From an optimization exercise on the open Yosys and OpenROAD flow, aimed at small area, a short achievable clock period and few clock cycles per item; shortcuts taken in it are not production practice. At most, simulation tests tie the RTL to the original design; equivalence was not proved. The series may have gaps, and a smaller design here may also do less where the tests do not look. No functional check of the RTL was part of runs 1 to 7.

$ cat flow/flow/run.sh
#!/bin/bash
# The standard layout, with timing repair free to resize the port buffers
# (MATCH_CELL_FOOTPRINT=0). Each tool's output goes to its own log here.
set -euo pipefail
bash standard.sh MATCH_CELL_FOOTPRINT=0 finish > standard_flow.log 2>&1
$ cat flow/standard.sh
#!/bin/bash
# synth_recipe.tcl (not shown) runs the flow's synth.tcl, then flattens the netlist and writes it again
# the make line also repeats each setting of config.mk as NAME=value (left out here)
make -C /OpenROAD-flow-scripts/flow DESIGN_CONFIG=/design/flow/config.mk WORK_HOME=/design/flow/orfs CLKGATE_MAP_FILE= SYNTH_SCRIPT=/design/flow/synth_recipe.tcl "${@:-finish}"
$ cat flow/config.mk
export PLATFORM = sky130hd
export DESIGN_NAME = cpuops
export DESIGN_NICKNAME = cpuops
export VERILOG_FILES = /design/flow/design.v
export SDC_FILE = /design/flow/constraint.sdc
export NUM_CORES = 4
export LEC_CHECK = 0
export CAP_MARGIN = 20
export CORE_MARGIN = 2
export CORE_UTILIZATION = 40
export SETUP_SLACK_MARGIN = 4.5
export SLEW_MARGIN = 20
$ cat flow/constraint.sdc
create_clock -name core_clock -period 10.0 [get_ports {i_clk}]
set_input_delay 2.0000 -clock core_clock [delete_from_list [all_inputs] [get_ports {i_clk}]]
set_output_delay 2.0000 -clock core_clock [all_outputs]
set_load 0.01 [all_outputs]
$ cat flow/design.v
`default_nettype	none
module	slowmpy(i_clk, i_reset, i_stb, i_a, i_b, i_aux, o_busy,
		o_done, o_p, o_aux);
	parameter			LGNA = 6;
	parameter	[LGNA:0]	NA = 33;
	parameter	[0:0]		OPT_SIGNED = 1'b1;
	localparam	NB = NA;	 
	input	wire	i_clk, i_reset;
	input	wire	i_stb;
	input	wire	signed	[(NA-1):0]	i_a;
	input	wire	signed	[(NB-1):0]	i_b;
	input	wire				i_aux;
	output	reg				o_busy, o_done;
	output	reg	signed	[(NA+NB-1):0]	o_p;
	output	reg				o_aux;
	reg	[LGNA-1:0]	count;
	reg	[NA-1:0]	p_a;
	reg	[NB-1:0]	p_b;
	reg	[NA+NB-1:0]	partial;
	reg			aux;
	reg	almost_done;
	wire	pre_done;
	assign	pre_done = (count == 0);
	always @(posedge i_clk)
		almost_done <= (!i_reset)&&(o_busy)&&(pre_done);
	always @(posedge i_clk)
	if (i_reset)
	begin
		aux    <= 0;
		o_done <= 0;
		o_busy <= 0;
	end else if ((!o_busy)&&(i_stb))
	begin
		o_done <= 0;
		o_busy <= 1;
		aux    <= i_aux;
	end else if ((o_busy)&&(almost_done))
	begin
		o_done <= 1;
		o_busy <= 0;
	end else
		o_done <= 0;
	wire	[NA-1:0]	pwire;
	assign	pwire = (p_b[0] ? p_a : 0);
	always @(posedge i_clk)
	if (!o_busy)
	begin
		count <= NA[LGNA-1:0]-1;
		partial <= 0;
		p_a <= i_a;
		p_b <= i_b;
	end else begin
		p_b <= (p_b >> 1);
		partial[NB-2:0] <= partial[NB-1:1];
		if ((OPT_SIGNED)&&(pre_done))
			partial[NA+NB-1:NB-1] <= { 1'b0, partial[NA+NB-1:NB]} +
				{ 1'b0, pwire[NA-1], ~pwire[NA-2:0] };
		else if (OPT_SIGNED)
			partial[NA+NB-1:NB-1] <= {1'b0,partial[NA+NB-1:NB]} +
				{ 1'b0, !pwire[NA-1], pwire[NA-2:0] };
		else
			partial[NA+NB-1:NB-1] <= {1'b0, partial[NA+NB-1:NB]}
				+ ((p_b[0]) ? {1'b0,p_a} : 0);
		count <= count - 1;
	end
	always @(posedge i_clk)
	if (almost_done)
	begin
		if (OPT_SIGNED)
			o_p   <= partial[NA+NB-1:0]
				+ {1'b1,{(NA-2){1'b0}},1'b1, {(NB){1'b0}}};
		else
			o_p   <= partial[NA+NB-1:0];
		o_aux <= aux;
	end
endmodule
`default_nettype	none
module	mpyop(i_clk, i_reset, i_start, i_op, i_a, i_b, o_busy, o_last, o_next);
	parameter	ND = 6, NS = 3;
	localparam	NB = 2*ND;		 
	localparam	R  = 32 - NB*(NS-1);	 
	localparam	SW = 34 + NB;		 
	input	wire		i_clk, i_reset, i_start;
	input	wire	[1:0]	i_op;	 
	input	wire	[31:0]	i_a, i_b;
	output	wire		o_busy;	 
	output	wire		o_last;	 
	output	wire	[31:0]	o_next;	 
	genvar	i;
	reg	[NS-1:0]	stage;
	reg	[32:0]		r_a;	 
	reg	[33:0]		acc;	 
	reg	[31:0]		bsh;	 
	reg			r_sgn, r_hi;
	reg	[ND-1:0]	d_one, d_two, d_neg;	 
	always @(posedge i_clk)
	if (i_reset)
		stage <= 0;
	else
		stage <= { stage[NS-2:0], i_start };
	assign	o_busy = |stage;
	assign	o_last = stage[NS-1];
	wire	nlast = stage[NS-2];	 
	wire	ext = r_sgn & bsh[R+NB-1];	 
	wire	[NB:0]	nchunk;
	generate for(i=0; i<NB; i=i+1)
	begin : NCHUNK
		if (i < R)
			assign nchunk[i+1] = (i_start) ? i_b[i] : bsh[NB+i];
		else
			assign nchunk[i+1] = (i_start) ? i_b[i]
					: ((nlast) ? ext : bsh[NB+i]);
	end endgenerate
	assign	nchunk[0] = (i_start) ? 1'b0 : bsh[NB-1];
	generate for(i=0; i<ND; i=i+1)
	begin : ENC
		wire	bm = nchunk[2*i];
		wire	b0 = nchunk[2*i+1];
		wire	b1 = nchunk[2*i+2];
		always @(posedge i_clk)
		begin
			d_one[i] <= b0 ^ bm;
			d_two[i] <= (b1 & !b0 & !bm) | (!b1 & b0 & bm);
			d_neg[i] <= b1;
		end
	end endgenerate
	wire	[33:0]	a_x1 = { r_a[32], r_a };
	wire	[33:0]	a_x2 = { r_a, 1'b0 };
	wire	[SW-1:0]	rows	[0:ND-1];
	wire	[SW-1:0]	negs;
	generate for(i=0; i<ND; i=i+1)
	begin : BOOTH
		wire	[33:0]	pp = ((d_one[i]) ? a_x1 : 34'h0)
				| ((d_two[i]) ? a_x2 : 34'h0);
		wire	[33:0]	row = pp ^ {(34){d_neg[i]}};
		assign	rows[i] = { {(SW-34){1'b0}}, !row[33], row[32:0] } << (2*i);
		assign	negs[2*i] = d_neg[i];
		assign	negs[2*i+1] = 1'b0;
	end endgenerate
	generate for(i=2*ND; i<SW; i=i+1)
	begin : NEGZ
		assign	negs[i] = 1'b0;
	end endgenerate
	function [SW-1:0] kconst(input dummy);
		integer	j;
		begin
			kconst = 0;
			kconst = kconst - ({{(SW-1){1'b0}},1'b1} << 33);
			for(j=0; j<ND; j=j+1)
				kconst = kconst - ({{(SW-1){1'b0}},1'b1} << (33+2*j));
		end
	endfunction
	localparam	[SW-1:0]	KC = kconst(1'b0);
	wire	[33:0]	acc_in = (stage[0]) ? 34'h0 : acc;
	wire	[SW-1:0]	accx = { {(SW-34){1'b0}}, !acc_in[33], acc_in[32:0] };
	reg	[SW-1:0]	rsum;
	integer	j;
	always @(*)
	begin
		rsum = accx + negs + KC;
		for(j=0; j<ND; j=j+1)
			rsum = rsum + rows[j];
	end
	always @(posedge i_clk)
	if (i_start)
	begin
		r_a   <= { i_op[0] & i_a[31], i_a };
		bsh   <= i_b;
		r_sgn <= i_op[0];
		r_hi  <= i_op[1];
	end else
		bsh   <= { rsum[NB-1:0], bsh[31:NB] };
	always @(posedge i_clk)
		acc   <= rsum[NB+33:NB];
	assign	o_next = (r_hi) ? rsum[R+31:R] : { rsum[R-1:0], bsh[31:R] };
endmodule
`default_nettype	none
module	cpuops(i_clk,i_reset, i_stb, i_op, i_a, i_b, o_c, o_f, o_valid,
			o_busy);
	input	wire	i_clk, i_reset, i_stb;
	input	wire	[3:0]	i_op;
	input	wire	[31:0]	i_a, i_b;
	output	reg	[31:0]	o_c;
	output	wire	[3:0]	o_f;
	output	reg		o_valid;
	output	wire		o_busy;
	genvar	k;
	wire		sub = (i_op == 4'h0);
	wire	[32:0]	sum = { 1'b0, i_a } + { 1'b0, i_b ^ {(32){sub}} }
				+ { 32'h0, sub };
	wire		c_add = sum[32] ^ sub;
	wire	[31:0]	a_rev, b_rev;
	generate for(k=0; k<32; k=k+1)
	begin : REV
		assign	a_rev[k] = i_a[31-k];
		assign	b_rev[k] = i_b[31-k];
	end endgenerate
	wire		lsl  = (i_op[1:0] == 2'b10);	 
	wire		fill = (i_op[1:0] == 2'b11) & i_a[31];
	wire		big  = (|i_b[31:6]) || (i_b[5] && (i_b[4:0] != 0));
	wire	[32:0]	sh_in = { (lsl) ? a_rev : i_a, 1'b0 };
	wire	signed	[33:0]	sh_x = { fill, sh_in };
	wire	[33:0]	sh_y = sh_x >>> i_b[4:0];
	wire	[32:0]	sh_r = (big) ? {(33){fill}}
				: ((i_b[5]) ? { {(32){fill}}, sh_in[32] } : sh_y[32:0]);
	wire	[31:0]	sh_rev;
	generate for(k=0; k<32; k=k+1)
	begin : SREV
		assign	sh_rev[k] = sh_r[32-k];
	end endgenerate
	reg	c, pre_sign, set_ovfl, keep_sgn_on_ovfl;
	wire	this_is_a_multiply_op;
	assign	this_is_a_multiply_op = (i_stb)&&((i_op[3:1]==3'h5)||(i_op[3:0]==4'hc));
	wire		mpybusy, mpylast;
	wire	[31:0]	mpy_next;
	mpyop	thempy(i_clk, i_reset, this_is_a_multiply_op, i_op[1:0],
		i_a, i_b, mpybusy, mpylast, mpy_next);
	reg	[31:0]	alu;
	reg		alu_c;
	always @(*)
	begin
		alu_c = 1'b0;
		case(i_op)
		4'h0: begin alu = sum[31:0]; alu_c = c_add; end
		4'h1: alu = i_a & i_b;
		4'h2: begin alu = sum[31:0]; alu_c = c_add; end
		4'h3: alu = i_a | i_b;
		4'h4: alu = i_a ^ i_b;
		4'h5: begin alu = sh_r[32:1]; alu_c = sh_r[0]; end
		4'h6: begin alu = sh_rev;     alu_c = sh_r[0]; end
		4'h7: begin alu = sh_r[32:1]; alu_c = sh_r[0]; end
		4'h8: alu = b_rev;
		4'h9: alu = { i_a[31:16], i_b[15:0] };
		default: alu = i_b;
		endcase
	end
	always @(posedge i_clk)
	begin
		pre_sign <= i_a[31];
		c <= i_stb & alu_c;
		set_ovfl <= i_stb && (((i_op==4'h0)&&(i_a[31] != i_b[31]))
			||((i_op==4'h2)&&(i_a[31] == i_b[31]))
			||(i_op == 4'h6)
			||(i_op == 4'h5));
		keep_sgn_on_ovfl <= i_stb &&
			(((i_op==4'h0)&&(i_a[31] != i_b[31]))
			||((i_op==4'h2)&&(i_a[31] == i_b[31])));
		o_c <= (i_stb) ? alu : mpy_next;
	end
	assign	o_busy = mpybusy;
	wire	z = (o_c == 32'h0000);
	wire	n = (o_c[31]);
	wire	v = (set_ovfl)&&(pre_sign != o_c[31]);
	wire	vx = (keep_sgn_on_ovfl)&&(pre_sign != o_c[31]);
	assign	o_f = { v, n^vx, c, z };
	always @(posedge i_clk)
	if (i_reset)
		o_valid <= 1'b0;
	else
		o_valid <=((i_stb)&&(!this_is_a_multiply_op))||(mpylast);
endmodule
Fig. 1: run 1, wires after detailed routing
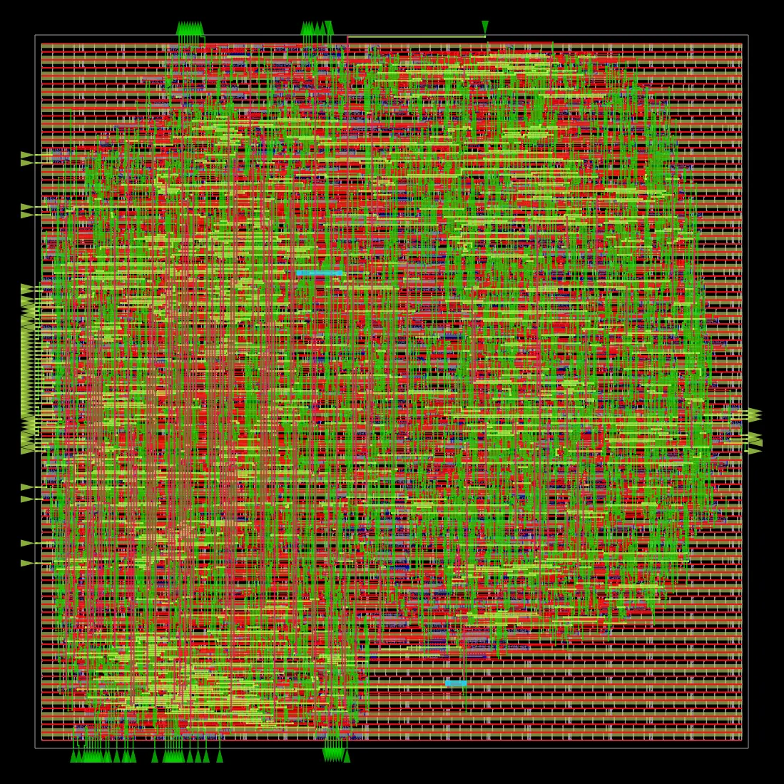
Tot GR Track Use: 33.4%
via count: 22600
top routing layer in use: met5

Fig. 2: run 1, clock wires, drivers and flops
Scale bar: 50 um.
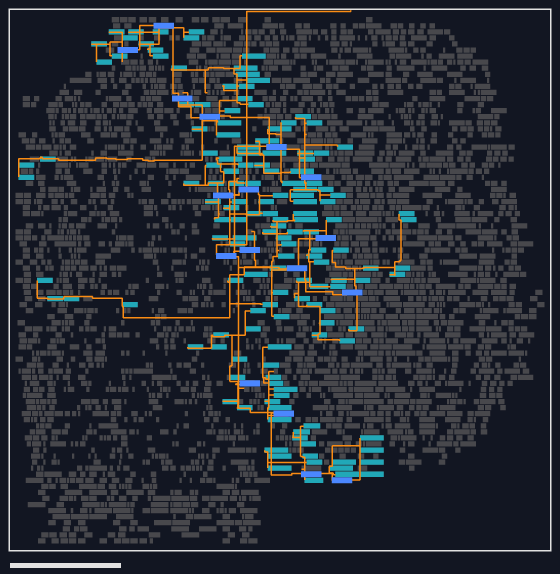
- clock drivers: blue (count 17)
- flip-flops: cyan (count 151)
- clock wires: orange (length 2180 um)
- routed clock nets: 18
clock latency (worst-skew pair): 0.46 ns
Worst Skew: 0.0185 ns

==> results by group, run 1 <==
Min path
  – Hold crit path type: reg2reg
  – Hold worst-path end: thempy.bsh[18]$_DFF_P_

GRT
  – Global-route wire length before repair: 147 mm
  – Pin count of the biggest net entering global routing: 71
  – Number of global-route vias before repair: 22000
  – Met1 usage: 43.4%

Layout
  – Seq Cell Count: 151
  – NumNets Final: 3168
  – Max FFs per register: 34
  – Layout cell share with drive strength beyond 1: 17.3%
  – Final Util: 49.2%
  – FF/Latch Area: 3390 um2
  – Multi-input gate area: 19400 um2
  – Area Growth Syn to Fin: 21.8%
  – Final Cell Area: 27700 um2

Logic synthesis
  – Count of cell types in the netlist: 81
  – Cells taking the most area after synthesis: fa_1 (14%), ha_1 (10%), dfxtp_1 (10%)
  – Most common cell in the synthesized netlist: a22oi_1
  – Yosys reg bits: 151
  – Synth Area in Simple Gates: 11.1%
  – Post-synth top area share: 13.7%
  – Largest family of logic cells by synthesized area: adder cells

Clock network
  – TritonCTS clock tree: yes
  – Postcts setup bufs: 44
  – Cts bufs inserted: 17
  – Clock-pin slew on the worst setup and hold paths: 0.07 ns

Worst setup path
  – FF-to-FF path depth: 31
  – CP Capture Point: thempy.acc[32]$_DFF_P_
  – Crit path top cell by count: fa_1

STA
  – RSZ-0062 raised after global routing: true
  – Fin crit share: 68.0%
  – Slew HR: 18.8%
  – Hold Slack: 0.462 ns

Place
  – Number of port buffers: 108
  – Pre-CTS WS: 2.27 ns

Run status
  – Run status: complete, no violations

Detailed routing
  – Drt pass-1 iters: 5
  – Via/cell ratio: 6.40
  – WL final: 102 mm

Floorplanning
  – Initial Utilization: 40.4%
  – IO Pins: 109

Run
  – Max cap viols: 0
Fig. 3: run 1, sizing map
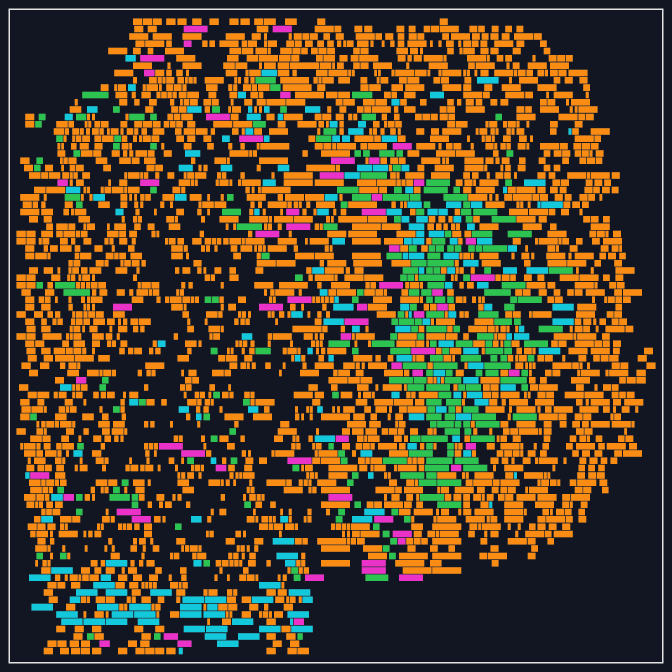
- _2 cells: cyan (cells 181; share 6.5%)
- _3 and _4 cells: green (cells 238; share 8.6%)
- _0 and _1 cells: orange (cells 2287; share 83%)
- _6 and larger: magenta (cells 61; share 2.2%)
nonclk buf count: 266
post-route setup slack: 3.20 ns

## Run 2: files that changed since run 1, shown whole
removed: flow/flow/run.sh
removed: flow/standard.sh
==> flow/design.v <==
`default_nettype	none
module	slowmpy(i_clk, i_reset, i_stb, i_a, i_b, i_aux, o_busy,
		o_done, o_p, o_aux);
	parameter			LGNA = 6;
	parameter	[LGNA:0]	NA = 33;
	parameter	[0:0]		OPT_SIGNED = 1'b1;
	localparam	NB = NA;	 
	input	wire	i_clk, i_reset;
	input	wire	i_stb;
	input	wire	signed	[(NA-1):0]	i_a;
	input	wire	signed	[(NB-1):0]	i_b;
	input	wire				i_aux;
	output	reg				o_busy, o_done;
	output	reg	signed	[(NA+NB-1):0]	o_p;
	output	reg				o_aux;
	reg	[LGNA-1:0]	count;
	reg	[NA-1:0]	p_a;
	reg	[NB-1:0]	p_b;
	reg	[NA+NB-1:0]	partial;
	reg			aux;
	reg	almost_done;
	wire	pre_done;
	assign	pre_done = (count == 0);
	always @(posedge i_clk)
		almost_done <= (!i_reset)&&(o_busy)&&(pre_done);
	always @(posedge i_clk)
	if (i_reset)
	begin
		aux    <= 0;
		o_done <= 0;
		o_busy <= 0;
	end else if ((!o_busy)&&(i_stb))
	begin
		o_done <= 0;
		o_busy <= 1;
		aux    <= i_aux;
	end else if ((o_busy)&&(almost_done))
	begin
		o_done <= 1;
		o_busy <= 0;
	end else
		o_done <= 0;
	wire	[NA-1:0]	pwire;
	assign	pwire = (p_b[0] ? p_a : 0);
	always @(posedge i_clk)
	if (!o_busy)
	begin
		count <= NA[LGNA-1:0]-1;
		partial <= 0;
		p_a <= i_a;
		p_b <= i_b;
	end else begin
		p_b <= (p_b >> 1);
		partial[NB-2:0] <= partial[NB-1:1];
		if ((OPT_SIGNED)&&(pre_done))
			partial[NA+NB-1:NB-1] <= { 1'b0, partial[NA+NB-1:NB]} +
				{ 1'b0, pwire[NA-1], ~pwire[NA-2:0] };
		else if (OPT_SIGNED)
			partial[NA+NB-1:NB-1] <= {1'b0,partial[NA+NB-1:NB]} +
				{ 1'b0, !pwire[NA-1], pwire[NA-2:0] };
		else
			partial[NA+NB-1:NB-1] <= {1'b0, partial[NA+NB-1:NB]}
				+ ((p_b[0]) ? {1'b0,p_a} : 0);
		count <= count - 1;
	end
	always @(posedge i_clk)
	if (almost_done)
	begin
		if (OPT_SIGNED)
			o_p   <= partial[NA+NB-1:0]
				+ {1'b1,{(NA-2){1'b0}},1'b1, {(NB){1'b0}}};
		else
			o_p   <= partial[NA+NB-1:0];
		o_aux <= aux;
	end
endmodule
`default_nettype	none
module	mpyop(i_clk, i_reset, i_start, i_op, i_a, i_b, o_busy, o_last, o_next);
	localparam	ND = 6, NS = 3;
	localparam	NB = 12;	 
	localparam	R  = 8;	 
	localparam	SW = 46;	 
	input	wire		i_clk, i_reset, i_start;
	input	wire	[1:0]	i_op;	 
	input	wire	[31:0]	i_a, i_b;
	output	wire		o_busy;	 
	output	wire		o_last;	 
	output	wire	[31:0]	o_next;	 
	genvar	i;
	reg	[NS-1:0]	stage;
	reg	[32:0]		r_a;	 
	reg	[33:0]		acc;	 
	reg	[31:0]		bsh;	 
	reg			r_sgn, r_hi;
	reg	[ND-1:0]	d_one, d_two, d_neg;	 
	always @(posedge i_clk)
	if (i_reset)
		stage <= 0;
	else
		stage <= { stage[NS-2:0], i_start };
	assign	o_busy = |stage;
	assign	o_last = stage[NS-1];
	wire	nlast = stage[NS-2];	 
	wire	ext = r_sgn & bsh[R+NB-1];	 
	wire	[NB:0]	nchunk;
	generate for(i=0; i<NB; i=i+1)
	begin : NCHUNK
		if (i < R)
			assign nchunk[i+1] = (i_start) ? i_b[i] : bsh[NB+i];
		else
			assign nchunk[i+1] = (i_start) ? i_b[i]
					: ((nlast) ? ext : bsh[NB+i]);
	end endgenerate
	assign	nchunk[0] = (i_start) ? 1'b0 : bsh[NB-1];
	generate for(i=0; i<ND; i=i+1)
	begin : ENC
		wire	bm = nchunk[2*i];
		wire	b0 = nchunk[2*i+1];
		wire	b1 = nchunk[2*i+2];
		always @(posedge i_clk)
		begin
			d_one[i] <= b0 ^ bm;
			d_two[i] <= (b1 & !b0 & !bm) | (!b1 & b0 & bm);
			d_neg[i] <= b1;
		end
	end endgenerate
	wire	[33:0]	a_x1 = { r_a[32], r_a };
	wire	[33:0]	a_x2 = { r_a, 1'b0 };
	wire	[33:0]	rx	[0:ND-1];
	generate for(i=0; i<ND; i=i+1)
	begin : BOOTH
		wire	[33:0]	pp = ((d_one[i]) ? a_x1 : 34'h0)
				| ((d_two[i]) ? a_x2 : 34'h0);
		wire	[33:0]	row = pp ^ {(34){d_neg[i]}};
		assign	rx[i] = { !row[33], row[32:0] };
	end endgenerate
	wire	[33:0]	rx0 = rx[0];
	wire	[33:0]	rx1 = rx[1];
	wire	[33:0]	rx2 = rx[2];
	wire	[33:0]	rx3 = rx[3];
	wire	[33:0]	rx4 = rx[4];
	wire	[33:0]	rx5 = rx[5];
	wire	[33:0]	acc_in = (stage[0]) ? 34'h0 : acc;
	wire	[33:0]	accx = { !acc_in[33], acc_in[32:0] };
	wire t1 = accx[8] ^ rx0[8];
	wire t2 = accx[8] & rx0[8];
	wire t3 = accx[9] ^ rx0[9];
	wire t4 = accx[9] & rx0[9];
	wire t5 = accx[10] ^ rx0[10] ^ rx1[8];
	wire t6 = (accx[10] & rx0[10]) | (accx[10] & rx1[8]) | (rx0[10] & rx1[8]);
	wire t7 = rx2[6] ^ rx3[4];
	wire t8 = rx2[6] & rx3[4];
	wire t9 = accx[11] ^ rx0[11] ^ rx1[9];
	wire t10 = (accx[11] & rx0[11]) | (accx[11] & rx1[9]) | (rx0[11] & rx1[9]);
	wire t11 = rx2[7] ^ rx3[5];
	wire t12 = rx2[7] & rx3[5];
	wire t13 = accx[12] ^ rx0[12] ^ rx1[10];
	wire t14 = (accx[12] & rx0[12]) | (accx[12] & rx1[10]) | (rx0[12] & rx1[10]);
	wire t15 = rx2[8] ^ rx3[6];
	wire t16 = rx2[8] & rx3[6];
	wire t17 = accx[13] ^ rx0[13] ^ rx1[11];
	wire t18 = (accx[13] & rx0[13]) | (accx[13] & rx1[11]) | (rx0[13] & rx1[11]);
	wire t19 = rx2[9] ^ rx3[7];
	wire t20 = rx2[9] & rx3[7];
	wire t21 = accx[14] ^ rx0[14] ^ rx1[12];
	wire t22 = (accx[14] & rx0[14]) | (accx[14] & rx1[12]) | (rx0[14] & rx1[12]);
	wire t23 = rx2[10] ^ rx3[8];
	wire t24 = rx2[10] & rx3[8];
	wire t25 = accx[15] ^ rx0[15] ^ rx1[13];
	wire t26 = (accx[15] & rx0[15]) | (accx[15] & rx1[13]) | (rx0[15] & rx1[13]);
	wire t27 = rx2[11] ^ rx3[9];
	wire t28 = rx2[11] & rx3[9];
	wire t29 = accx[16] ^ rx0[16] ^ rx1[14];
	wire t30 = (accx[16] & rx0[16]) | (accx[16] & rx1[14]) | (rx0[16] & rx1[14]);
	wire t31 = rx2[12] ^ rx3[10];
	wire t32 = rx2[12] & rx3[10];
	wire t33 = accx[17] ^ rx0[17] ^ rx1[15];
	wire t34 = (accx[17] & rx0[17]) | (accx[17] & rx1[15]) | (rx0[17] & rx1[15]);
	wire t35 = rx2[13] ^ rx3[11];
	wire t36 = rx2[13] & rx3[11];
	wire t37 = accx[18] ^ rx0[18] ^ rx1[16];
	wire t38 = (accx[18] & rx0[18]) | (accx[18] & rx1[16]) | (rx0[18] & rx1[16]);
	wire t39 = rx2[14] ^ rx3[12];
	wire t40 = rx2[14] & rx3[12];
	wire t41 = accx[19] ^ rx0[19] ^ rx1[17];
	wire t42 = (accx[19] & rx0[19]) | (accx[19] & rx1[17]) | (rx0[19] & rx1[17]);
	wire t43 = rx2[15] ^ rx3[13];
	wire t44 = rx2[15] & rx3[13];
	wire t45 = accx[20] ^ rx0[20] ^ rx1[18];
	wire t46 = (accx[20] & rx0[20]) | (accx[20] & rx1[18]) | (rx0[20] & rx1[18]);
	wire t47 = rx2[16] ^ rx3[14];
	wire t48 = rx2[16] & rx3[14];
	wire t49 = accx[21] ^ rx0[21] ^ rx1[19];
	wire t50 = (accx[21] & rx0[21]) | (accx[21] & rx1[19]) | (rx0[21] & rx1[19]);
	wire t51 = rx2[17] ^ rx3[15];
	wire t52 = rx2[17] & rx3[15];
	wire t53 = accx[22] ^ rx0[22] ^ rx1[20];
	wire t54 = (accx[22] & rx0[22]) | (accx[22] & rx1[20]) | (rx0[22] & rx1[20]);
	wire t55 = rx2[18] ^ rx3[16];
	wire t56 = rx2[18] & rx3[16];
	wire t57 = accx[23] ^ rx0[23] ^ rx1[21];
	wire t58 = (accx[23] & rx0[23]) | (accx[23] & rx1[21]) | (rx0[23] & rx1[21]);
	wire t59 = rx2[19] ^ rx3[17];
	wire t60 = rx2[19] & rx3[17];
	wire t61 = accx[24] ^ rx0[24] ^ rx1[22];
	wire t62 = (accx[24] & rx0[24]) | (accx[24] & rx1[22]) | (rx0[24] & rx1[22]);
	wire t63 = rx2[20] ^ rx3[18];
	wire t64 = rx2[20] & rx3[18];
	wire t65 = accx[25] ^ rx0[25] ^ rx1[23];
	wire t66 = (accx[25] & rx0[25]) | (accx[25] & rx1[23]) | (rx0[25] & rx1[23]);
	wire t67 = rx2[21] ^ rx3[19];
	wire t68 = rx2[21] & rx3[19];
	wire t69 = accx[26] ^ rx0[26] ^ rx1[24];
	wire t70 = (accx[26] & rx0[26]) | (accx[26] & rx1[24]) | (rx0[26] & rx1[24]);
	wire t71 = rx2[22] ^ rx3[20];
	wire t72 = rx2[22] & rx3[20];
	wire t73 = accx[27] ^ rx0[27] ^ rx1[25];
	wire t74 = (accx[27] & rx0[27]) | (accx[27] & rx1[25]) | (rx0[27] & rx1[25]);
	wire t75 = rx2[23] ^ rx3[21];
	wire t76 = rx2[23] & rx3[21];
	wire t77 = accx[28] ^ rx0[28] ^ rx1[26];
	wire t78 = (accx[28] & rx0[28]) | (accx[28] & rx1[26]) | (rx0[28] & rx1[26]);
	wire t79 = rx2[24] ^ rx3[22];
	wire t80 = rx2[24] & rx3[22];
	wire t81 = accx[29] ^ rx0[29] ^ rx1[27];
	wire t82 = (accx[29] & rx0[29]) | (accx[29] & rx1[27]) | (rx0[29] & rx1[27]);
	wire t83 = rx2[25] ^ rx3[23];
	wire t84 = rx2[25] & rx3[23];
	wire t85 = accx[30] ^ rx0[30] ^ rx1[28];
	wire t86 = (accx[30] & rx0[30]) | (accx[30] & rx1[28]) | (rx0[30] & rx1[28]);
	wire t87 = rx2[26] ^ rx3[24];
	wire t88 = rx2[26] & rx3[24];
	wire t89 = accx[31] ^ rx0[31] ^ rx1[29];
	wire t90 = (accx[31] & rx0[31]) | (accx[31] & rx1[29]) | (rx0[31] & rx1[29]);
	wire t91 = rx2[27] ^ rx3[25];
	wire t92 = rx2[27] & rx3[25];
	wire t93 = accx[32] ^ rx0[32] ^ rx1[30];
	wire t94 = (accx[32] & rx0[32]) | (accx[32] & rx1[30]) | (rx0[32] & rx1[30]);
	wire t95 = rx2[28] ^ rx3[26];
	wire t96 = rx2[28] & rx3[26];
	wire t97 = accx[33] ^ rx0[33] ^ rx1[31];
	wire t98 = (accx[33] & rx0[33]) | (accx[33] & rx1[31]) | (rx0[33] & rx1[31]);
	wire t99 = rx2[29] ^ rx3[27];
	wire t100 = rx2[29] & rx3[27];
	wire t101 = rx1[32] ^ rx2[30] ^ rx3[28];
	wire t102 = (rx1[32] & rx2[30]) | (rx1[32] & rx3[28]) | (rx2[30] & rx3[28]);
	wire t103 = accx[4] ^ rx0[4];
	wire t104 = accx[4] & rx0[4];
	wire t105 = accx[5] ^ rx0[5];
	wire t106 = accx[5] & rx0[5];
	wire t107 = accx[6] ^ rx0[6] ^ rx1[4];
	wire t108 = (accx[6] & rx0[6]) | (accx[6] & rx1[4]) | (rx0[6] & rx1[4]);
	wire t109 = rx2[2] ^ rx3[0];
	wire t110 = rx2[2] & rx3[0];
	wire t111 = accx[7] ^ rx0[7] ^ rx1[5];
	wire t112 = (accx[7] & rx0[7]) | (accx[7] & rx1[5]) | (rx0[7] & rx1[5]);
	wire t113 = rx2[3] ^ rx3[1];
	wire t114 = rx2[3] & rx3[1];
	wire t115 = t1 ^ rx1[6] ^ rx2[4];
	wire t116 = (t1 & rx1[6]) | (t1 & rx2[4]) | (rx1[6] & rx2[4]);
	wire t117 = rx3[2] ^ rx4[0] ^ d_neg[4];
	wire t118 = (rx3[2] & rx4[0]) | (rx3[2] & d_neg[4]) | (rx4[0] & d_neg[4]);
	wire t119 = t2 ^ t3 ^ rx1[7];
	wire t120 = (t2 & t3) | (t2 & rx1[7]) | (t3 & rx1[7]);
	wire t121 = rx2[5] ^ rx3[3] ^ rx4[1];
	wire t122 = (rx2[5] & rx3[3]) | (rx2[5] & rx4[1]) | (rx3[3] & rx4[1]);
	wire t123 = t4 ^ t5 ^ t7;
	wire t124 = (t4 & t5) | (t4 & t7) | (t5 & t7);
	wire t125 = rx4[2] ^ rx5[0] ^ d_neg[5];
	wire t126 = (rx4[2] & rx5[0]) | (rx4[2] & d_neg[5]) | (rx5[0] & d_neg[5]);
	wire t127 = t6 ^ t8 ^ t9;
	wire t128 = (t6 & t8) | (t6 & t9) | (t8 & t9);
	wire t129 = t11 ^ rx4[3] ^ rx5[1];
	wire t130 = (t11 & rx4[3]) | (t11 & rx5[1]) | (rx4[3] & rx5[1]);
	wire t131 = t10 ^ t12 ^ t13;
	wire t132 = (t10 & t12) | (t10 & t13) | (t12 & t13);
	wire t133 = t15 ^ rx4[4] ^ rx5[2];
	wire t134 = (t15 & rx4[4]) | (t15 & rx5[2]) | (rx4[4] & rx5[2]);
	wire t135 = t14 ^ t16 ^ t17;
	wire t136 = (t14 & t16) | (t14 & t17) | (t16 & t17);
	wire t137 = t19 ^ rx4[5] ^ rx5[3];
	wire t138 = (t19 & rx4[5]) | (t19 & rx5[3]) | (rx4[5] & rx5[3]);
	wire t139 = t18 ^ t20 ^ t21;
	wire t140 = (t18 & t20) | (t18 & t21) | (t20 & t21);
	wire t141 = t23 ^ rx4[6] ^ rx5[4];
	wire t142 = (t23 & rx4[6]) | (t23 & rx5[4]) | (rx4[6] & rx5[4]);
	wire t143 = t22 ^ t24 ^ t25;
	wire t144 = (t22 & t24) | (t22 & t25) | (t24 & t25);
	wire t145 = t27 ^ rx4[7] ^ rx5[5];
	wire t146 = (t27 & rx4[7]) | (t27 & rx5[5]) | (rx4[7] & rx5[5]);
	wire t147 = t26 ^ t28 ^ t29;
	wire t148 = (t26 & t28) | (t26 & t29) | (t28 & t29);
	wire t149 = t31 ^ rx4[8] ^ rx5[6];
	wire t150 = (t31 & rx4[8]) | (t31 & rx5[6]) | (rx4[8] & rx5[6]);
	wire t151 = t30 ^ t32 ^ t33;
	wire t152 = (t30 & t32) | (t30 & t33) | (t32 & t33);
	wire t153 = t35 ^ rx4[9] ^ rx5[7];
	wire t154 = (t35 & rx4[9]) | (t35 & rx5[7]) | (rx4[9] & rx5[7]);
	wire t155 = t34 ^ t36 ^ t37;
	wire t156 = (t34 & t36) | (t34 & t37) | (t36 & t37);
	wire t157 = t39 ^ rx4[10] ^ rx5[8];
	wire t158 = (t39 & rx4[10]) | (t39 & rx5[8]) | (rx4[10] & rx5[8]);
	wire t159 = t38 ^ t40 ^ t41;
	wire t160 = (t38 & t40) | (t38 & t41) | (t40 & t41);
	wire t161 = t43 ^ rx4[11] ^ rx5[9];
	wire t162 = (t43 & rx4[11]) | (t43 & rx5[9]) | (rx4[11] & rx5[9]);
	wire t163 = t42 ^ t44 ^ t45;
	wire t164 = (t42 & t44) | (t42 & t45) | (t44 & t45);
	wire t165 = t47 ^ rx4[12] ^ rx5[10];
	wire t166 = (t47 & rx4[12]) | (t47 & rx5[10]) | (rx4[12] & rx5[10]);
	wire t167 = t46 ^ t48 ^ t49;
	wire t168 = (t46 & t48) | (t46 & t49) | (t48 & t49);
	wire t169 = t51 ^ rx4[13] ^ rx5[11];
	wire t170 = (t51 & rx4[13]) | (t51 & rx5[11]) | (rx4[13] & rx5[11]);
	wire t171 = t50 ^ t52 ^ t53;
	wire t172 = (t50 & t52) | (t50 & t53) | (t52 & t53);
	wire t173 = t55 ^ rx4[14] ^ rx5[12];
	wire t174 = (t55 & rx4[14]) | (t55 & rx5[12]) | (rx4[14] & rx5[12]);
	wire t175 = t54 ^ t56 ^ t57;
	wire t176 = (t54 & t56) | (t54 & t57) | (t56 & t57);
	wire t177 = t59 ^ rx4[15] ^ rx5[13];
	wire t178 = (t59 & rx4[15]) | (t59 & rx5[13]) | (rx4[15] & rx5[13]);
	wire t179 = t58 ^ t60 ^ t61;
	wire t180 = (t58 & t60) | (t58 & t61) | (t60 & t61);
	wire t181 = t63 ^ rx4[16] ^ rx5[14];
	wire t182 = (t63 & rx4[16]) | (t63 & rx5[14]) | (rx4[16] & rx5[14]);
	wire t183 = t62 ^ t64 ^ t65;
	wire t184 = (t62 & t64) | (t62 & t65) | (t64 & t65);
	wire t185 = t67 ^ rx4[17] ^ rx5[15];
	wire t186 = (t67 & rx4[17]) | (t67 & rx5[15]) | (rx4[17] & rx5[15]);
	wire t187 = t66 ^ t68 ^ t69;
	wire t188 = (t66 & t68) | (t66 & t69) | (t68 & t69);
	wire t189 = t71 ^ rx4[18] ^ rx5[16];
	wire t190 = (t71 & rx4[18]) | (t71 & rx5[16]) | (rx4[18] & rx5[16]);
	wire t191 = t70 ^ t72 ^ t73;
	wire t192 = (t70 & t72) | (t70 & t73) | (t72 & t73);
	wire t193 = t75 ^ rx4[19] ^ rx5[17];
	wire t194 = (t75 & rx4[19]) | (t75 & rx5[17]) | (rx4[19] & rx5[17]);
	wire t195 = t74 ^ t76 ^ t77;
	wire t196 = (t74 & t76) | (t74 & t77) | (t76 & t77);
	wire t197 = t79 ^ rx4[20] ^ rx5[18];
	wire t198 = (t79 & rx4[20]) | (t79 & rx5[18]) | (rx4[20] & rx5[18]);
	wire t199 = t78 ^ t80 ^ t81;
	wire t200 = (t78 & t80) | (t78 & t81) | (t80 & t81);
	wire t201 = t83 ^ rx4[21] ^ rx5[19];
	wire t202 = (t83 & rx4[21]) | (t83 & rx5[19]) | (rx4[21] & rx5[19]);
	wire t203 = t82 ^ t84 ^ t85;
	wire t204 = (t82 & t84) | (t82 & t85) | (t84 & t85);
	wire t205 = t87 ^ rx4[22] ^ rx5[20];
	wire t206 = (t87 & rx4[22]) | (t87 & rx5[20]) | (rx4[22] & rx5[20]);
	wire t207 = t86 ^ t88 ^ t89;
	wire t208 = (t86 & t88) | (t86 & t89) | (t88 & t89);
	wire t209 = t91 ^ rx4[23] ^ rx5[21];
	wire t210 = (t91 & rx4[23]) | (t91 & rx5[21]) | (rx4[23] & rx5[21]);
	wire t211 = t90 ^ t92 ^ t93;
	wire t212 = (t90 & t92) | (t90 & t93) | (t92 & t93);
	wire t213 = t95 ^ rx4[24] ^ rx5[22];
	wire t214 = (t95 & rx4[24]) | (t95 & rx5[22]) | (rx4[24] & rx5[22]);
	wire t215 = t94 ^ t96 ^ t97;
	wire t216 = (t94 & t96) | (t94 & t97) | (t96 & t97);
	wire t217 = t99 ^ rx4[25] ^ rx5[23];
	wire t218 = (t99 & rx4[25]) | (t99 & rx5[23]) | (rx4[25] & rx5[23]);
	wire t219 = t98 ^ t100 ^ t101;
	wire t220 = (t98 & t100) | (t98 & t101) | (t100 & t101);
	wire t221 = rx4[26] ^ rx5[24] ^ 1'b1;
	wire t222 = (rx4[26] & rx5[24]) | (rx4[26] & 1'b1) | (rx5[24] & 1'b1);
	wire t223 = t102 ^ rx1[33] ^ rx2[31];
	wire t224 = (t102 & rx1[33]) | (t102 & rx2[31]) | (rx1[33] & rx2[31]);
	wire t225 = rx3[29] ^ rx4[27] ^ rx5[25];
	wire t226 = (rx3[29] & rx4[27]) | (rx3[29] & rx5[25]) | (rx4[27] & rx5[25]);
	wire t227 = rx2[32] ^ rx3[30] ^ rx4[28];
	wire t228 = (rx2[32] & rx3[30]) | (rx2[32] & rx4[28]) | (rx3[30] & rx4[28]);
	wire t229 = rx5[26] ^ 1'b1;
	wire t230 = rx5[26] & 1'b1;
	wire t231 = rx2[33] ^ rx3[31] ^ rx4[29];
	wire t232 = (rx2[33] & rx3[31]) | (rx2[33] & rx4[29]) | (rx3[31] & rx4[29]);
	wire t233 = rx3[32] ^ rx4[30];
	wire t234 = rx3[32] & rx4[30];
	wire t235 = accx[2] ^ rx0[2];
	wire t236 = accx[2] & rx0[2];
	wire t237 = accx[3] ^ rx0[3];
	wire t238 = accx[3] & rx0[3];
	wire t239 = t103 ^ rx1[2] ^ rx2[0];
	wire t240 = (t103 & rx1[2]) | (t103 & rx2[0]) | (rx1[2] & rx2[0]);
	wire t241 = t104 ^ t105 ^ rx1[3];
	wire t242 = (t104 & t105) | (t104 & rx1[3]) | (t105 & rx1[3]);
	wire t243 = t106 ^ t107 ^ t109;
	wire t244 = (t106 & t107) | (t106 & t109) | (t107 & t109);
	wire t245 = t108 ^ t110 ^ t111;
	wire t246 = (t108 & t110) | (t108 & t111) | (t110 & t111);
	wire t247 = t112 ^ t114 ^ t115;
	wire t248 = (t112 & t114) | (t112 & t115) | (t114 & t115);
	wire t249 = t116 ^ t118 ^ t119;
	wire t250 = (t116 & t118) | (t116 & t119) | (t118 & t119);
	wire t251 = t120 ^ t122 ^ t123;
	wire t252 = (t120 & t122) | (t120 & t123) | (t122 & t123);
	wire t253 = t124 ^ t126 ^ t127;
	wire t254 = (t124 & t126) | (t124 & t127) | (t126 & t127);
	wire t255 = t128 ^ t130 ^ t131;
	wire t256 = (t128 & t130) | (t128 & t131) | (t130 & t131);
	wire t257 = t132 ^ t134 ^ t135;
	wire t258 = (t132 & t134) | (t132 & t135) | (t134 & t135);
	wire t259 = t136 ^ t138 ^ t139;
	wire t260 = (t136 & t138) | (t136 & t139) | (t138 & t139);
	wire t261 = t140 ^ t142 ^ t143;
	wire t262 = (t140 & t142) | (t140 & t143) | (t142 & t143);
	wire t263 = t144 ^ t146 ^ t147;
	wire t264 = (t144 & t146) | (t144 & t147) | (t146 & t147);
	wire t265 = t148 ^ t150 ^ t151;
	wire t266 = (t148 & t150) | (t148 & t151) | (t150 & t151);
	wire t267 = t152 ^ t154 ^ t155;
	wire t268 = (t152 & t154) | (t152 & t155) | (t154 & t155);
	wire t269 = t156 ^ t158 ^ t159;
	wire t270 = (t156 & t158) | (t156 & t159) | (t158 & t159);
	wire t271 = t160 ^ t162 ^ t163;
	wire t272 = (t160 & t162) | (t160 & t163) | (t162 & t163);
	wire t273 = t164 ^ t166 ^ t167;
	wire t274 = (t164 & t166) | (t164 & t167) | (t166 & t167);
	wire t275 = t168 ^ t170 ^ t171;
	wire t276 = (t168 & t170) | (t168 & t171) | (t170 & t171);
	wire t277 = t172 ^ t174 ^ t175;
	wire t278 = (t172 & t174) | (t172 & t175) | (t174 & t175);
	wire t279 = t176 ^ t178 ^ t179;
	wire t280 = (t176 & t178) | (t176 & t179) | (t178 & t179);
	wire t281 = t180 ^ t182 ^ t183;
	wire t282 = (t180 & t182) | (t180 & t183) | (t182 & t183);
	wire t283 = t184 ^ t186 ^ t187;
	wire t284 = (t184 & t186) | (t184 & t187) | (t186 & t187);
	wire t285 = t188 ^ t190 ^ t191;
	wire t286 = (t188 & t190) | (t188 & t191) | (t190 & t191);
	wire t287 = t192 ^ t194 ^ t195;
	wire t288 = (t192 & t194) | (t192 & t195) | (t194 & t195);
	wire t289 = t196 ^ t198 ^ t199;
	wire t290 = (t196 & t198) | (t196 & t199) | (t198 & t199);
	wire t291 = t200 ^ t202 ^ t203;
	wire t292 = (t200 & t202) | (t200 & t203) | (t202 & t203);
	wire t293 = t204 ^ t206 ^ t207;
	wire t294 = (t204 & t206) | (t204 & t207) | (t206 & t207);
	wire t295 = t208 ^ t210 ^ t211;
	wire t296 = (t208 & t210) | (t208 & t211) | (t210 & t211);
	wire t297 = t212 ^ t214 ^ t215;
	wire t298 = (t212 & t214) | (t212 & t215) | (t214 & t215);
	wire t299 = t216 ^ t218 ^ t219;
	wire t300 = (t216 & t218) | (t216 & t219) | (t218 & t219);
	wire t301 = t220 ^ t222 ^ t223;
	wire t302 = (t220 & t222) | (t220 & t223) | (t222 & t223);
	wire t303 = t224 ^ t226 ^ t227;
	wire t304 = (t224 & t226) | (t224 & t227) | (t226 & t227);
	wire t305 = t228 ^ t230 ^ t231;
	wire t306 = (t228 & t230) | (t228 & t231) | (t230 & t231);
	wire t307 = t232 ^ t233 ^ rx5[28];
	wire t308 = (t232 & t233) | (t232 & rx5[28]) | (t233 & rx5[28]);
	wire t309 = t234 ^ rx3[33] ^ rx4[31];
	wire t310 = (t234 & rx3[33]) | (t234 & rx4[31]) | (rx3[33] & rx4[31]);
	wire t311 = rx4[32] ^ rx5[30];
	wire t312 = rx4[32] & rx5[30];
	wire t313 = accx[0] ^ rx0[0];
	wire t314 = accx[0] & rx0[0];
	wire t315 = accx[1] ^ rx0[1];
	wire t316 = accx[1] & rx0[1];
	wire t317 = t235 ^ rx1[0] ^ d_neg[1];
	wire t318 = (t235 & rx1[0]) | (t235 & d_neg[1]) | (rx1[0] & d_neg[1]);
	wire t319 = t236 ^ t237 ^ rx1[1];
	wire t320 = (t236 & t237) | (t236 & rx1[1]) | (t237 & rx1[1]);
	wire t321 = t238 ^ t239 ^ d_neg[2];
	wire t322 = (t238 & t239) | (t238 & d_neg[2]) | (t239 & d_neg[2]);
	wire t323 = t240 ^ t241 ^ rx2[1];
	wire t324 = (t240 & t241) | (t240 & rx2[1]) | (t241 & rx2[1]);
	wire t325 = t242 ^ t243 ^ d_neg[3];
	wire t326 = (t242 & t243) | (t242 & d_neg[3]) | (t243 & d_neg[3]);
	wire t327 = t244 ^ t245 ^ t113;
	wire t328 = (t244 & t245) | (t244 & t113) | (t245 & t113);
	wire t329 = t246 ^ t247 ^ t117;
	wire t330 = (t246 & t247) | (t246 & t117) | (t247 & t117);
	wire t331 = t248 ^ t249 ^ t121;
	wire t332 = (t248 & t249) | (t248 & t121) | (t249 & t121);
	wire t333 = t250 ^ t251 ^ t125;
	wire t334 = (t250 & t251) | (t250 & t125) | (t251 & t125);
	wire t335 = t252 ^ t253 ^ t129;
	wire t336 = (t252 & t253) | (t252 & t129) | (t253 & t129);
	wire t337 = t254 ^ t255 ^ t133;
	wire t338 = (t254 & t255) | (t254 & t133) | (t255 & t133);
	wire t339 = t256 ^ t257 ^ t137;
	wire t340 = (t256 & t257) | (t256 & t137) | (t257 & t137);
	wire t341 = t258 ^ t259 ^ t141;
	wire t342 = (t258 & t259) | (t258 & t141) | (t259 & t141);
	wire t343 = t260 ^ t261 ^ t145;
	wire t344 = (t260 & t261) | (t260 & t145) | (t261 & t145);
	wire t345 = t262 ^ t263 ^ t149;
	wire t346 = (t262 & t263) | (t262 & t149) | (t263 & t149);
	wire t347 = t264 ^ t265 ^ t153;
	wire t348 = (t264 & t265) | (t264 & t153) | (t265 & t153);
	wire t349 = t266 ^ t267 ^ t157;
	wire t350 = (t266 & t267) | (t266 & t157) | (t267 & t157);
	wire t351 = t268 ^ t269 ^ t161;
	wire t352 = (t268 & t269) | (t268 & t161) | (t269 & t161);
	wire t353 = t270 ^ t271 ^ t165;
	wire t354 = (t270 & t271) | (t270 & t165) | (t271 & t165);
	wire t355 = t272 ^ t273 ^ t169;
	wire t356 = (t272 & t273) | (t272 & t169) | (t273 & t169);
	wire t357 = t274 ^ t275 ^ t173;
	wire t358 = (t274 & t275) | (t274 & t173) | (t275 & t173);
	wire t359 = t276 ^ t277 ^ t177;
	wire t360 = (t276 & t277) | (t276 & t177) | (t277 & t177);
	wire t361 = t278 ^ t279 ^ t181;
	wire t362 = (t278 & t279) | (t278 & t181) | (t279 & t181);
	wire t363 = t280 ^ t281 ^ t185;
	wire t364 = (t280 & t281) | (t280 & t185) | (t281 & t185);
	wire t365 = t282 ^ t283 ^ t189;
	wire t366 = (t282 & t283) | (t282 & t189) | (t283 & t189);
	wire t367 = t284 ^ t285 ^ t193;
	wire t368 = (t284 & t285) | (t284 & t193) | (t285 & t193);
	wire t369 = t286 ^ t287 ^ t197;
	wire t370 = (t286 & t287) | (t286 & t197) | (t287 & t197);
	wire t371 = t288 ^ t289 ^ t201;
	wire t372 = (t288 & t289) | (t288 & t201) | (t289 & t201);
	wire t373 = t290 ^ t291 ^ t205;
	wire t374 = (t290 & t291) | (t290 & t205) | (t291 & t205);
	wire t375 = t292 ^ t293 ^ t209;
	wire t376 = (t292 & t293) | (t292 & t209) | (t293 & t209);
	wire t377 = t294 ^ t295 ^ t213;
	wire t378 = (t294 & t295) | (t294 & t213) | (t295 & t213);
	wire t379 = t296 ^ t297 ^ t217;
	wire t380 = (t296 & t297) | (t296 & t217) | (t297 & t217);
	wire t381 = t298 ^ t299 ^ t221;
	wire t382 = (t298 & t299) | (t298 & t221) | (t299 & t221);
	wire t383 = t300 ^ t301 ^ t225;
	wire t384 = (t300 & t301) | (t300 & t225) | (t301 & t225);
	wire t385 = t302 ^ t303 ^ t229;
	wire t386 = (t302 & t303) | (t302 & t229) | (t303 & t229);
	wire t387 = t304 ^ t305 ^ rx5[27];
	wire t388 = (t304 & t305) | (t304 & rx5[27]) | (t305 & rx5[27]);
	wire t389 = t306 ^ t307 ^ 1'b1;
	wire t390 = (t306 & t307) | (t306 & 1'b1) | (t307 & 1'b1);
	wire t391 = t308 ^ t309 ^ rx5[29];
	wire t392 = (t308 & t309) | (t308 & rx5[29]) | (t309 & rx5[29]);
	wire t393 = t310 ^ t311 ^ 1'b1;
	wire t394 = (t310 & t311) | (t310 & 1'b1) | (t311 & 1'b1);
	wire t395 = t312 ^ rx4[33] ^ rx5[31];
	wire t396 = (t312 & rx4[33]) | (t312 & rx5[31]) | (rx4[33] & rx5[31]);
	wire t397 = rx5[32] ^ 1'b1;
	wire t398 = rx5[32] & 1'b1;
	wire	[SW-1:0]	tx = { 1'b1, 1'b1, t398, t396, t394, t392, t390, t388, t386, t384, t382, t380, t378, t376, t374, t372, t370, t368, t366, t364, t362, t360, t358, t356, t354, t352, t350, t348, t346, t344, t342, t340, t338, t336, t334, t332, t330, t328, t326, t324, t322, t320, t318, t316, t314, t313 };
	wire	[SW-1:0]	ty = { 1'b0, 1'b0, rx5[33], t397, t395, t393, t391, t389, t387, t385, t383, t381, t379, t377, t375, t373, t371, t369, t367, t365, t363, t361, t359, t357, t355, t353, t351, t349, t347, t345, t343, t341, t339, t337, t335, t333, t331, t329, t327, t325, t323, t321, t319, t317, t315, d_neg[0] };
	wire	[SW-1:0]	rsum = tx + ty;
	always @(posedge i_clk)
	if (i_start)
	begin
		r_a   <= { i_op[0] & i_a[31], i_a };
		bsh   <= i_b;
		r_sgn <= i_op[0];
		r_hi  <= i_op[1];
	end else
		bsh   <= { rsum[NB-1:0], bsh[31:NB] };
	always @(posedge i_clk)
		acc   <= rsum[NB+33:NB];
	assign	o_next = (r_hi) ? rsum[R+31:R] : { rsum[R-1:0], bsh[31:R] };
endmodule
`default_nettype	none
module	cpuops(i_clk,i_reset, i_stb, i_op, i_a, i_b, o_c, o_f, o_valid,
			o_busy);
	input	wire	i_clk, i_reset, i_stb;
	input	wire	[3:0]	i_op;
	input	wire	[31:0]	i_a, i_b;
	output	reg	[31:0]	o_c;
	output	wire	[3:0]	o_f;
	output	reg		o_valid;
	output	wire		o_busy;
	reg	c, pre_sign, set_ovfl, keep_sgn_on_ovfl;
	wire	this_is_a_multiply_op;
	assign	this_is_a_multiply_op = (i_stb)&&((i_op[3:1]==3'h5)||(i_op[3:0]==4'hc));
	wire		mpybusy, mpylast;
	wire	[31:0]	mpy_next;
	mpyop	thempy(i_clk, i_reset, this_is_a_multiply_op, i_op[1:0],
		i_a, i_b, mpybusy, mpylast, mpy_next);
	wire	[31:0]	alu;
	wire		alu_c;
	aluop	thealu(i_op, i_a, i_b, alu, alu_c);
	always @(posedge i_clk)
	begin
		pre_sign <= i_a[31];
		c <= i_stb & alu_c;
		set_ovfl <= i_stb && (((i_op==4'h0)&&(i_a[31] != i_b[31]))
			||((i_op==4'h2)&&(i_a[31] == i_b[31]))
			||(i_op == 4'h6)
			||(i_op == 4'h5));
		keep_sgn_on_ovfl <= i_stb &&
			(((i_op==4'h0)&&(i_a[31] != i_b[31]))
			||((i_op==4'h2)&&(i_a[31] == i_b[31])));
		o_c <= (i_stb) ? alu : mpy_next;
	end
	assign	o_busy = mpybusy;
	wire	z = (o_c == 32'h0000);
	wire	n = (o_c[31]);
	wire	v = (set_ovfl)&&(pre_sign != o_c[31]);
	wire	vx = (keep_sgn_on_ovfl)&&(pre_sign != o_c[31]);
	assign	o_f = { v, n^vx, c, z };
	always @(posedge i_clk)
	if (i_reset)
		o_valid <= 1'b0;
	else
		o_valid <=((i_stb)&&(!this_is_a_multiply_op))||(mpylast);
endmodule
module	aluop(i_op, i_a, i_b, o_r, o_c);
	input	wire	[3:0]	i_op;
	input	wire	[31:0]	i_a, i_b;
	output	reg	[31:0]	o_r;
	output	reg		o_c;
	genvar	k;
	wire		sub = (i_op == 4'h0);
	wire	[32:0]	sum = { 1'b0, i_a } + { 1'b0, i_b ^ {(32){sub}} }
				+ { 32'h0, sub };
	wire		c_add = sum[32] ^ sub;
	wire	[31:0]	a_rev, b_rev;
	generate for(k=0; k<32; k=k+1)
	begin : REV
		assign	a_rev[k] = i_a[31-k];
		assign	b_rev[k] = i_b[31-k];
	end endgenerate
	wire		lsl  = (i_op[1:0] == 2'b10);	 
	wire		fill = (i_op[1:0] == 2'b11) & i_a[31];
	wire		big  = (|i_b[31:6]) || (i_b[5] && (i_b[4:0] != 0));
	wire	[32:0]	sh_in = { (lsl) ? a_rev : i_a, 1'b0 };
	wire	signed	[33:0]	sh_x = { fill, sh_in };
	wire	[33:0]	sh_y = sh_x >>> i_b[4:0];
	wire	[32:0]	sh_r = (big) ? {(33){fill}}
				: ((i_b[5]) ? { {(32){fill}}, sh_in[32] } : sh_y[32:0]);
	wire	[31:0]	sh_rev;
	generate for(k=0; k<32; k=k+1)
	begin : SREV
		assign	sh_rev[k] = sh_r[32-k];
	end endgenerate
	always @(*)
	begin
		o_c = 1'b0;
		case(i_op)
		4'h0: begin o_r = sum[31:0]; o_c = c_add; end
		4'h1: o_r = i_a & i_b;
		4'h2: begin o_r = sum[31:0]; o_c = c_add; end
		4'h3: o_r = i_a | i_b;
		4'h4: o_r = i_a ^ i_b;
		4'h5: begin o_r = sh_r[32:1]; o_c = sh_r[0]; end
		4'h6: begin o_r = sh_rev;     o_c = sh_r[0]; end
		4'h7: begin o_r = sh_r[32:1]; o_c = sh_r[0]; end
		4'h8: o_r = b_rev;
		4'h9: o_r = { i_a[31:16], i_b[15:0] };
		default: o_r = i_b;
		endcase
	end
endmodule
==> flow/run.sh <==
#!/bin/bash
# synth_recipe.tcl (not shown) runs the flow's synth.tcl, then flattens the netlist and writes it again
# the make line also repeats each setting of config.mk as NAME=value (left out here)
make -C /OpenROAD-flow-scripts/flow DESIGN_CONFIG=/design/flow/config.mk WORK_HOME=/design/flow/orfs CLKGATE_MAP_FILE= SYNTH_SCRIPT=/design/flow/synth_recipe.tcl finish
==> flow/config.mk <==
export PLATFORM = sky130hd
export DESIGN_NAME = cpuops
export DESIGN_NICKNAME = cpuops
export VERILOG_FILES = /design/flow/design.v
export SDC_FILE = /design/flow/constraint.sdc
export NUM_CORES = 4
export LEC_CHECK = 0
export CAP_MARGIN = 20
export CORE_MARGIN = 2
export CORE_UTILIZATION = 40
export SETUP_SLACK_MARGIN = 3
export SLEW_MARGIN = 20
==> run 2 against run 1 <==
Compared with the run above:
- critical path depth fell by 17
- core utilization fell by 5.1 points
- sequential share of layout area rose by 1.2 points
- clock skew fell by 0.0041 ns
- global-route usage rose by 0.47 points
- cell area fell by 8.7%
- clock-buffer cell count fell by 2
- non-clock buffer count fell by 106
- first-iteration DRC count fell by 7.7%
- setup slack improved by 0.21 ns
- largest cell class unchanged
==> results by group, run 2 <==
Run status
  – Run status: complete, no violations

Logic synthesis
  – Most common cell in the synthesized netlist: inv_1
  – Cells taking the most area after synthesis: fa_1 (14%), dfxtp_1 (10%), ha_1 (9.6%)
  – Count of cell types in the netlist: 84
  – Synth Area in Simple Gates: 11.5%
  – FFs w/ async S/R, synth: 0%
  – Yosys reg bits: 151
  – Largest family of logic cells by synthesized area: compound AO/OA/AOI/OAI gates

Layout
  – Final Util: 44.1%
  – Inverters: 269
  – Layout cell share with drive strength beyond 1: 6.63%
  – Nonclk buf count: 160
  – Area Growth Syn to Fin: 9.37%
  – Multi-input gate area: 17800 um2
  – Most flops, register: thempy.acc
  – NumNets Final: 3125
  – Seq Cell Count: 151
  – Max FFs per register: 34

Floorplanning
  – Floorplan Core Area: 57400 um2
  – Initial Utilization: 40.3%

Worst setup path
  – Slowest stage delay, CP: 0.86 ns
  – R2R Setup Slk: 3.54 ns
  – Crit path top cell by count: o21ai_0
  – Worst-path maximum fanout: 33
  – Critical Path RT: 10.34 ns
  – FF-to-FF path depth: 18
  – CP Capture Point: c$_DFF_P_

GRT
  – Number of global-route vias before repair: 21900
  – Global-route wire length before repair: 149 mm
  – Pin count of the biggest net entering global routing: 55
  – Met1 usage: 44.3%
  – GR Util met3: 6.03%

STA
  – Slew HR: 23.6%
  – Fin crit share: 65.9%
  – Worst Skew: 0.0144 ns
  – Post-route setup slack: 3.41 ns
  – Hold Slack: 0.466 ns

Place
  – Number of port buffers: 108
  – Pre-CTS WS: 3.04 ns

Clock network
  – TritonCTS clock tree: yes
  – Clock latency (worst-skew pair): 0.45 ns
  – Max clock buf depth: 2
  – Postcts setup bufs: 0
  – Cts bufs inserted: 17
  – Clock-pin slew on the worst setup and hold paths: 0.07 ns

Run
  – Max cap viols: 0

Detailed routing
  – Via/cell ratio: 6.38
  – Via count: 22300
  – Top routing layer in use: met5
  – Drt pass-1 iters: 6

Min path
  – Hold crit path type: reg2reg
  – Hold worst-path end: o_valid$_SDFF_PP0_
Fig. 4: run 2, wires after detailed routing
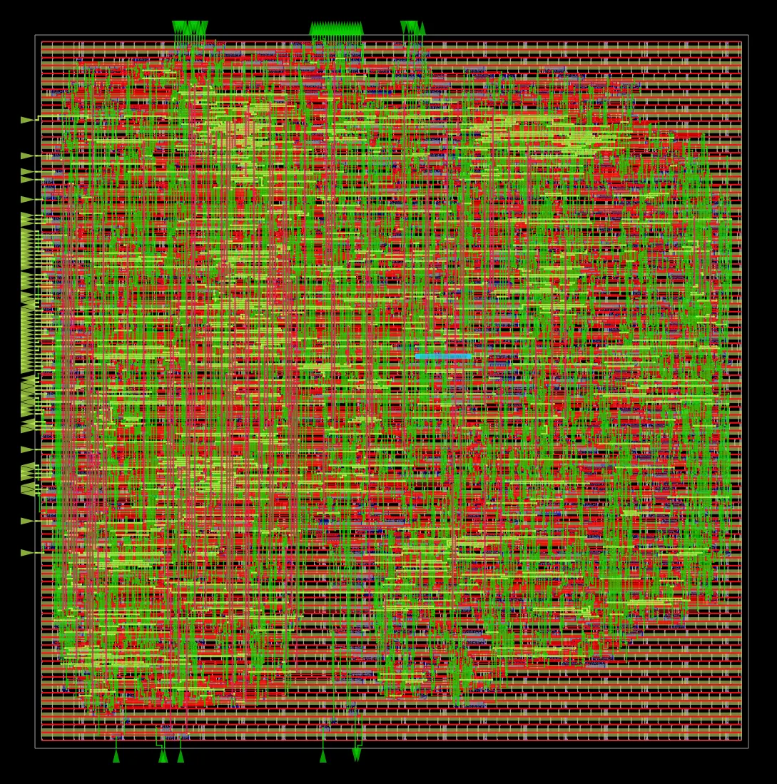
Tot GR Track Use: 33.8%
WL final: 102 mm
metal3 WL: 9.26 mm

Fig. 5: run 2, full-chip view from the flow's report step
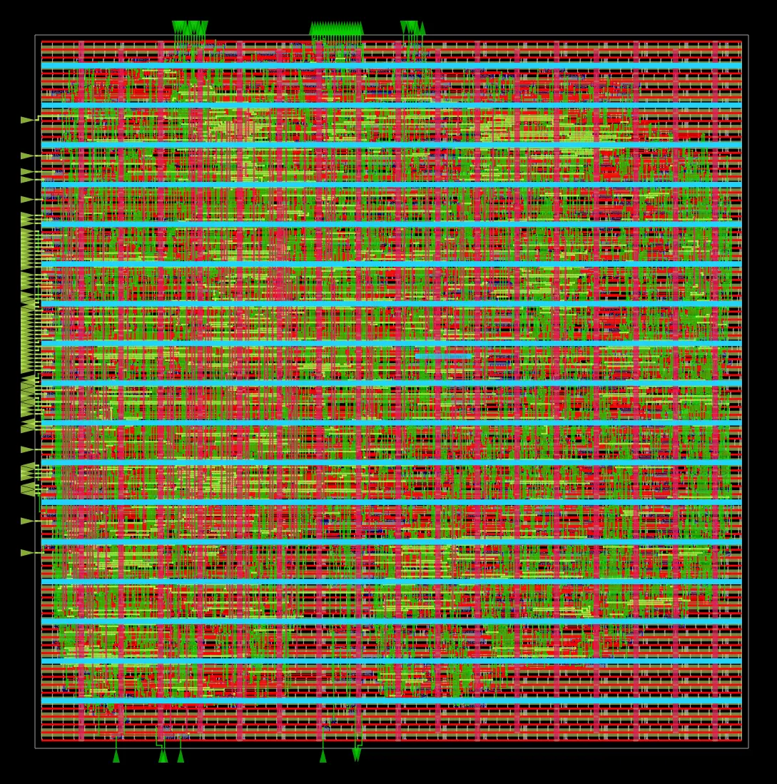
die width: 244 um
Final Cell Area: 25300 um2
# rows: 88
Die Height: 244 um

Fig. 6: run 2, sizing map
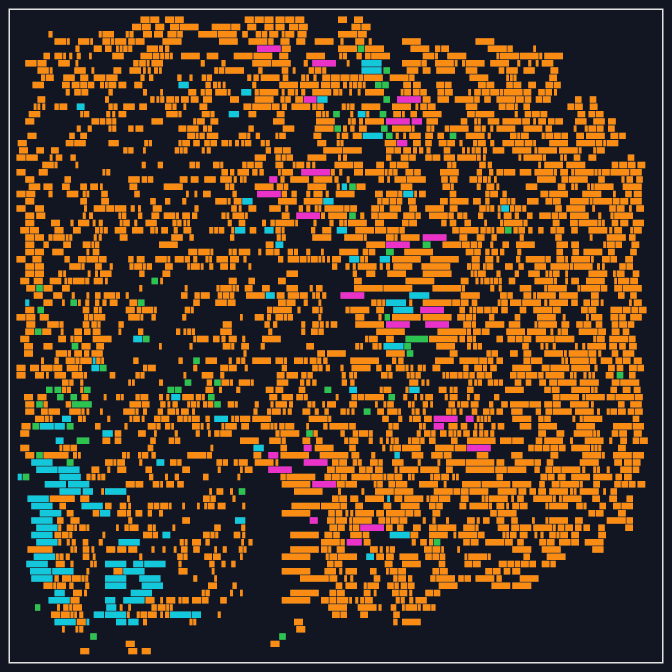

==> run 3: changes to the inputs <==
--- a/flow/config.mk
+++ b/flow/config.mk
@@ -9,4 +9,4 @@
 export CORE_MARGIN = 2
 export CORE_UTILIZATION = 40
-export SETUP_SLACK_MARGIN = 3
+export SETUP_SLACK_MARGIN = 4
 export SLEW_MARGIN = 20
Fig. 7: run 3, sizing map
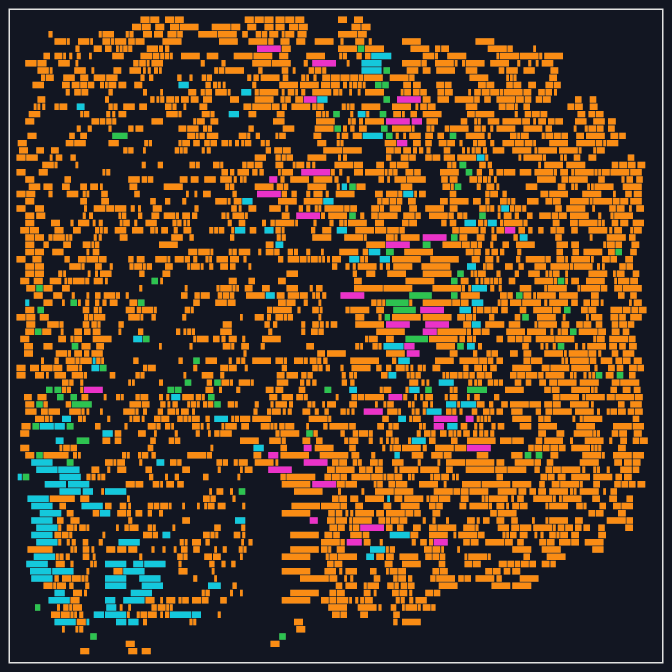
Final Cell Area: 25700 um2
Area Growth Syn to Fin: 11.0%
nonclk buf count: 181
post-route setup slack: 4.12 ns

==> run 3 against run 2 <==
Compared with the run above:
- sequential share of layout area shrank 0.16 points
- global-route usage grew 0.13 points
- non-clock buffer count grew 21
- clock-buffer cell count is the same
- critical endpoint is now o_c[2]$_DFF_P_
- die area is the same
- synthesized cell count is the same
- fmax grew 12%
- via count grew 0.27%
==> results by group, run 3 <==
Run status
  – Run status: complete, no violations

Worst setup path
  – CP Capture Point: o_c[2]$_DFF_P_
  – R2R Setup Slk: 4.18 ns
  – Slowest stage delay, CP: 0.74 ns
  – FF-to-FF path depth: 17
  – Worst-path maximum fanout: 23

Floorplanning
  – IO Pins: 109
  – # rows: 88

Layout
  – Layout cell share with drive strength beyond 1: 8.25%
  – Inverters: 269
  – Multi-input gate area: 18000 um2

Clock network
  – Clock-pin slew on the worst setup and hold paths: 0.07 ns
  – Max clock buf depth: 2
  – Postcts setup bufs: 19
  – TritonCTS clock tree: yes
  – Cts bufs inserted: 17

Place
  – Number of port buffers: 108

Min path
  – Hold worst-path end: o_valid$_SDFF_PP0_
  – Hold crit path type: reg2reg

GRT
  – Tot GR Track Use: 34.0%
  – Met1 usage: 44.3%
  – Pin count of the biggest net entering global routing: 55
  – Number of global-route vias before repair: 22000

Logic synthesis
  – Largest family of logic cells by synthesized area: compound AO/OA/AOI/OAI gates
  – Yosys reg bits: 151
  – Synth Area in Simple Gates: 11.5%

Detailed routing
  – Via/cell ratio: 6.36
  – Drt pass-1 iters: 6
  – Metal3 WL: 9.27 mm

STA
  – Worst Skew: 0.0138 ns
Fig. 8: run 3, local utilization
The die is cut into 24 by 24 equal tiles; white is low, dark blue is high, 0 to 100% covered.
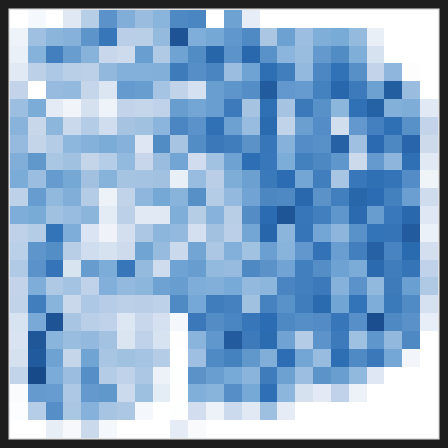
- fullest tile: 90%
- densest ninth of the die: east
- mean over tiles: 41%
Final Util: 44.7%
Initial Utilization: 40.3%

Fig. 9: run 3, clock wires, drivers and flops
Scale bar: 50 um.
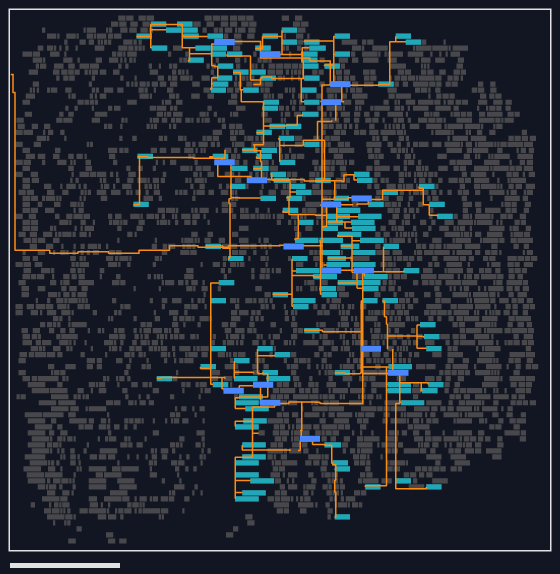

==> run 4: changes to the inputs <==
--- a/flow/config.mk
+++ b/flow/config.mk
@@ -9,4 +9,4 @@
 export CORE_MARGIN = 2
 export CORE_UTILIZATION = 40
-export SETUP_SLACK_MARGIN = 4
+export SETUP_SLACK_MARGIN = 5
 export SLEW_MARGIN = 20
Fig. 10: run 4, clock wires, drivers and flops
Scale bar: 50 um.
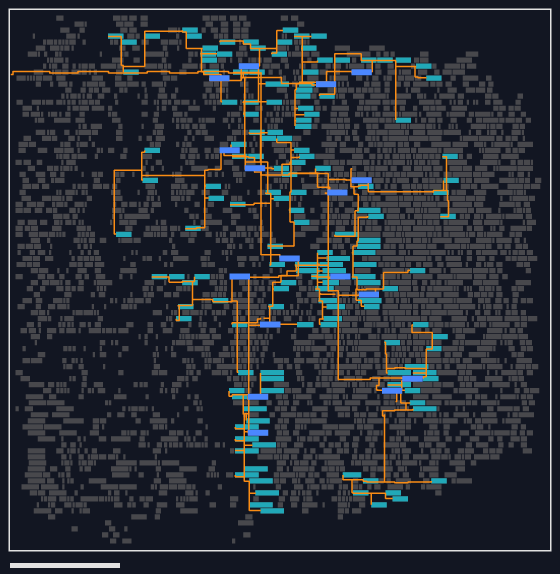
- clock wires: orange (length 2350 um)
- flip-flops: cyan (count 151)
- clock drivers: blue (count 17)
- routed clock nets: 18
Worst Skew: 0.0217 ns

Fig. 11: run 4, full-chip view from the flow's report step
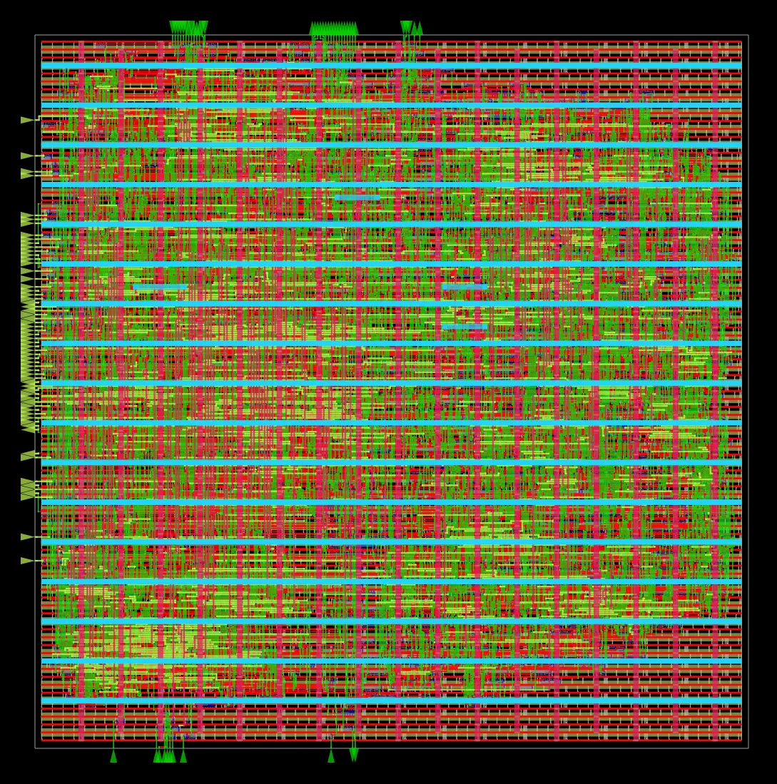
WL final: 112 mm
Final Util: 50.9%
die area: 59700 um2

==> run 4 against run 3 <==
Compared with the run above:
- synthesized cell count stayed put
- critical path depth up 7
- critical path type is now reg2reg
- first-iteration DRC count rose by 12%
- still clean
- highest routed layer unchanged
- register-to-register slack better by 0.30 ns
- sequential share of layout area fell by 1.6 points
- fmax grew 6.6%
- final cell count is 4.5% higher
- core utilization up 6.2 points
- hold slack got worse by 0.0099 ns
- die area is the same
==> results by group, run 4 <==
Detailed routing
  – Drt pass-1 iters: 7
  – Via count: 24000
  – Metal3 WL: 11.7 mm
  – Via/cell ratio: 6.52
  – Top routing layer in use: met5

Floorplanning
  – # rows: 88
  – IO Pins: 109
  – Die width: 244 um
  – Die Height: 244 um
  – Floorplan Core Area: 57400 um2

Worst setup path
  – Critical Path RT: 10.34 ns
  – FF-to-FF path depth: 19
  – Slowest stage delay, CP: 0.55 ns
  – CP Capture Point: o_c[26]$_DFF_P_
  – Crit path top cell by count: fa_1
  – R2R Setup Slk: 4.48 ns
  – Worst-path maximum fanout: 7

Logic synthesis
  – Count of cell types in the netlist: 84
  – FFs w/ async S/R, synth: 0%
  – Post-synth top area share: 13.6%
  – Synth Area in Simple Gates: 11.5%
  – Cells taking the most area after synthesis: fa_1 (14%), dfxtp_1 (10%), ha_1 (9.6%)
  – Yosys reg bits: 151
  – Largest family of logic cells by synthesized area: compound AO/OA/AOI/OAI gates

Layout
  – NumNets Final: 3304
  – FF/Latch Area: 3400 um2
  – Seq Cell Count: 151
  – Most flops, register: thempy.acc
  – Nonclk buf count: 338
  – Max FFs per register: 34
  – Area Growth Syn to Fin: 26.3%
  – Final Cell Area: 29200 um2
  – Multi-input gate area: 19800 um2

GRT
  – Tot GR Track Use: 36.4%
  – Met1 usage: 46.2%
  – Global-route wire length before repair: 160 mm
  – Pin count of the biggest net entering global routing: 55

Clock network
  – Max clock buf depth: 2
  – Clock-pin slew on the worst setup and hold paths: 0.07 ns
  – Clock latency (worst-skew pair): 0.46 ns
  – Postcts setup bufs: 125
  – TritonCTS clock tree: yes

Min path
  – Hold worst-path end: thempy.bsh[15]$_DFF_P_

STA
  – Slew HR: 25.3%
  – Post-route setup slack: 4.48 ns
  – Fin crit share: 55.2%
  – RSZ-0062 raised after global routing: true
  – Hold Slack: 0.456 ns

Place
  – Pre-CTS WS: 3.48 ns
  – Number of port buffers: 108

Run status
  – Run status: complete, no violations
==> run 5: changes to the inputs <==
--- a/flow/design.v
+++ b/flow/design.v
@@ -574,11 +574,11 @@
 	mpyop	thempy(i_clk, i_reset, this_is_a_multiply_op, i_op[1:0],
 		i_a, i_b, mpybusy, mpylast, mpy_next);
-	wire	[31:0]	alu;
-	wire		alu_c;
-	aluop	thealu(i_op, i_a, i_b, alu, alu_c);
+	wire	[31:0]	next_c;
+	wire		next_carry;
+	aluop	thealu(i_stb, i_op, i_a, i_b, mpy_next, next_c, next_carry);
 	always @(posedge i_clk)
 	begin
 		pre_sign <= i_a[31];
-		c <= i_stb & alu_c;
+		c <= next_carry;
 		set_ovfl <= i_stb && (((i_op==4'h0)&&(i_a[31] != i_b[31]))
 			||((i_op==4'h2)&&(i_a[31] == i_b[31]))
@@ -588,5 +588,5 @@
 			(((i_op==4'h0)&&(i_a[31] != i_b[31]))
 			||((i_op==4'h2)&&(i_a[31] == i_b[31])));
-		o_c <= (i_stb) ? alu : mpy_next;
+		o_c <= next_c;
 	end
 	assign	o_busy = mpybusy;
@@ -602,11 +602,13 @@
 		o_valid <=((i_stb)&&(!this_is_a_multiply_op))||(mpylast);
 endmodule
-module	aluop(i_op, i_a, i_b, o_r, o_c);
+module	aluop(i_stb, i_op, i_a, i_b, i_mpy, o_r, o_c);
+	input	wire		i_stb;
 	input	wire	[3:0]	i_op;
 	input	wire	[31:0]	i_a, i_b;
-	output	reg	[31:0]	o_r;
-	output	reg		o_c;
+	input	wire	[31:0]	i_mpy;
+	output	wire	[31:0]	o_r;
+	output	wire		o_c;
 	genvar	k;
-	wire		sub = (i_op == 4'h0);
+	wire		sub = !i_op[1];
 	wire	[32:0]	sum = { 1'b0, i_a } + { 1'b0, i_b ^ {(32){sub}} }
 				+ { 32'h0, sub };
@@ -618,12 +620,11 @@
 		assign	b_rev[k] = i_b[31-k];
 	end endgenerate
-	wire		lsl  = (i_op[1:0] == 2'b10);	 
-	wire		fill = (i_op[1:0] == 2'b11) & i_a[31];
-	wire		big  = (|i_b[31:6]) || (i_b[5] && (i_b[4:0] != 0));
+	wire		lsl  = i_op[1] & !i_op[0];
+	wire		fill = i_op[1] & i_op[0] & i_a[31];
+	wire		kill = |i_b[31:6];
 	wire	[32:0]	sh_in = { (lsl) ? a_rev : i_a, 1'b0 };
 	wire	signed	[33:0]	sh_x = { fill, sh_in };
-	wire	[33:0]	sh_y = sh_x >>> i_b[4:0];
-	wire	[32:0]	sh_r = (big) ? {(33){fill}}
-				: ((i_b[5]) ? { {(32){fill}}, sh_in[32] } : sh_y[32:0]);
+	wire	[33:0]	sh_y = sh_x >>> i_b[5:0];
+	wire	[32:0]	sh_r = (kill) ? {(33){fill}} : sh_y[32:0];
 	wire	[31:0]	sh_rev;
 	generate for(k=0; k<32; k=k+1)
@@ -631,20 +632,26 @@
 		assign	sh_rev[k] = sh_r[32-k];
 	end endgenerate
-	always @(*)
-	begin
-		o_c = 1'b0;
-		case(i_op)
-		4'h0: begin o_r = sum[31:0]; o_c = c_add; end
-		4'h1: o_r = i_a & i_b;
-		4'h2: begin o_r = sum[31:0]; o_c = c_add; end
-		4'h3: o_r = i_a | i_b;
-		4'h4: o_r = i_a ^ i_b;
-		4'h5: begin o_r = sh_r[32:1]; o_c = sh_r[0]; end
-		4'h6: begin o_r = sh_rev;     o_c = sh_r[0]; end
-		4'h7: begin o_r = sh_r[32:1]; o_c = sh_r[0]; end
-		4'h8: o_r = b_rev;
-		4'h9: o_r = { i_a[31:16], i_b[15:0] };
-		default: o_r = i_b;
-		endcase
-	end
+	wire	op_arith = i_stb && (i_op[3:2] == 2'b00) && !i_op[0];  
+	wire	op_rsh   = i_stb && (i_op[3:2] == 2'b01) && i_op[0];   
+	wire	op_lsl   = i_stb && (i_op == 4'h6);
+	wire	op_and   = (i_op == 4'h1);
+	wire	op_or    = (i_op == 4'h3);
+	wire	op_xor   = (i_op == 4'h4);
+	wire	op_brev  = (i_op == 4'h8);
+	wire	op_ldilo = (i_op == 4'h9);
+	wire	op_mov   = (i_op[3:1] == 3'b101) || (i_op[3:2] == 2'b11);
+	wire	op_logic = i_stb && (op_and || op_or || op_xor || op_brev
+					|| op_ldilo || op_mov);
+	wire	[31:0]	logic_r = ({(32){op_and}} & (i_a & i_b))
+			| ({(32){op_or}} & (i_a | i_b))
+			| ({(32){op_xor}} & (i_a ^ i_b))
+			| ({(32){op_brev}} & b_rev)
+			| ({(32){op_ldilo}} & { i_a[31:16], i_b[15:0] })
+			| ({(32){op_mov}} & i_b);
+	assign	o_r = ({(32){op_arith}} & sum[31:0])
+			| ({(32){op_rsh}} & sh_r[32:1])
+			| ({(32){op_lsl}} & sh_rev)
+			| ({(32){op_logic}} & logic_r)
+			| ({(32){!i_stb}} & i_mpy);
+	assign	o_c = (op_arith & c_add) | ((op_rsh | op_lsl) & sh_r[0]);
 endmodule
Fig. 12: run 5, full-chip view from the flow's report step
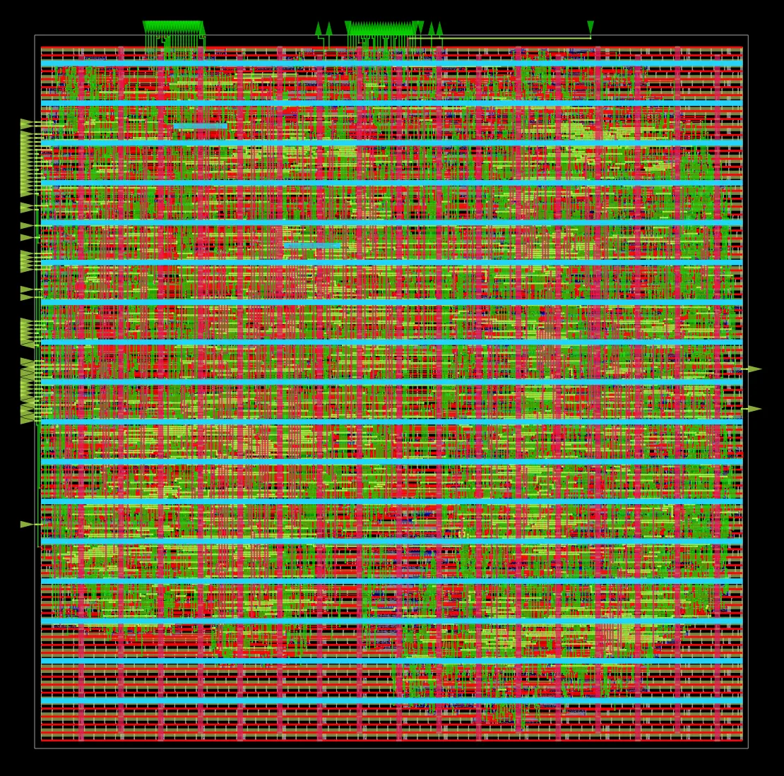
die area: 59300 um2
WL final: 115 mm

Fig. 13: run 5, wires after detailed routing
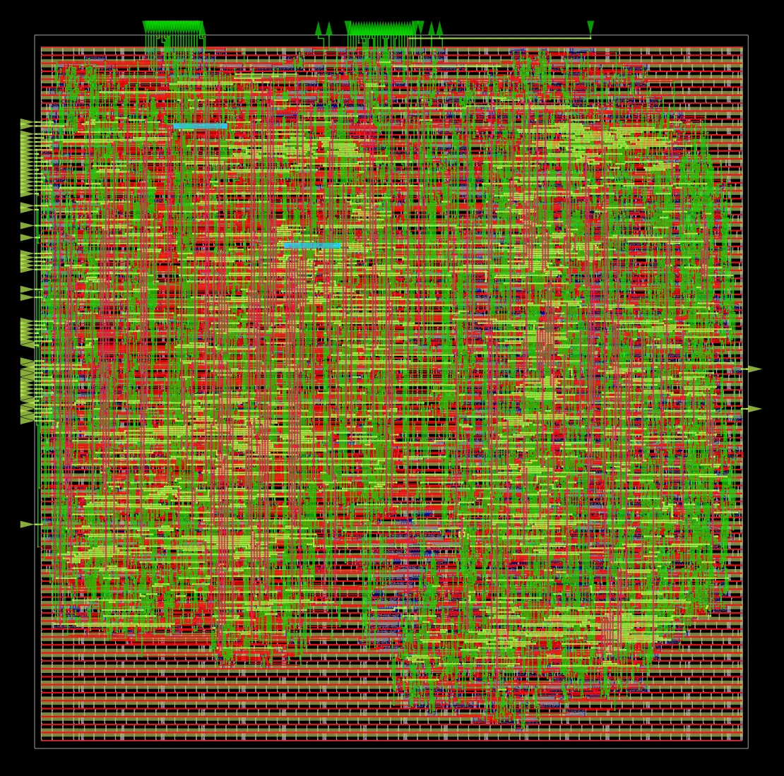
met1 wire length: 43.5 mm
Detail Route met2 WL: 49.4 mm
via count: 24000

==> run 5 against run 4 <==
Compared with the run above:
- setup slack got worse by 0.12 ns
- synthesized cell count fell by 1.6%
- global-route usage rose by 0.57 points
- sequential share of layout area barely moved
- critical path depth fell by 1
- core utilization rose by 0.57 points
- die area fell by 0.69%
- critical path type unchanged
- critical endpoint is now o_c[28]$_DFF_P_
- largest cell class unchanged
==> results by group, run 5 <==
Run status
  – Run status: complete, no violations

Clock network
  – Clock latency (worst-skew pair): 0.47 ns
  – Postcts setup bufs: 130
  – Max clock buf depth: 2
  – Cts bufs inserted: 17

Floorplanning
  – Die Height: 244 um
  – Die width: 244 um

Logic synthesis
  – Most common cell in the synthesized netlist: inv_1
  – Synth Area in Simple Gates: 11.3%
  – Count of cell types in the netlist: 82
  – Cells taking the most area after synthesis: fa_1 (14%), dfxtp_1 (10%), ha_1 (9.7%)

Worst setup path
  – R2R Setup Slk: 4.37 ns
  – Worst-path maximum fanout: 6
  – Slowest stage delay, CP: 0.56 ns
  – FF-to-FF path depth: 18

Layout
  – NumNets Final: 3278
  – Seq Cell Count: 151
  – Inverters: 271
  – Final Util: 51.5%
  – Most flops, register: thempy.acc
  – Multi-input gate area: 19600 um2
  – Layout cell share with drive strength beyond 1: 21.1%

Min path
  – Hold worst-path end: o_valid$_SDFF_PP0_

STA
  – Post-route setup slack: 4.37 ns

GRT
  – Tot GR Track Use: 37.0%

Run
  – Max cap viols: 0
--- run 6: outline of the changes from run 5 ---
flow/design.v: 657 -> 660 lines; modules unchanged: 3
  mpyop: edited, 481 -> 484 lines
--- a/flow/config.mk
+++ b/flow/config.mk
@@ -9,4 +9,4 @@
 export CORE_MARGIN = 2
 export CORE_UTILIZATION = 40
-export SETUP_SLACK_MARGIN = 5
+export SETUP_SLACK_MARGIN = 3.5
 export SLEW_MARGIN = 20
==> run 6 against run 5 <==
Compared with the run above:
- setup slack got worse by 0.60 ns
- final cell count fell by 8.2%
- clock skew fell by 0.0044 ns
- fmax fell by 9.7%
- critical path depth did not move
- non-clock buffer count fell by 199
- sequential share of layout area rose by 2.0 points
- cell area fell by 15%
- core utilization fell by 7.4 points
- hold slack improved by 0.011 ns
- first-iteration DRC count fell by 8.8%
==> results by group, run 6 <==
Run status
  – Run status: complete, no violations

Min path
  – Hold worst-path end: thempy.bsh[19]$_DFF_P_
  – Hold crit path type: reg2reg

Detailed routing
  – Met1 wire length: 39.0 mm
  – Drt pass-1 iters: 9
  – Via/cell ratio: 6.38

Clock network
  – Max clock buf depth: 2
  – Postcts setup bufs: 0
  – Clock-pin slew on the worst setup and hold paths: 0.07 ns
  – Cts bufs inserted: 17
  – TritonCTS clock tree: yes

Logic synthesis
  – Yosys reg bits: 151
  – Synth Area in Simple Gates: 9.83%
  – FFs w/ async S/R, synth: 0%
  – Largest family of logic cells by synthesized area: compound AO/OA/AOI/OAI gates
  – Post-synth top area share: 14.1%
  – Count of cell types in the netlist: 78

Worst setup path
  – Worst-path maximum fanout: 23
  – Slowest stage delay, CP: 0.57 ns
  – CP Capture Point: o_c[23]$_DFF_P_
  – R2R Setup Slk: 3.76 ns

GRT
  – GR Util met3: 4.96%
  – Pin count of the biggest net entering global routing: 63
  – Number of global-route vias before repair: 20600
  – Global-route wire length before repair: 138 mm
  – Tot GR Track Use: 32.2%

Layout
  – Max FFs per register: 34
  – Multi-input gate area: 17400 um2
  – Seq Cell Count: 151
  – Most flops, register: thempy.acc
  – Nonclk buf count: 150
  – Area Growth Syn to Fin: 9.41%
  – Layout cell share with drive strength beyond 1: 6.26%

STA
  – Worst Skew: 0.0167 ns
  – RSZ-0062 raised after global routing: false
  – Post-route setup slack: 3.76 ns
  – Slew HR: 17.3%
  – Hold Slack: 0.479 ns

Place
  – Pre-CTS WS: 3.50 ns
  – Number of port buffers: 108

Floorplanning
  – # rows: 87
  – Die Height: 241 um
  – IO Pins: 109
  – Die area: 58300 um2
  – Die width: 241 um
Fig. 14: run 6, local utilization
The die is cut into 24 by 24 equal tiles; white is low, dark blue is high, 0 to 100% covered.
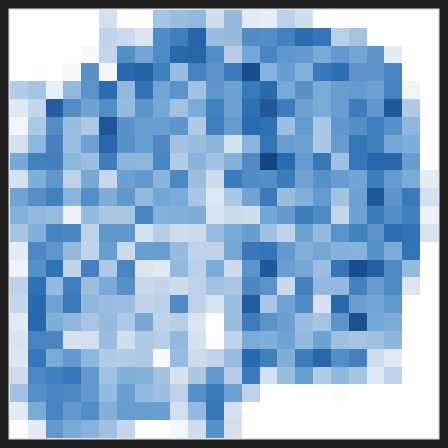
- emptiest ninth of the die: south-east
- tiles over 75% full: 5.4%
- mean over tiles: 41%
- fullest tile: 92%
- nearly empty tiles: 16%
Floorplan Core Area: 56100 um2
Initial Utilization: 40.2%
Final Util: 44.0%

Fig. 15: run 6, wires after detailed routing
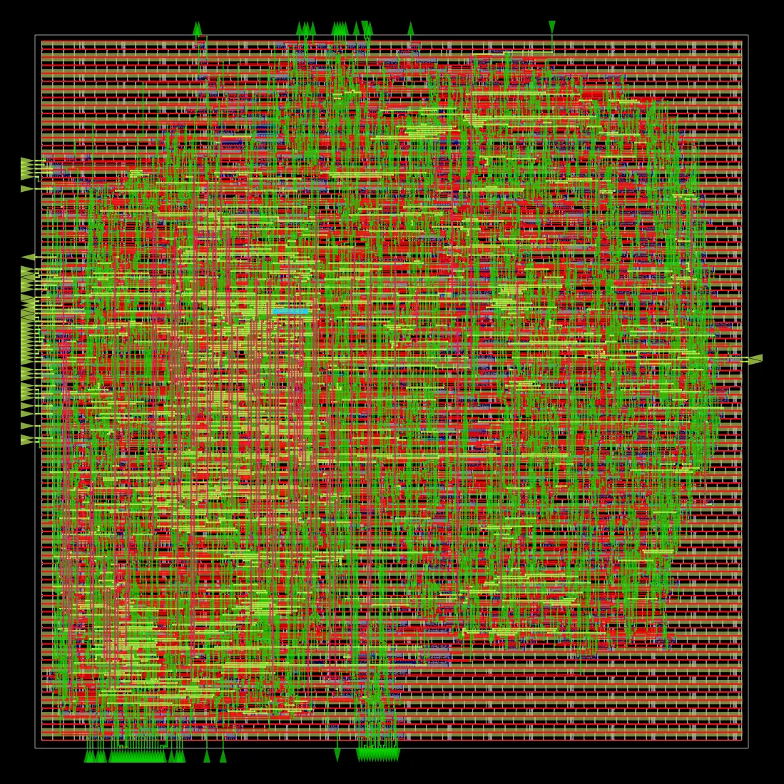
WL final: 93.7 mm
Detail Route met2 WL: 41.1 mm
metal3 WL: 8.36 mm
Wirelength per Cell: 28.0 um

==> run 7: changes to the inputs <==
--- a/flow/config.mk
+++ b/flow/config.mk
@@ -9,4 +9,4 @@
 export CORE_MARGIN = 2
 export CORE_UTILIZATION = 40
-export SETUP_SLACK_MARGIN = 3.5
+export SETUP_SLACK_MARGIN = 4
 export SLEW_MARGIN = 20
Fig. 16: run 7, cell classes on the final placement
Scale bar: 50 um.
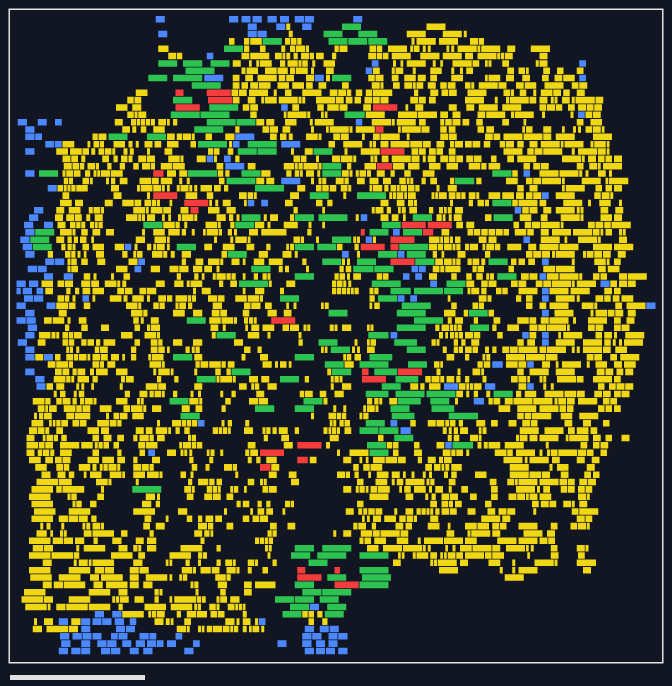
- clock drivers and dummy loads: red (cells 32)
- flops: green (cells 151)
- other buffers and delay cells: blue (cells 177)
- combinational and other logic: yellow (cells 2254)
# rows: 87
Final Cell Area: 25100 um2
Final Util: 44.7%

==> run 7 against run 6 <==
Compared with the run above:
- area after synthesis is the same
- synthesized cell count is the same
- clock skew is essentially flat
- critical endpoint is now o_c[30]$_DFF_P_
==> results by group, run 7 <==
Run status
  – Run status: complete, no violations

Floorplanning
  – Die Height: 241 um
  – Initial Utilization: 40.2%
  – Die area: 58300 um2

STA
  – RSZ-0062 raised after global routing: true
  – Hold Slack: 0.480 ns
  – Worst Skew: 0.0170 ns

Layout
  – Seq Cell Count: 151
  – Most flops, register: thempy.acc
  – Layout cell share with drive strength beyond 1: 7.69%
  – Inverters: 256
  – Max FFs per register: 34
  – Multi-input gate area: 17500 um2
  – NumNets Final: 3011

Clock network
  – TritonCTS clock tree: yes
  – Cts bufs inserted: 17
  – Max clock buf depth: 2
  – Clock latency (worst-skew pair): 0.45 ns

Detailed routing
  – Detail Route met2 WL: 41.3 mm
  – WL final: 93.7 mm
  – Drt pass-1 iters: 7
  – Wirelength per Cell: 27.8 um
  – Via/cell ratio: 6.34
  – Via count: 21400

Place
  – Pre-CTS WS: 3.50 ns

Worst setup path
  – Worst-path maximum fanout: 19
  – R2R Setup Slk: 4.13 ns
  – FF-to-FF path depth: 16

GRT
  – Number of global-route vias before repair: 20600
  – Met1 usage: 43.8%

Logic synthesis
  – Largest family of logic cells by synthesized area: compound AO/OA/AOI/OAI gates
  – FFs w/ async S/R, synth: 0%
  – Count of cell types in the netlist: 78
  – Most common cell in the synthesized netlist: inv_1
Fig. 17: run 7, clock wires, drivers and flops
Scale bar: 50 um.
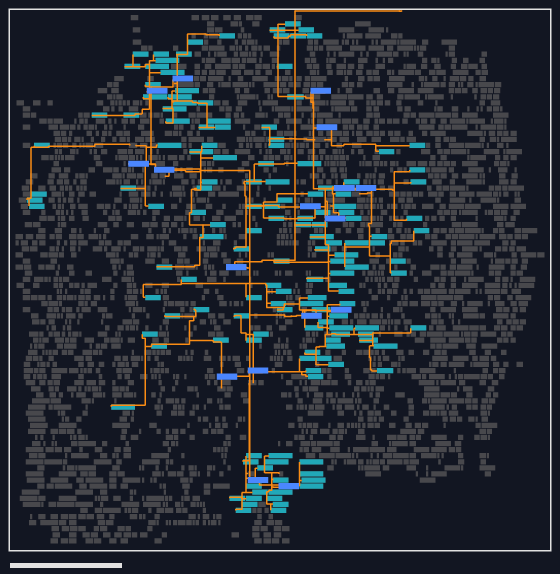
- clock drivers: blue (count 17)
- flip-flops: cyan (count 151)
- clock wires: orange (length 2370 um)
- routed clock nets: 18

==> run 8: changes to the inputs <==
--- a/flow/design.v
+++ b/flow/design.v
@@ -76,5 +76,5 @@
 endmodule
 `default_nettype	none
-module	mpyop(i_clk, i_reset, i_start, i_op, i_a, i_b, o_busy, o_last, o_next);
+module	mpyop(i_clk, i_reset, i_start, i_op, i_a, i_b, i_areg, o_busy, o_last, o_next);
 	localparam	ND = 6, NS = 3;
 	localparam	NB = 12;	 
@@ -84,4 +84,5 @@
 	input	wire	[1:0]	i_op;	 
 	input	wire	[31:0]	i_a, i_b;
+	input	wire	[31:0]	i_areg;	 
 	output	wire		o_busy;	 
 	output	wire		o_last;	 
@@ -89,5 +90,6 @@
 	genvar	i;
 	reg	[NS-1:0]	stage;
-	reg	[32:0]		r_a;	 
+	reg			r_asgn;	 
+	wire	[32:0]		r_a = { r_asgn, i_areg };
 	reg	[33:0]		acc;	 
 	reg	[31:0]		bsh;	 
@@ -107,10 +109,10 @@
 	begin : NCHUNK
 		if (i < R)
-			assign nchunk[i+1] = (i_start) ? i_b[i] : bsh[NB+i];
+			assign nchunk[i+1] = (o_busy) ? bsh[NB+i] : i_b[i];
 		else
-			assign nchunk[i+1] = (i_start) ? i_b[i]
-					: ((nlast) ? ext : bsh[NB+i]);
+			assign nchunk[i+1] = (o_busy)
+					? ((nlast) ? ext : bsh[NB+i]) : i_b[i];
 	end endgenerate
-	assign	nchunk[0] = (i_start) ? 1'b0 : bsh[NB-1];
+	assign	nchunk[0] = (o_busy) ? bsh[NB-1] : 1'b0;
 	generate for(i=0; i<ND; i=i+1)
 	begin : ENC
@@ -548,7 +550,7 @@
 	wire	[SW-1:0]	rsum = tx + ty;
 	always @(posedge i_clk)
-	if (i_start)
+	if (!o_busy)
 	begin
-		r_a   <= { i_op[0] & i_a[31], i_a };
+		r_asgn <= i_op[0] & i_a[31];
 		bsh   <= i_b;
 		r_sgn <= i_op[0];
@@ -576,17 +578,18 @@
 	wire	[31:0]	mpy_next;
 	mpyop	thempy(i_clk, i_reset, this_is_a_multiply_op, i_op[1:0],
-		i_a, i_b, mpybusy, mpylast, mpy_next);
+		i_a, i_b, o_c, mpybusy, mpylast, mpy_next);
 	wire	[31:0]	next_c;
 	wire		next_carry;
-	aluop	thealu(i_stb, i_op, i_a, i_b, mpy_next, next_c, next_carry);
+	aluop	thealu(mpybusy, mpylast, i_op, i_a, i_b, mpy_next, o_c,
+			next_c, next_carry);
 	always @(posedge i_clk)
 	begin
 		pre_sign <= i_a[31];
 		c <= next_carry;
-		set_ovfl <= i_stb && (((i_op==4'h0)&&(i_a[31] != i_b[31]))
+		set_ovfl <= !mpybusy && (((i_op==4'h0)&&(i_a[31] != i_b[31]))
 			||((i_op==4'h2)&&(i_a[31] == i_b[31]))
 			||(i_op == 4'h6)
 			||(i_op == 4'h5));
-		keep_sgn_on_ovfl <= i_stb &&
+		keep_sgn_on_ovfl <= !mpybusy &&
 			(((i_op==4'h0)&&(i_a[31] != i_b[31]))
 			||((i_op==4'h2)&&(i_a[31] == i_b[31])));
@@ -605,9 +608,9 @@
 		o_valid <=((i_stb)&&(!this_is_a_multiply_op))||(mpylast);
 endmodule
-module	aluop(i_stb, i_op, i_a, i_b, i_mpy, o_r, o_c);
-	input	wire		i_stb;
+module	aluop(i_busy, i_last, i_op, i_a, i_b, i_mpy, i_hold, o_r, o_c);
+	input	wire		i_busy, i_last;
 	input	wire	[3:0]	i_op;
 	input	wire	[31:0]	i_a, i_b;
-	input	wire	[31:0]	i_mpy;
+	input	wire	[31:0]	i_mpy, i_hold;
 	output	wire	[31:0]	o_r;
 	output	wire		o_c;
@@ -635,7 +638,8 @@
 		assign	sh_rev[k] = sh_r[32-k];
 	end endgenerate
-	wire	op_arith = i_stb && (i_op[3:2] == 2'b00) && !i_op[0];  
-	wire	op_rsh   = i_stb && (i_op[3:2] == 2'b01) && i_op[0];   
-	wire	op_lsl   = i_stb && (i_op == 4'h6);
+	wire	alu = !i_busy;
+	wire	op_arith = alu && (i_op[3:2] == 2'b00) && !i_op[0];  
+	wire	op_rsh   = alu && (i_op[3:2] == 2'b01) && i_op[0];   
+	wire	op_lsl   = alu && (i_op == 4'h6);
 	wire	op_and   = (i_op == 4'h1);
 	wire	op_or    = (i_op == 4'h3);
@@ -643,7 +647,8 @@
 	wire	op_brev  = (i_op == 4'h8);
 	wire	op_ldilo = (i_op == 4'h9);
-	wire	op_mov   = (i_op[3:1] == 3'b101) || (i_op[3:2] == 2'b11);
-	wire	op_logic = i_stb && (op_and || op_or || op_xor || op_brev
-					|| op_ldilo || op_mov);
+	wire	op_mov   = (i_op[3:2] == 2'b11) && (i_op[1:0] != 2'b00);  
+	wire	op_mpy   = (i_op[3:1] == 3'b101) || (i_op == 4'hc);	 
+	wire	op_logic = alu && (op_and || op_or || op_xor || op_brev
+					|| op_ldilo || op_mov || op_mpy);
 	wire	[31:0]	logic_r = ({(32){op_and}} & (i_a & i_b))
 			| ({(32){op_or}} & (i_a | i_b))
@@ -651,10 +656,12 @@
 			| ({(32){op_brev}} & b_rev)
 			| ({(32){op_ldilo}} & { i_a[31:16], i_b[15:0] })
-			| ({(32){op_mov}} & i_b);
+			| ({(32){op_mov}} & i_b)
+			| ({(32){op_mpy}} & i_a);
 	assign	o_r = ({(32){op_arith}} & sum[31:0])
 			| ({(32){op_rsh}} & sh_r[32:1])
 			| ({(32){op_lsl}} & sh_rev)
 			| ({(32){op_logic}} & logic_r)
-			| ({(32){!i_stb}} & i_mpy);
+			| ({(32){i_last}} & i_mpy)
+			| ({(32){i_busy && !i_last}} & i_hold);
 	assign	o_c = (op_arith & c_add) | ((op_rsh | op_lsl) & sh_r[0]);
 endmodule
Fig. 18: run 8, wires after detailed routing
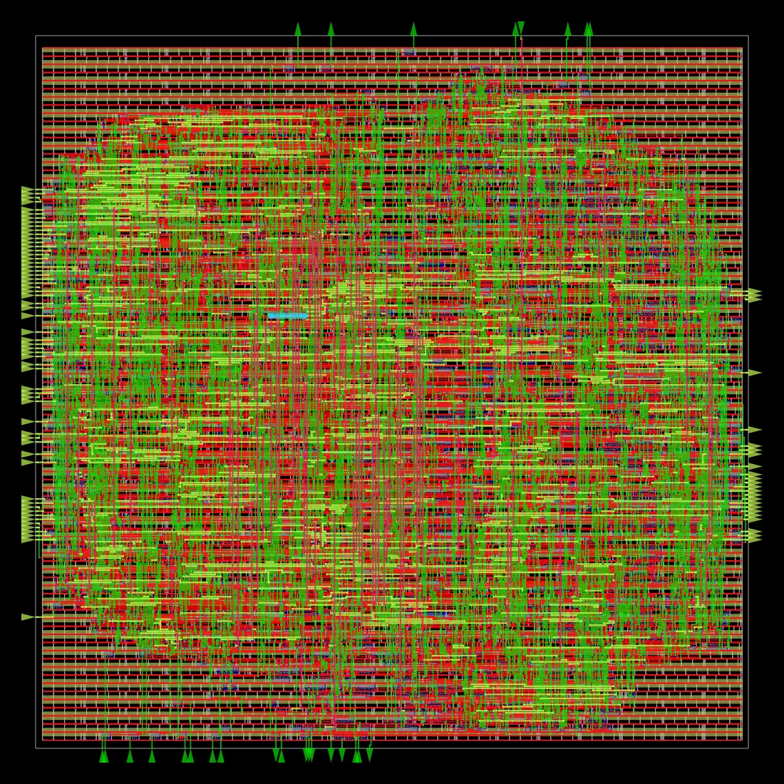
Tot GR Track Use: 32.7%
WL final: 93.9 mm
via count: 21700

==> run 8 against run 7 <==
Compared with the run above:
- clock-buffer cell count down 1
- register-to-register slack improved by 0.06 ns
- critical endpoint is now o_c[20]$_DFF_P_
- first-iteration DRC count rose by 0.86%
- via count rose by 1.5%
- critical path depth grew 5
==> results by group, run 8 <==
Clock network
  – Max clock buf depth: 2
  – Clock-pin slew on the worst setup and hold paths: 0.06 ns
  – Postcts setup bufs: 0
  – Clock latency (worst-skew pair): 0.43 ns

Detailed routing
  – Met1 wire length: 39.0 mm
  – Top routing layer in use: met5
  – Via/cell ratio: 6.55
  – Detail Route met2 WL: 41.3 mm
  – Metal3 WL: 8.72 mm
  – Wirelength per Cell: 28.4 um

Worst setup path
  – CP Capture Point: o_c[20]$_DFF_P_
  – Slowest stage delay, CP: 0.90 ns
  – Critical Path RT: 10.34 ns
  – R2R Setup Slk: 4.19 ns

Logic synthesis
  – Post-synth top area share: 14.5%
  – Cells taking the most area after synthesis: fa_1 (15%), dfxtp_1 (11%), ha_1 (10%)
  – Synth Area in Simple Gates: 11.4%
  – Most common cell in the synthesized netlist: inv_1

Layout
  – NumNets Final: 3015
  – Multi-input gate area: 17700 um2
  – Nonclk buf count: 175
  – Layout cell share with drive strength beyond 1: 7.91%
  – Final Cell Area: 24200 um2
  – FF/Latch Area: 2450 um2
  – Most flops, register: thempy.acc

Floorplanning
  – Die area: 56700 um2
  – Die Height: 238 um
  – Die width: 238 um
  – # rows: 85
  – Floorplan Core Area: 54000 um2

Min path
  – Hold crit path type: reg2reg
  – Hold worst-path end: thempy.bsh[16]$_DFF_P_

STA
  – Fin crit share: 58.1%
  – Hold Slack: 0.465 ns
  – Post-route setup slack: 4.19 ns
  – RSZ-0062 raised after global routing: true
  – Slew HR: 27.6%
  – Worst Skew: 0.00725 ns

Place
  – Number of port buffers: 108

GRT
  – Global-route wire length before repair: 139 mm
  – Met1 usage: 45.9%
  – Pin count of the biggest net entering global routing: 53
  – GR Util met3: 3.51%
  – Number of global-route vias before repair: 20800

Run status
  – Run status: complete, no violations
Testbench counts for the RTL of run 8, summed over its fixed seeds: cycles 28,765, items 16,384.
Fig. 19: run 8, clock wires, drivers and flops
Scale bar: 50 um.
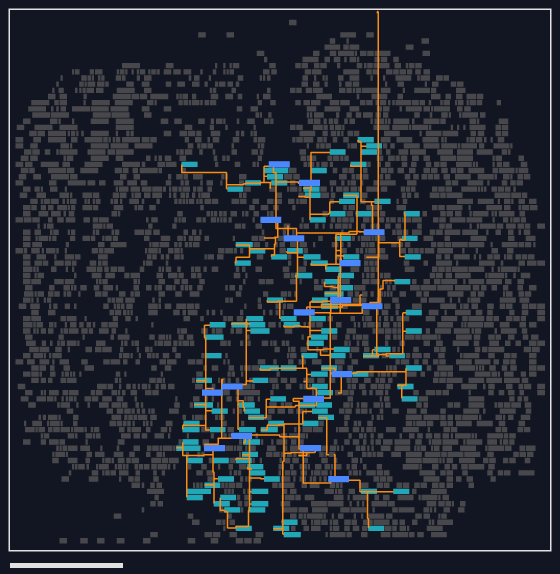
- flip-flops: cyan (count 119)
- clock drivers: blue (count 17)
- clock wires: orange (length 1860 um)
- routed clock nets: 18

==> run 9: changes to the inputs <==
--- a/flow/config.mk
+++ b/flow/config.mk
@@ -9,4 +9,4 @@
 export CORE_MARGIN = 2
 export CORE_UTILIZATION = 40
-export SETUP_SLACK_MARGIN = 4
+export SETUP_SLACK_MARGIN = 5
 export SLEW_MARGIN = 20
Fig. 20: run 9, sizing map
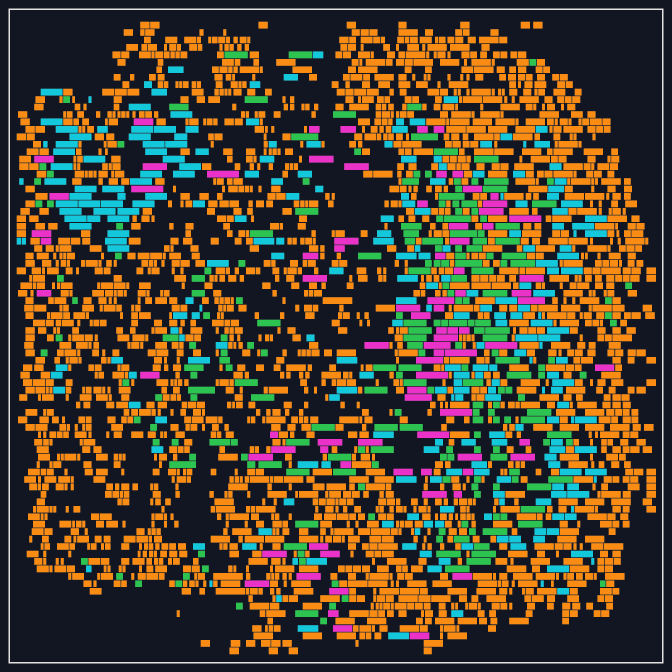
- _0 and _1 cells: orange (cells 2166; share 80%)
- _3 and _4 cells: green (cells 222; share 8.1%)
- _2 cells: cyan (cells 254; share 9.3%)
- _6 and larger: magenta (cells 82; share 3.0%)
post-route setup slack: 4.79 ns
Final Cell Area: 27200 um2

Fig. 21: run 9, cell classes on the final placement
Scale bar: 50 um.
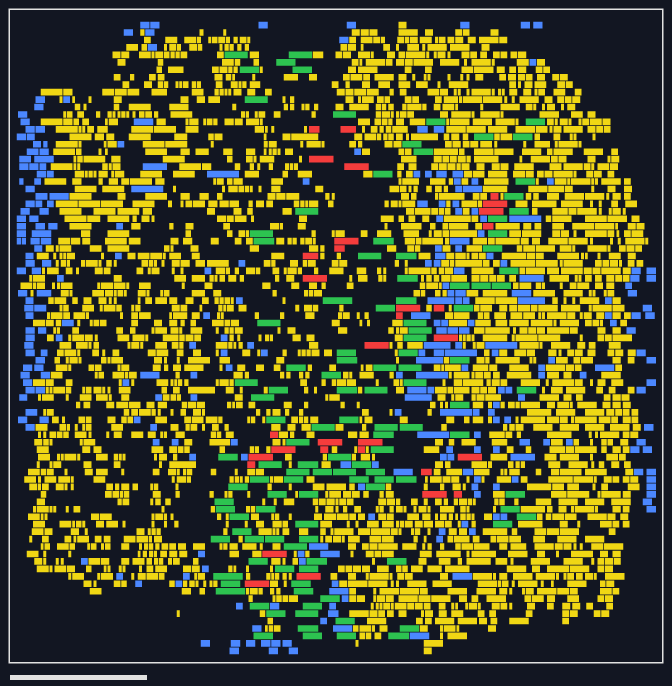
Seq/total area: 9.34%
Final Util: 50.3%
Floorplan Core Area: 54000 um2

==> run 9 against run 8 <==
Compared with the run above:
- first-iteration DRC count is 7.8% lower
- global-route usage increased by 3.2 points
- core utilization rose by 5.5 points
- critical path depth is 4 higher
- clock skew is 0.011 ns higher
- register-to-register slack improved by 0.61 ns
==> results by group, run 9 <==
Run status
  – Run status: complete, no violations

Worst setup path
  – Critical Path RT: 10.32 ns
  – FF-to-FF path depth: 18
  – CP Capture Point: o_c[31]$_DFF_P_
  – Crit path top cell by count: fa_1

Detailed routing
  – Via/cell ratio: 6.63
  – Detail Route met2 WL: 46.1 mm
  – Via count: 22700
  – Metal3 WL: 9.94 mm
  – Met1 wire length: 41.0 mm
  – Top routing layer in use: met5

Place
  – Pre-CTS WS: 3.74 ns
  – Number of port buffers: 108

Clock network
  – Postcts setup bufs: 60
  – Clock latency (worst-skew pair): 0.45 ns
  – Clock-pin slew on the worst setup and hold paths: 0.06 ns

Layout
  – Max FFs per register: 34
  – Nonclk buf count: 280
  – NumNets Final: 3121
  – Multi-input gate area: 19200 um2

GRT
  – Tot GR Track Use: 36.0%
  – Met1 usage: 46.5%
  – Number of global-route vias before repair: 22300
  – GR Util met3: 6.49%
  – Global-route wire length before repair: 151 mm
  – Pin count of the biggest net entering global routing: 54

Logic synthesis
  – Count of cell types in the netlist: 81
  – FFs w/ async S/R, synth: 0%
  – Yosys reg bits: 119

STA
  – Fin crit share: 52.1%
  – Slew HR: 19.9%

Floorplanning
  – Die area: 56700 um2
  – IO Pins: 109
  – # rows: 85
  – Initial Utilization: 40.6%

Min path
  – Hold worst-path end: thempy.bsh[15]$_DFF_P_
  – Hold crit path type: reg2reg
==> run 10: changes to the inputs <==
--- a/flow/config.mk
+++ b/flow/config.mk
@@ -9,4 +9,5 @@
 export CORE_MARGIN = 2
 export CORE_UTILIZATION = 40
-export SETUP_SLACK_MARGIN = 5
+export SETUP_SLACK_MARGIN = 4.5
 export SLEW_MARGIN = 20
+export SYNTH_HIERARCHICAL = 1
Fig. 22: run 10, cell classes on the final placement
Scale bar: 50 um.
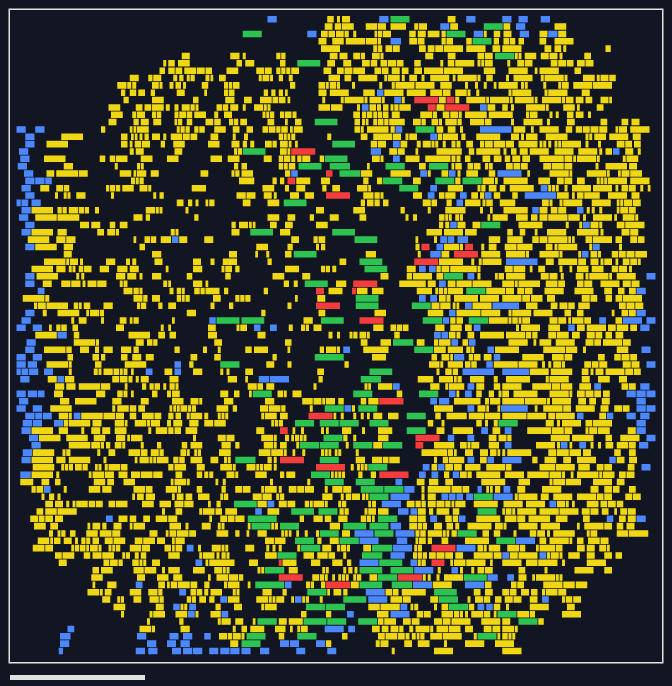
- combinational and other logic: yellow (cells 2392)
- flops: green (cells 119)
- clock drivers and dummy loads: red (cells 31)
- other buffers and delay cells: blue (cells 278)
Final Cell Area: 27500 um2
Final Util: 49.0%
Floorplan Core Area: 56100 um2
Seq/total area: 9.26%

Fig. 23: run 10, sizing map
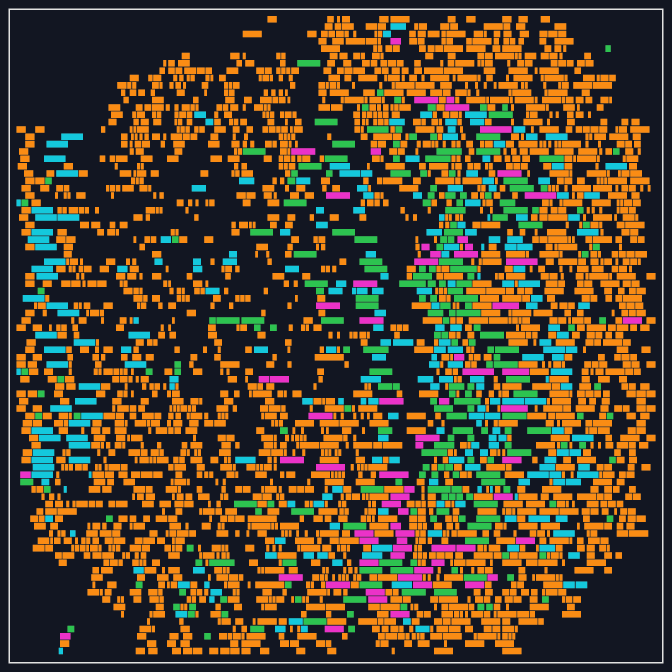
- _0 and _1 cells: orange (cells 2284; share 81%)
- _2 cells: cyan (cells 241; share 8.5%)
- _3 and _4 cells: green (cells 228; share 8.1%)
- _6 and larger: magenta (cells 67; share 2.4%)
nonclk buf count: 278
Area Growth Syn to Fin: 21.8%
post-route setup slack: 3.93 ns

==> run 10 against run 9 <==
Compared with the run above:
- final cell count grew 4.5%
- critical path depth is 2 higher
- setup slack worse by 0.87 ns
- highest routed layer is now met4
- register-to-register slack worse by 0.87 ns
- clock skew down 0.0050 ns
- fmax decreased by 14%
- hold slack worse by 0.011 ns
==> results by group, run 10 <==
Clock network
  – Clock-pin slew on the worst setup and hold paths: 0.06 ns
  – Cts bufs inserted: 17
  – Clock latency (worst-skew pair): 0.45 ns
  – TritonCTS clock tree: yes
  – Postcts setup bufs: 71
  – Max clock buf depth: 2

Min path
  – Hold crit path type: reg2reg
  – Hold worst-path end: thempy.bsh[15]$_DFF_P_

Floorplanning
  – Die area: 58300 um2
  – Initial Utilization: 40.2%
  – # rows: 87
  – Die Height: 241 um
  – IO Pins: 109

Worst setup path
  – Worst-path maximum fanout: 9
  – Critical Path RT: 10.31 ns
  – Slowest stage delay, CP: 0.65 ns
  – FF-to-FF path depth: 20
  – R2R Setup Slk: 3.93 ns
  – CP Capture Point: o_c[19]$_DFF_P_

Logic synthesis
  – Post-synth top area share: 14.1%
  – Sequential element share of the synthesized area: 10.7%
  – Yosys reg bits: 119
  – FFs w/ async S/R, synth: 0%
  – Cells taking the most area after synthesis: fa_1 (14%), ha_1 (10%), dfxtp_1 (10%)
  – Largest family of logic cells by synthesized area: adder cells
  – Most common cell in the synthesized netlist: inv_1

Layout
  – NumNets Final: 3226
  – Multi-input gate area: 19400 um2
  – Inverters: 300
  – Layout cell share with drive strength beyond 1: 19.0%
  – Max FFs per register: 34
  – FF/Latch Area: 2540 um2

Run status
  – Run status: complete, no violations

Detailed routing
  – Met1 wire length: 41.8 mm
  – Via/cell ratio: 6.45
  – WL final: 107 mm
  – Detail Route met2 WL: 48.7 mm
  – Top routing layer in use: met4
  – Wirelength per Cell: 30.0 um
  – Drt pass-1 iters: 7
  – Via count: 23100

Place
  – Number of port buffers: 108
  – Pre-CTS WS: 2.35 ns

STA
  – Worst Skew: 0.0134 ns
  – Fin crit share: 60.7%
  – Slew HR: 28.8%
  – RSZ-0062 raised after global routing: true

GRT
  – Remaining Overflow, GRT: 0
  – Number of global-route vias before repair: 22600
  – Tot GR Track Use: 36.7%
  – GR Util met3: 4.90%
  – Pin count of the biggest net entering global routing: 58
==> run 11: changes to the inputs <==
--- a/flow/config.mk
+++ b/flow/config.mk
@@ -11,3 +11,2 @@
 export SETUP_SLACK_MARGIN = 4.5
 export SLEW_MARGIN = 20
-export SYNTH_HIERARCHICAL = 1
==> run 11 against run 10 <==
Compared with the run above:
- die area decreased by 2.8%
- setup slack better by 0.56 ns
- clock-buffer cell count fell by 1
- critical path depth down 10
- clock skew grew 0.00067 ns
- global-route usage down 2.1 points
- cell area is 9.1% lower
==> results by group, run 11 <==
Run status
  – Run status: complete, no violations

Logic synthesis
  – Most common cell in the synthesized netlist: inv_1
  – FFs w/ async S/R, synth: 0%
  – Synth Area in Simple Gates: 11.4%
  – Yosys reg bits: 119
  – Largest family of logic cells by synthesized area: adder cells
  – Post-synth top area share: 14.5%

Detailed routing
  – Via count: 21800
  – Met1 wire length: 39.9 mm
  – Via/cell ratio: 6.56
  – Drt pass-1 iters: 6
  – Metal3 WL: 8.37 mm
  – Detail Route met2 WL: 44.7 mm

Worst setup path
  – CP Capture Point: o_c[23]$_DFF_P_
  – Worst-path maximum fanout: 7
  – Critical Path RT: 10.33 ns

Floorplanning
  – Initial Utilization: 40.6%
  – Die width: 238 um
  – IO Pins: 109
  – Die Height: 238 um

Clock network
  – Clock latency (worst-skew pair): 0.44 ns
  – Max clock buf depth: 2
  – Cts bufs inserted: 17
  – TritonCTS clock tree: yes

Layout
  – Seq Cell Count: 119
  – Max FFs per register: 34
  – Most flops, register: thempy.acc
  – NumNets Final: 3022
  – Inverters: 248
  – FF/Latch Area: 2510 um2
  – Layout cell share with drive strength beyond 1: 10.6%

Place
  – Pre-CTS WS: 3.51 ns
  – Number of port buffers: 108

Run
  – Max cap viols: 0

GRT
  – Tot GR Track Use: 34.5%
  – GR Util met3: 5.30%
  – Pin count of the biggest net entering global routing: 54

STA
  – RSZ-0062 raised after global routing: true
  – Hold Slack: 0.499 ns
  – Fin crit share: 55.1%

Min path
  – Hold crit path type: reg2reg
Fig. 24: run 11, sizing map
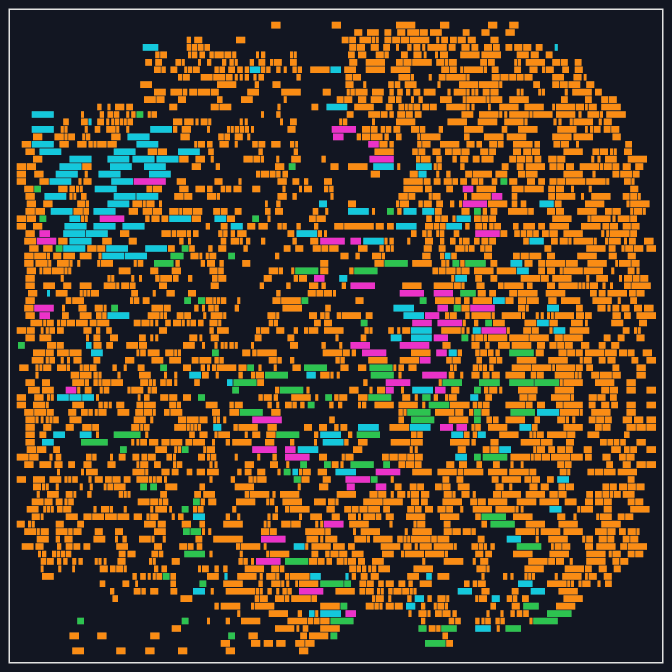
- _0 and _1 cells: orange (cells 2346; share 89%)
- _6 and larger: magenta (cells 52; share 2.0%)
- _3 and _4 cells: green (cells 100; share 3.8%)
- _2 cells: cyan (cells 127; share 4.8%)
post-route setup slack: 4.49 ns
Final Cell Area: 25000 um2
Area Growth Syn to Fin: 13.9%
nonclk buf count: 182

Fig. 25: run 11, cell classes on the final placement
Scale bar: 50 um.
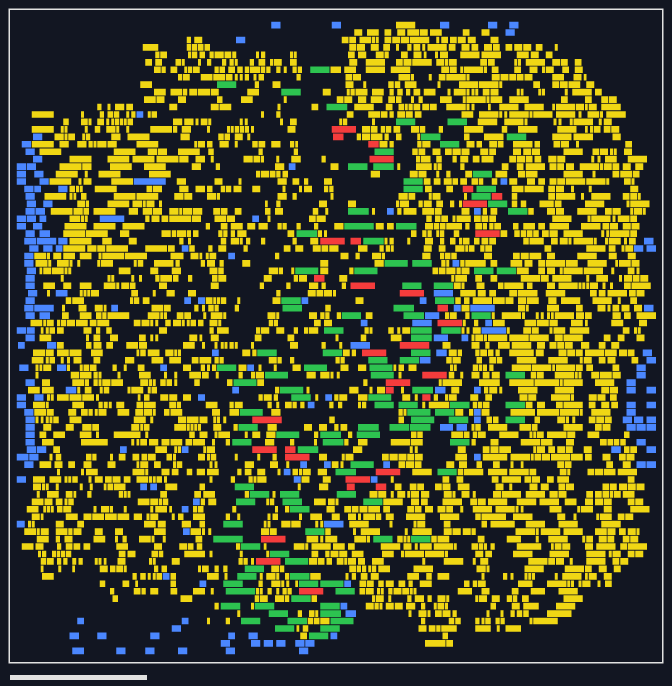
- combinational and other logic: yellow (cells 2292)
- other buffers and delay cells: blue (cells 182)
- clock drivers and dummy loads: red (cells 32)
- flops: green (cells 119)
# rows: 85
Seq/total area: 10.0%
Final Util: 46.2%
Floorplan Core Area: 54000 um2


==> notes/layouts.md <==
Pictures saved along the way, in no particular order.

Clock wires, drivers and flops.
Scale bar: 50 um.
panel A
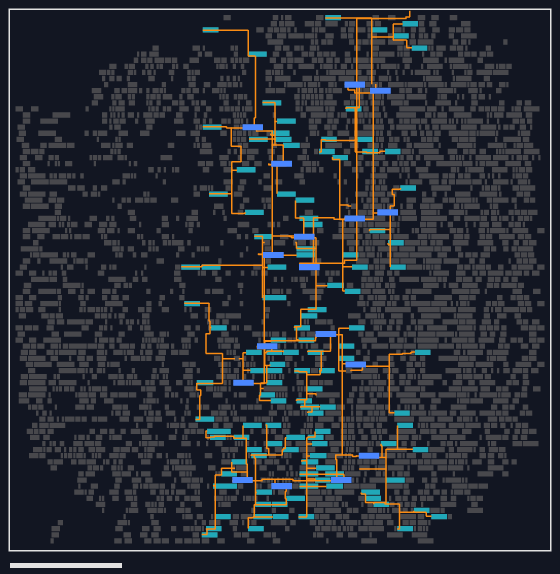
panel B
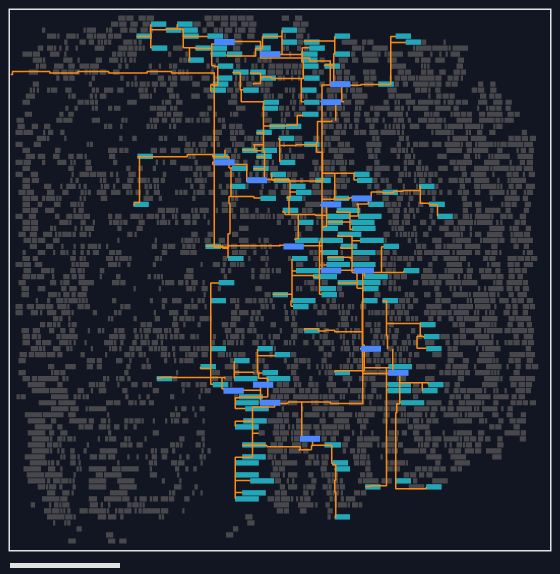
panel C
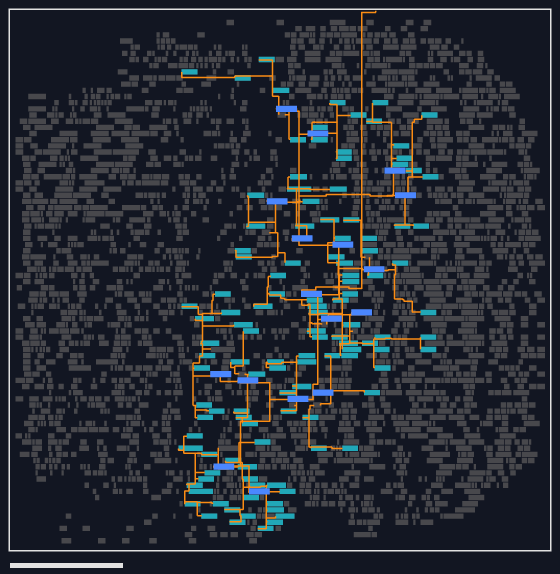
panel D
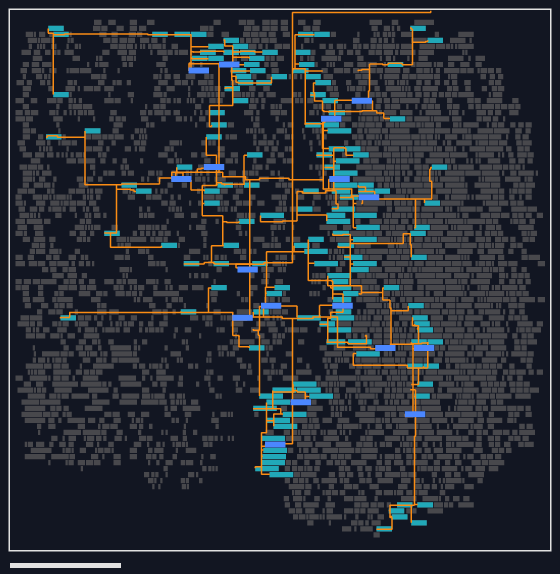
panel E
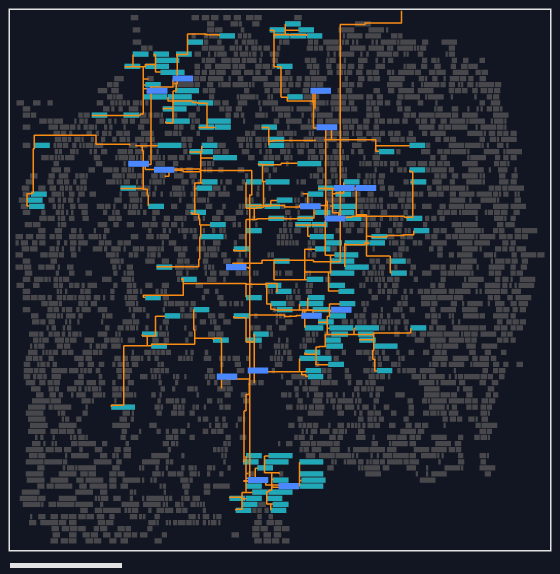
Panel E is run 6.
Panel C is run 11.
Panel D is run 5.
Panel A is run 10.
Panel B is run 2.

Key to panel A:
- clock drivers: blue (count 17)
- flip-flops: cyan (count 119)
- clock wires: orange (length 2110 um)
- routed clock nets: 18


==> gallery <==
Cell classes on the final placement.
Scale bar: 50 um.
image #1
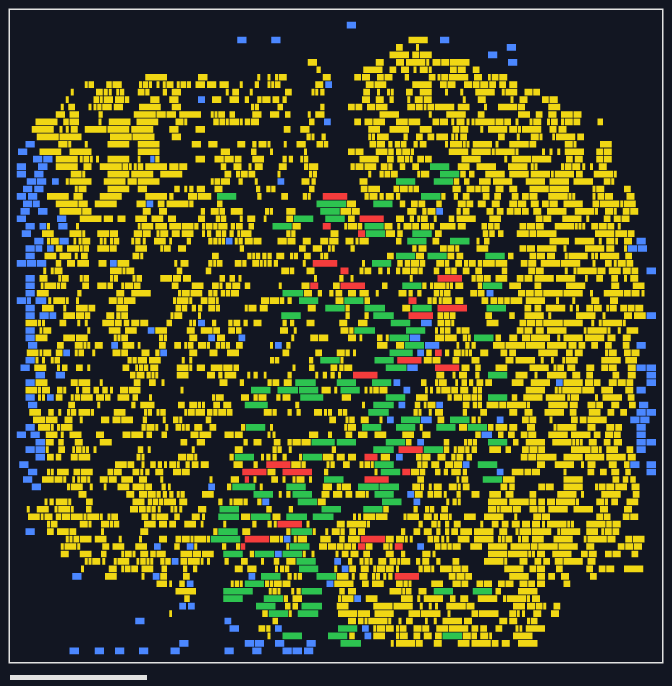
image #2
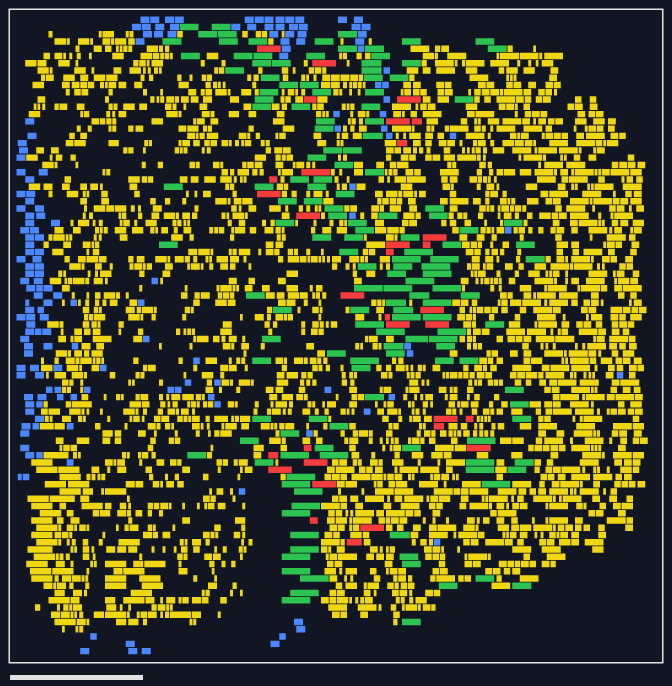
image #3
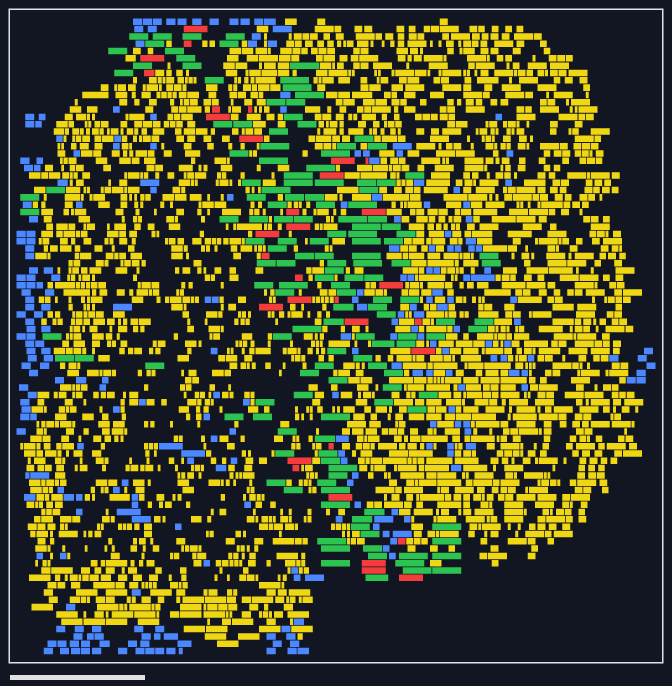
image #1 -> run 8
image #2 -> run 2
image #3 -> run 1

Key to image #2:
- clock drivers and dummy loads: red (cells 32)
- flops: green (cells 151)
- other buffers and delay cells: blue (cells 160)
- combinational and other logic: yellow (cells 2389)

## static timing again, ports no longer ideal
How much do the figures lean on ideal ports? The routed layouts below were timed once more, with nothing changed but the port constraints. Step 1, drivers: a clkbuf_16 drives i_clk and a buf_2 each remaining input, both assumed. Step 2 also shifts input and output timing later by t, the mid clock arrival at the registers, as if the neighbouring blocks saw the same clock. Three values: ideal ports, drivers, drivers and shift; two values: the first two.
| run | t, ns | slack for setup (ns) | worst setup path at the end |
|---|---|---|---|
| run 1 | 0.495 | 3.195 / 3.195 / 3.195 | register to register |
| run 2 | 0.507 | 3.406 / 3.442 / 2.935 | input to register |
| run 3 | 0.505 | 4.119 / 4.155 / 3.650 | input to register |
| run 4 | 0.512 | 4.482 / 4.482 / 4.326 | input to register |
| run 5 | 0.519 | 4.366 / 4.366 / 4.185 | input to register |
| run 6 | 0.500 | 3.763 / 3.763 / 3.545 | input to register |
| run 7 | 0.499 | 4.013 / 4.031 / 3.532 | input to register |
| run 8 | 0.476 | 4.189 / 4.189 / 3.771 | input to register |
| run 9 | 0.490 | 4.794 / 4.794 / 4.444 | input to register |
| run 10 | 0.501 | 3.926 / 3.926 / 3.926 | register to register |
| run 11 | 0.486 | 4.489 / 4.519 / 4.033 | input to register |
After both steps setup and hold are still met in every run listed. For run 7, which loses most, drivers alone change the setup slack by +0.018 ns; drivers and shift together by -0.481 ns.
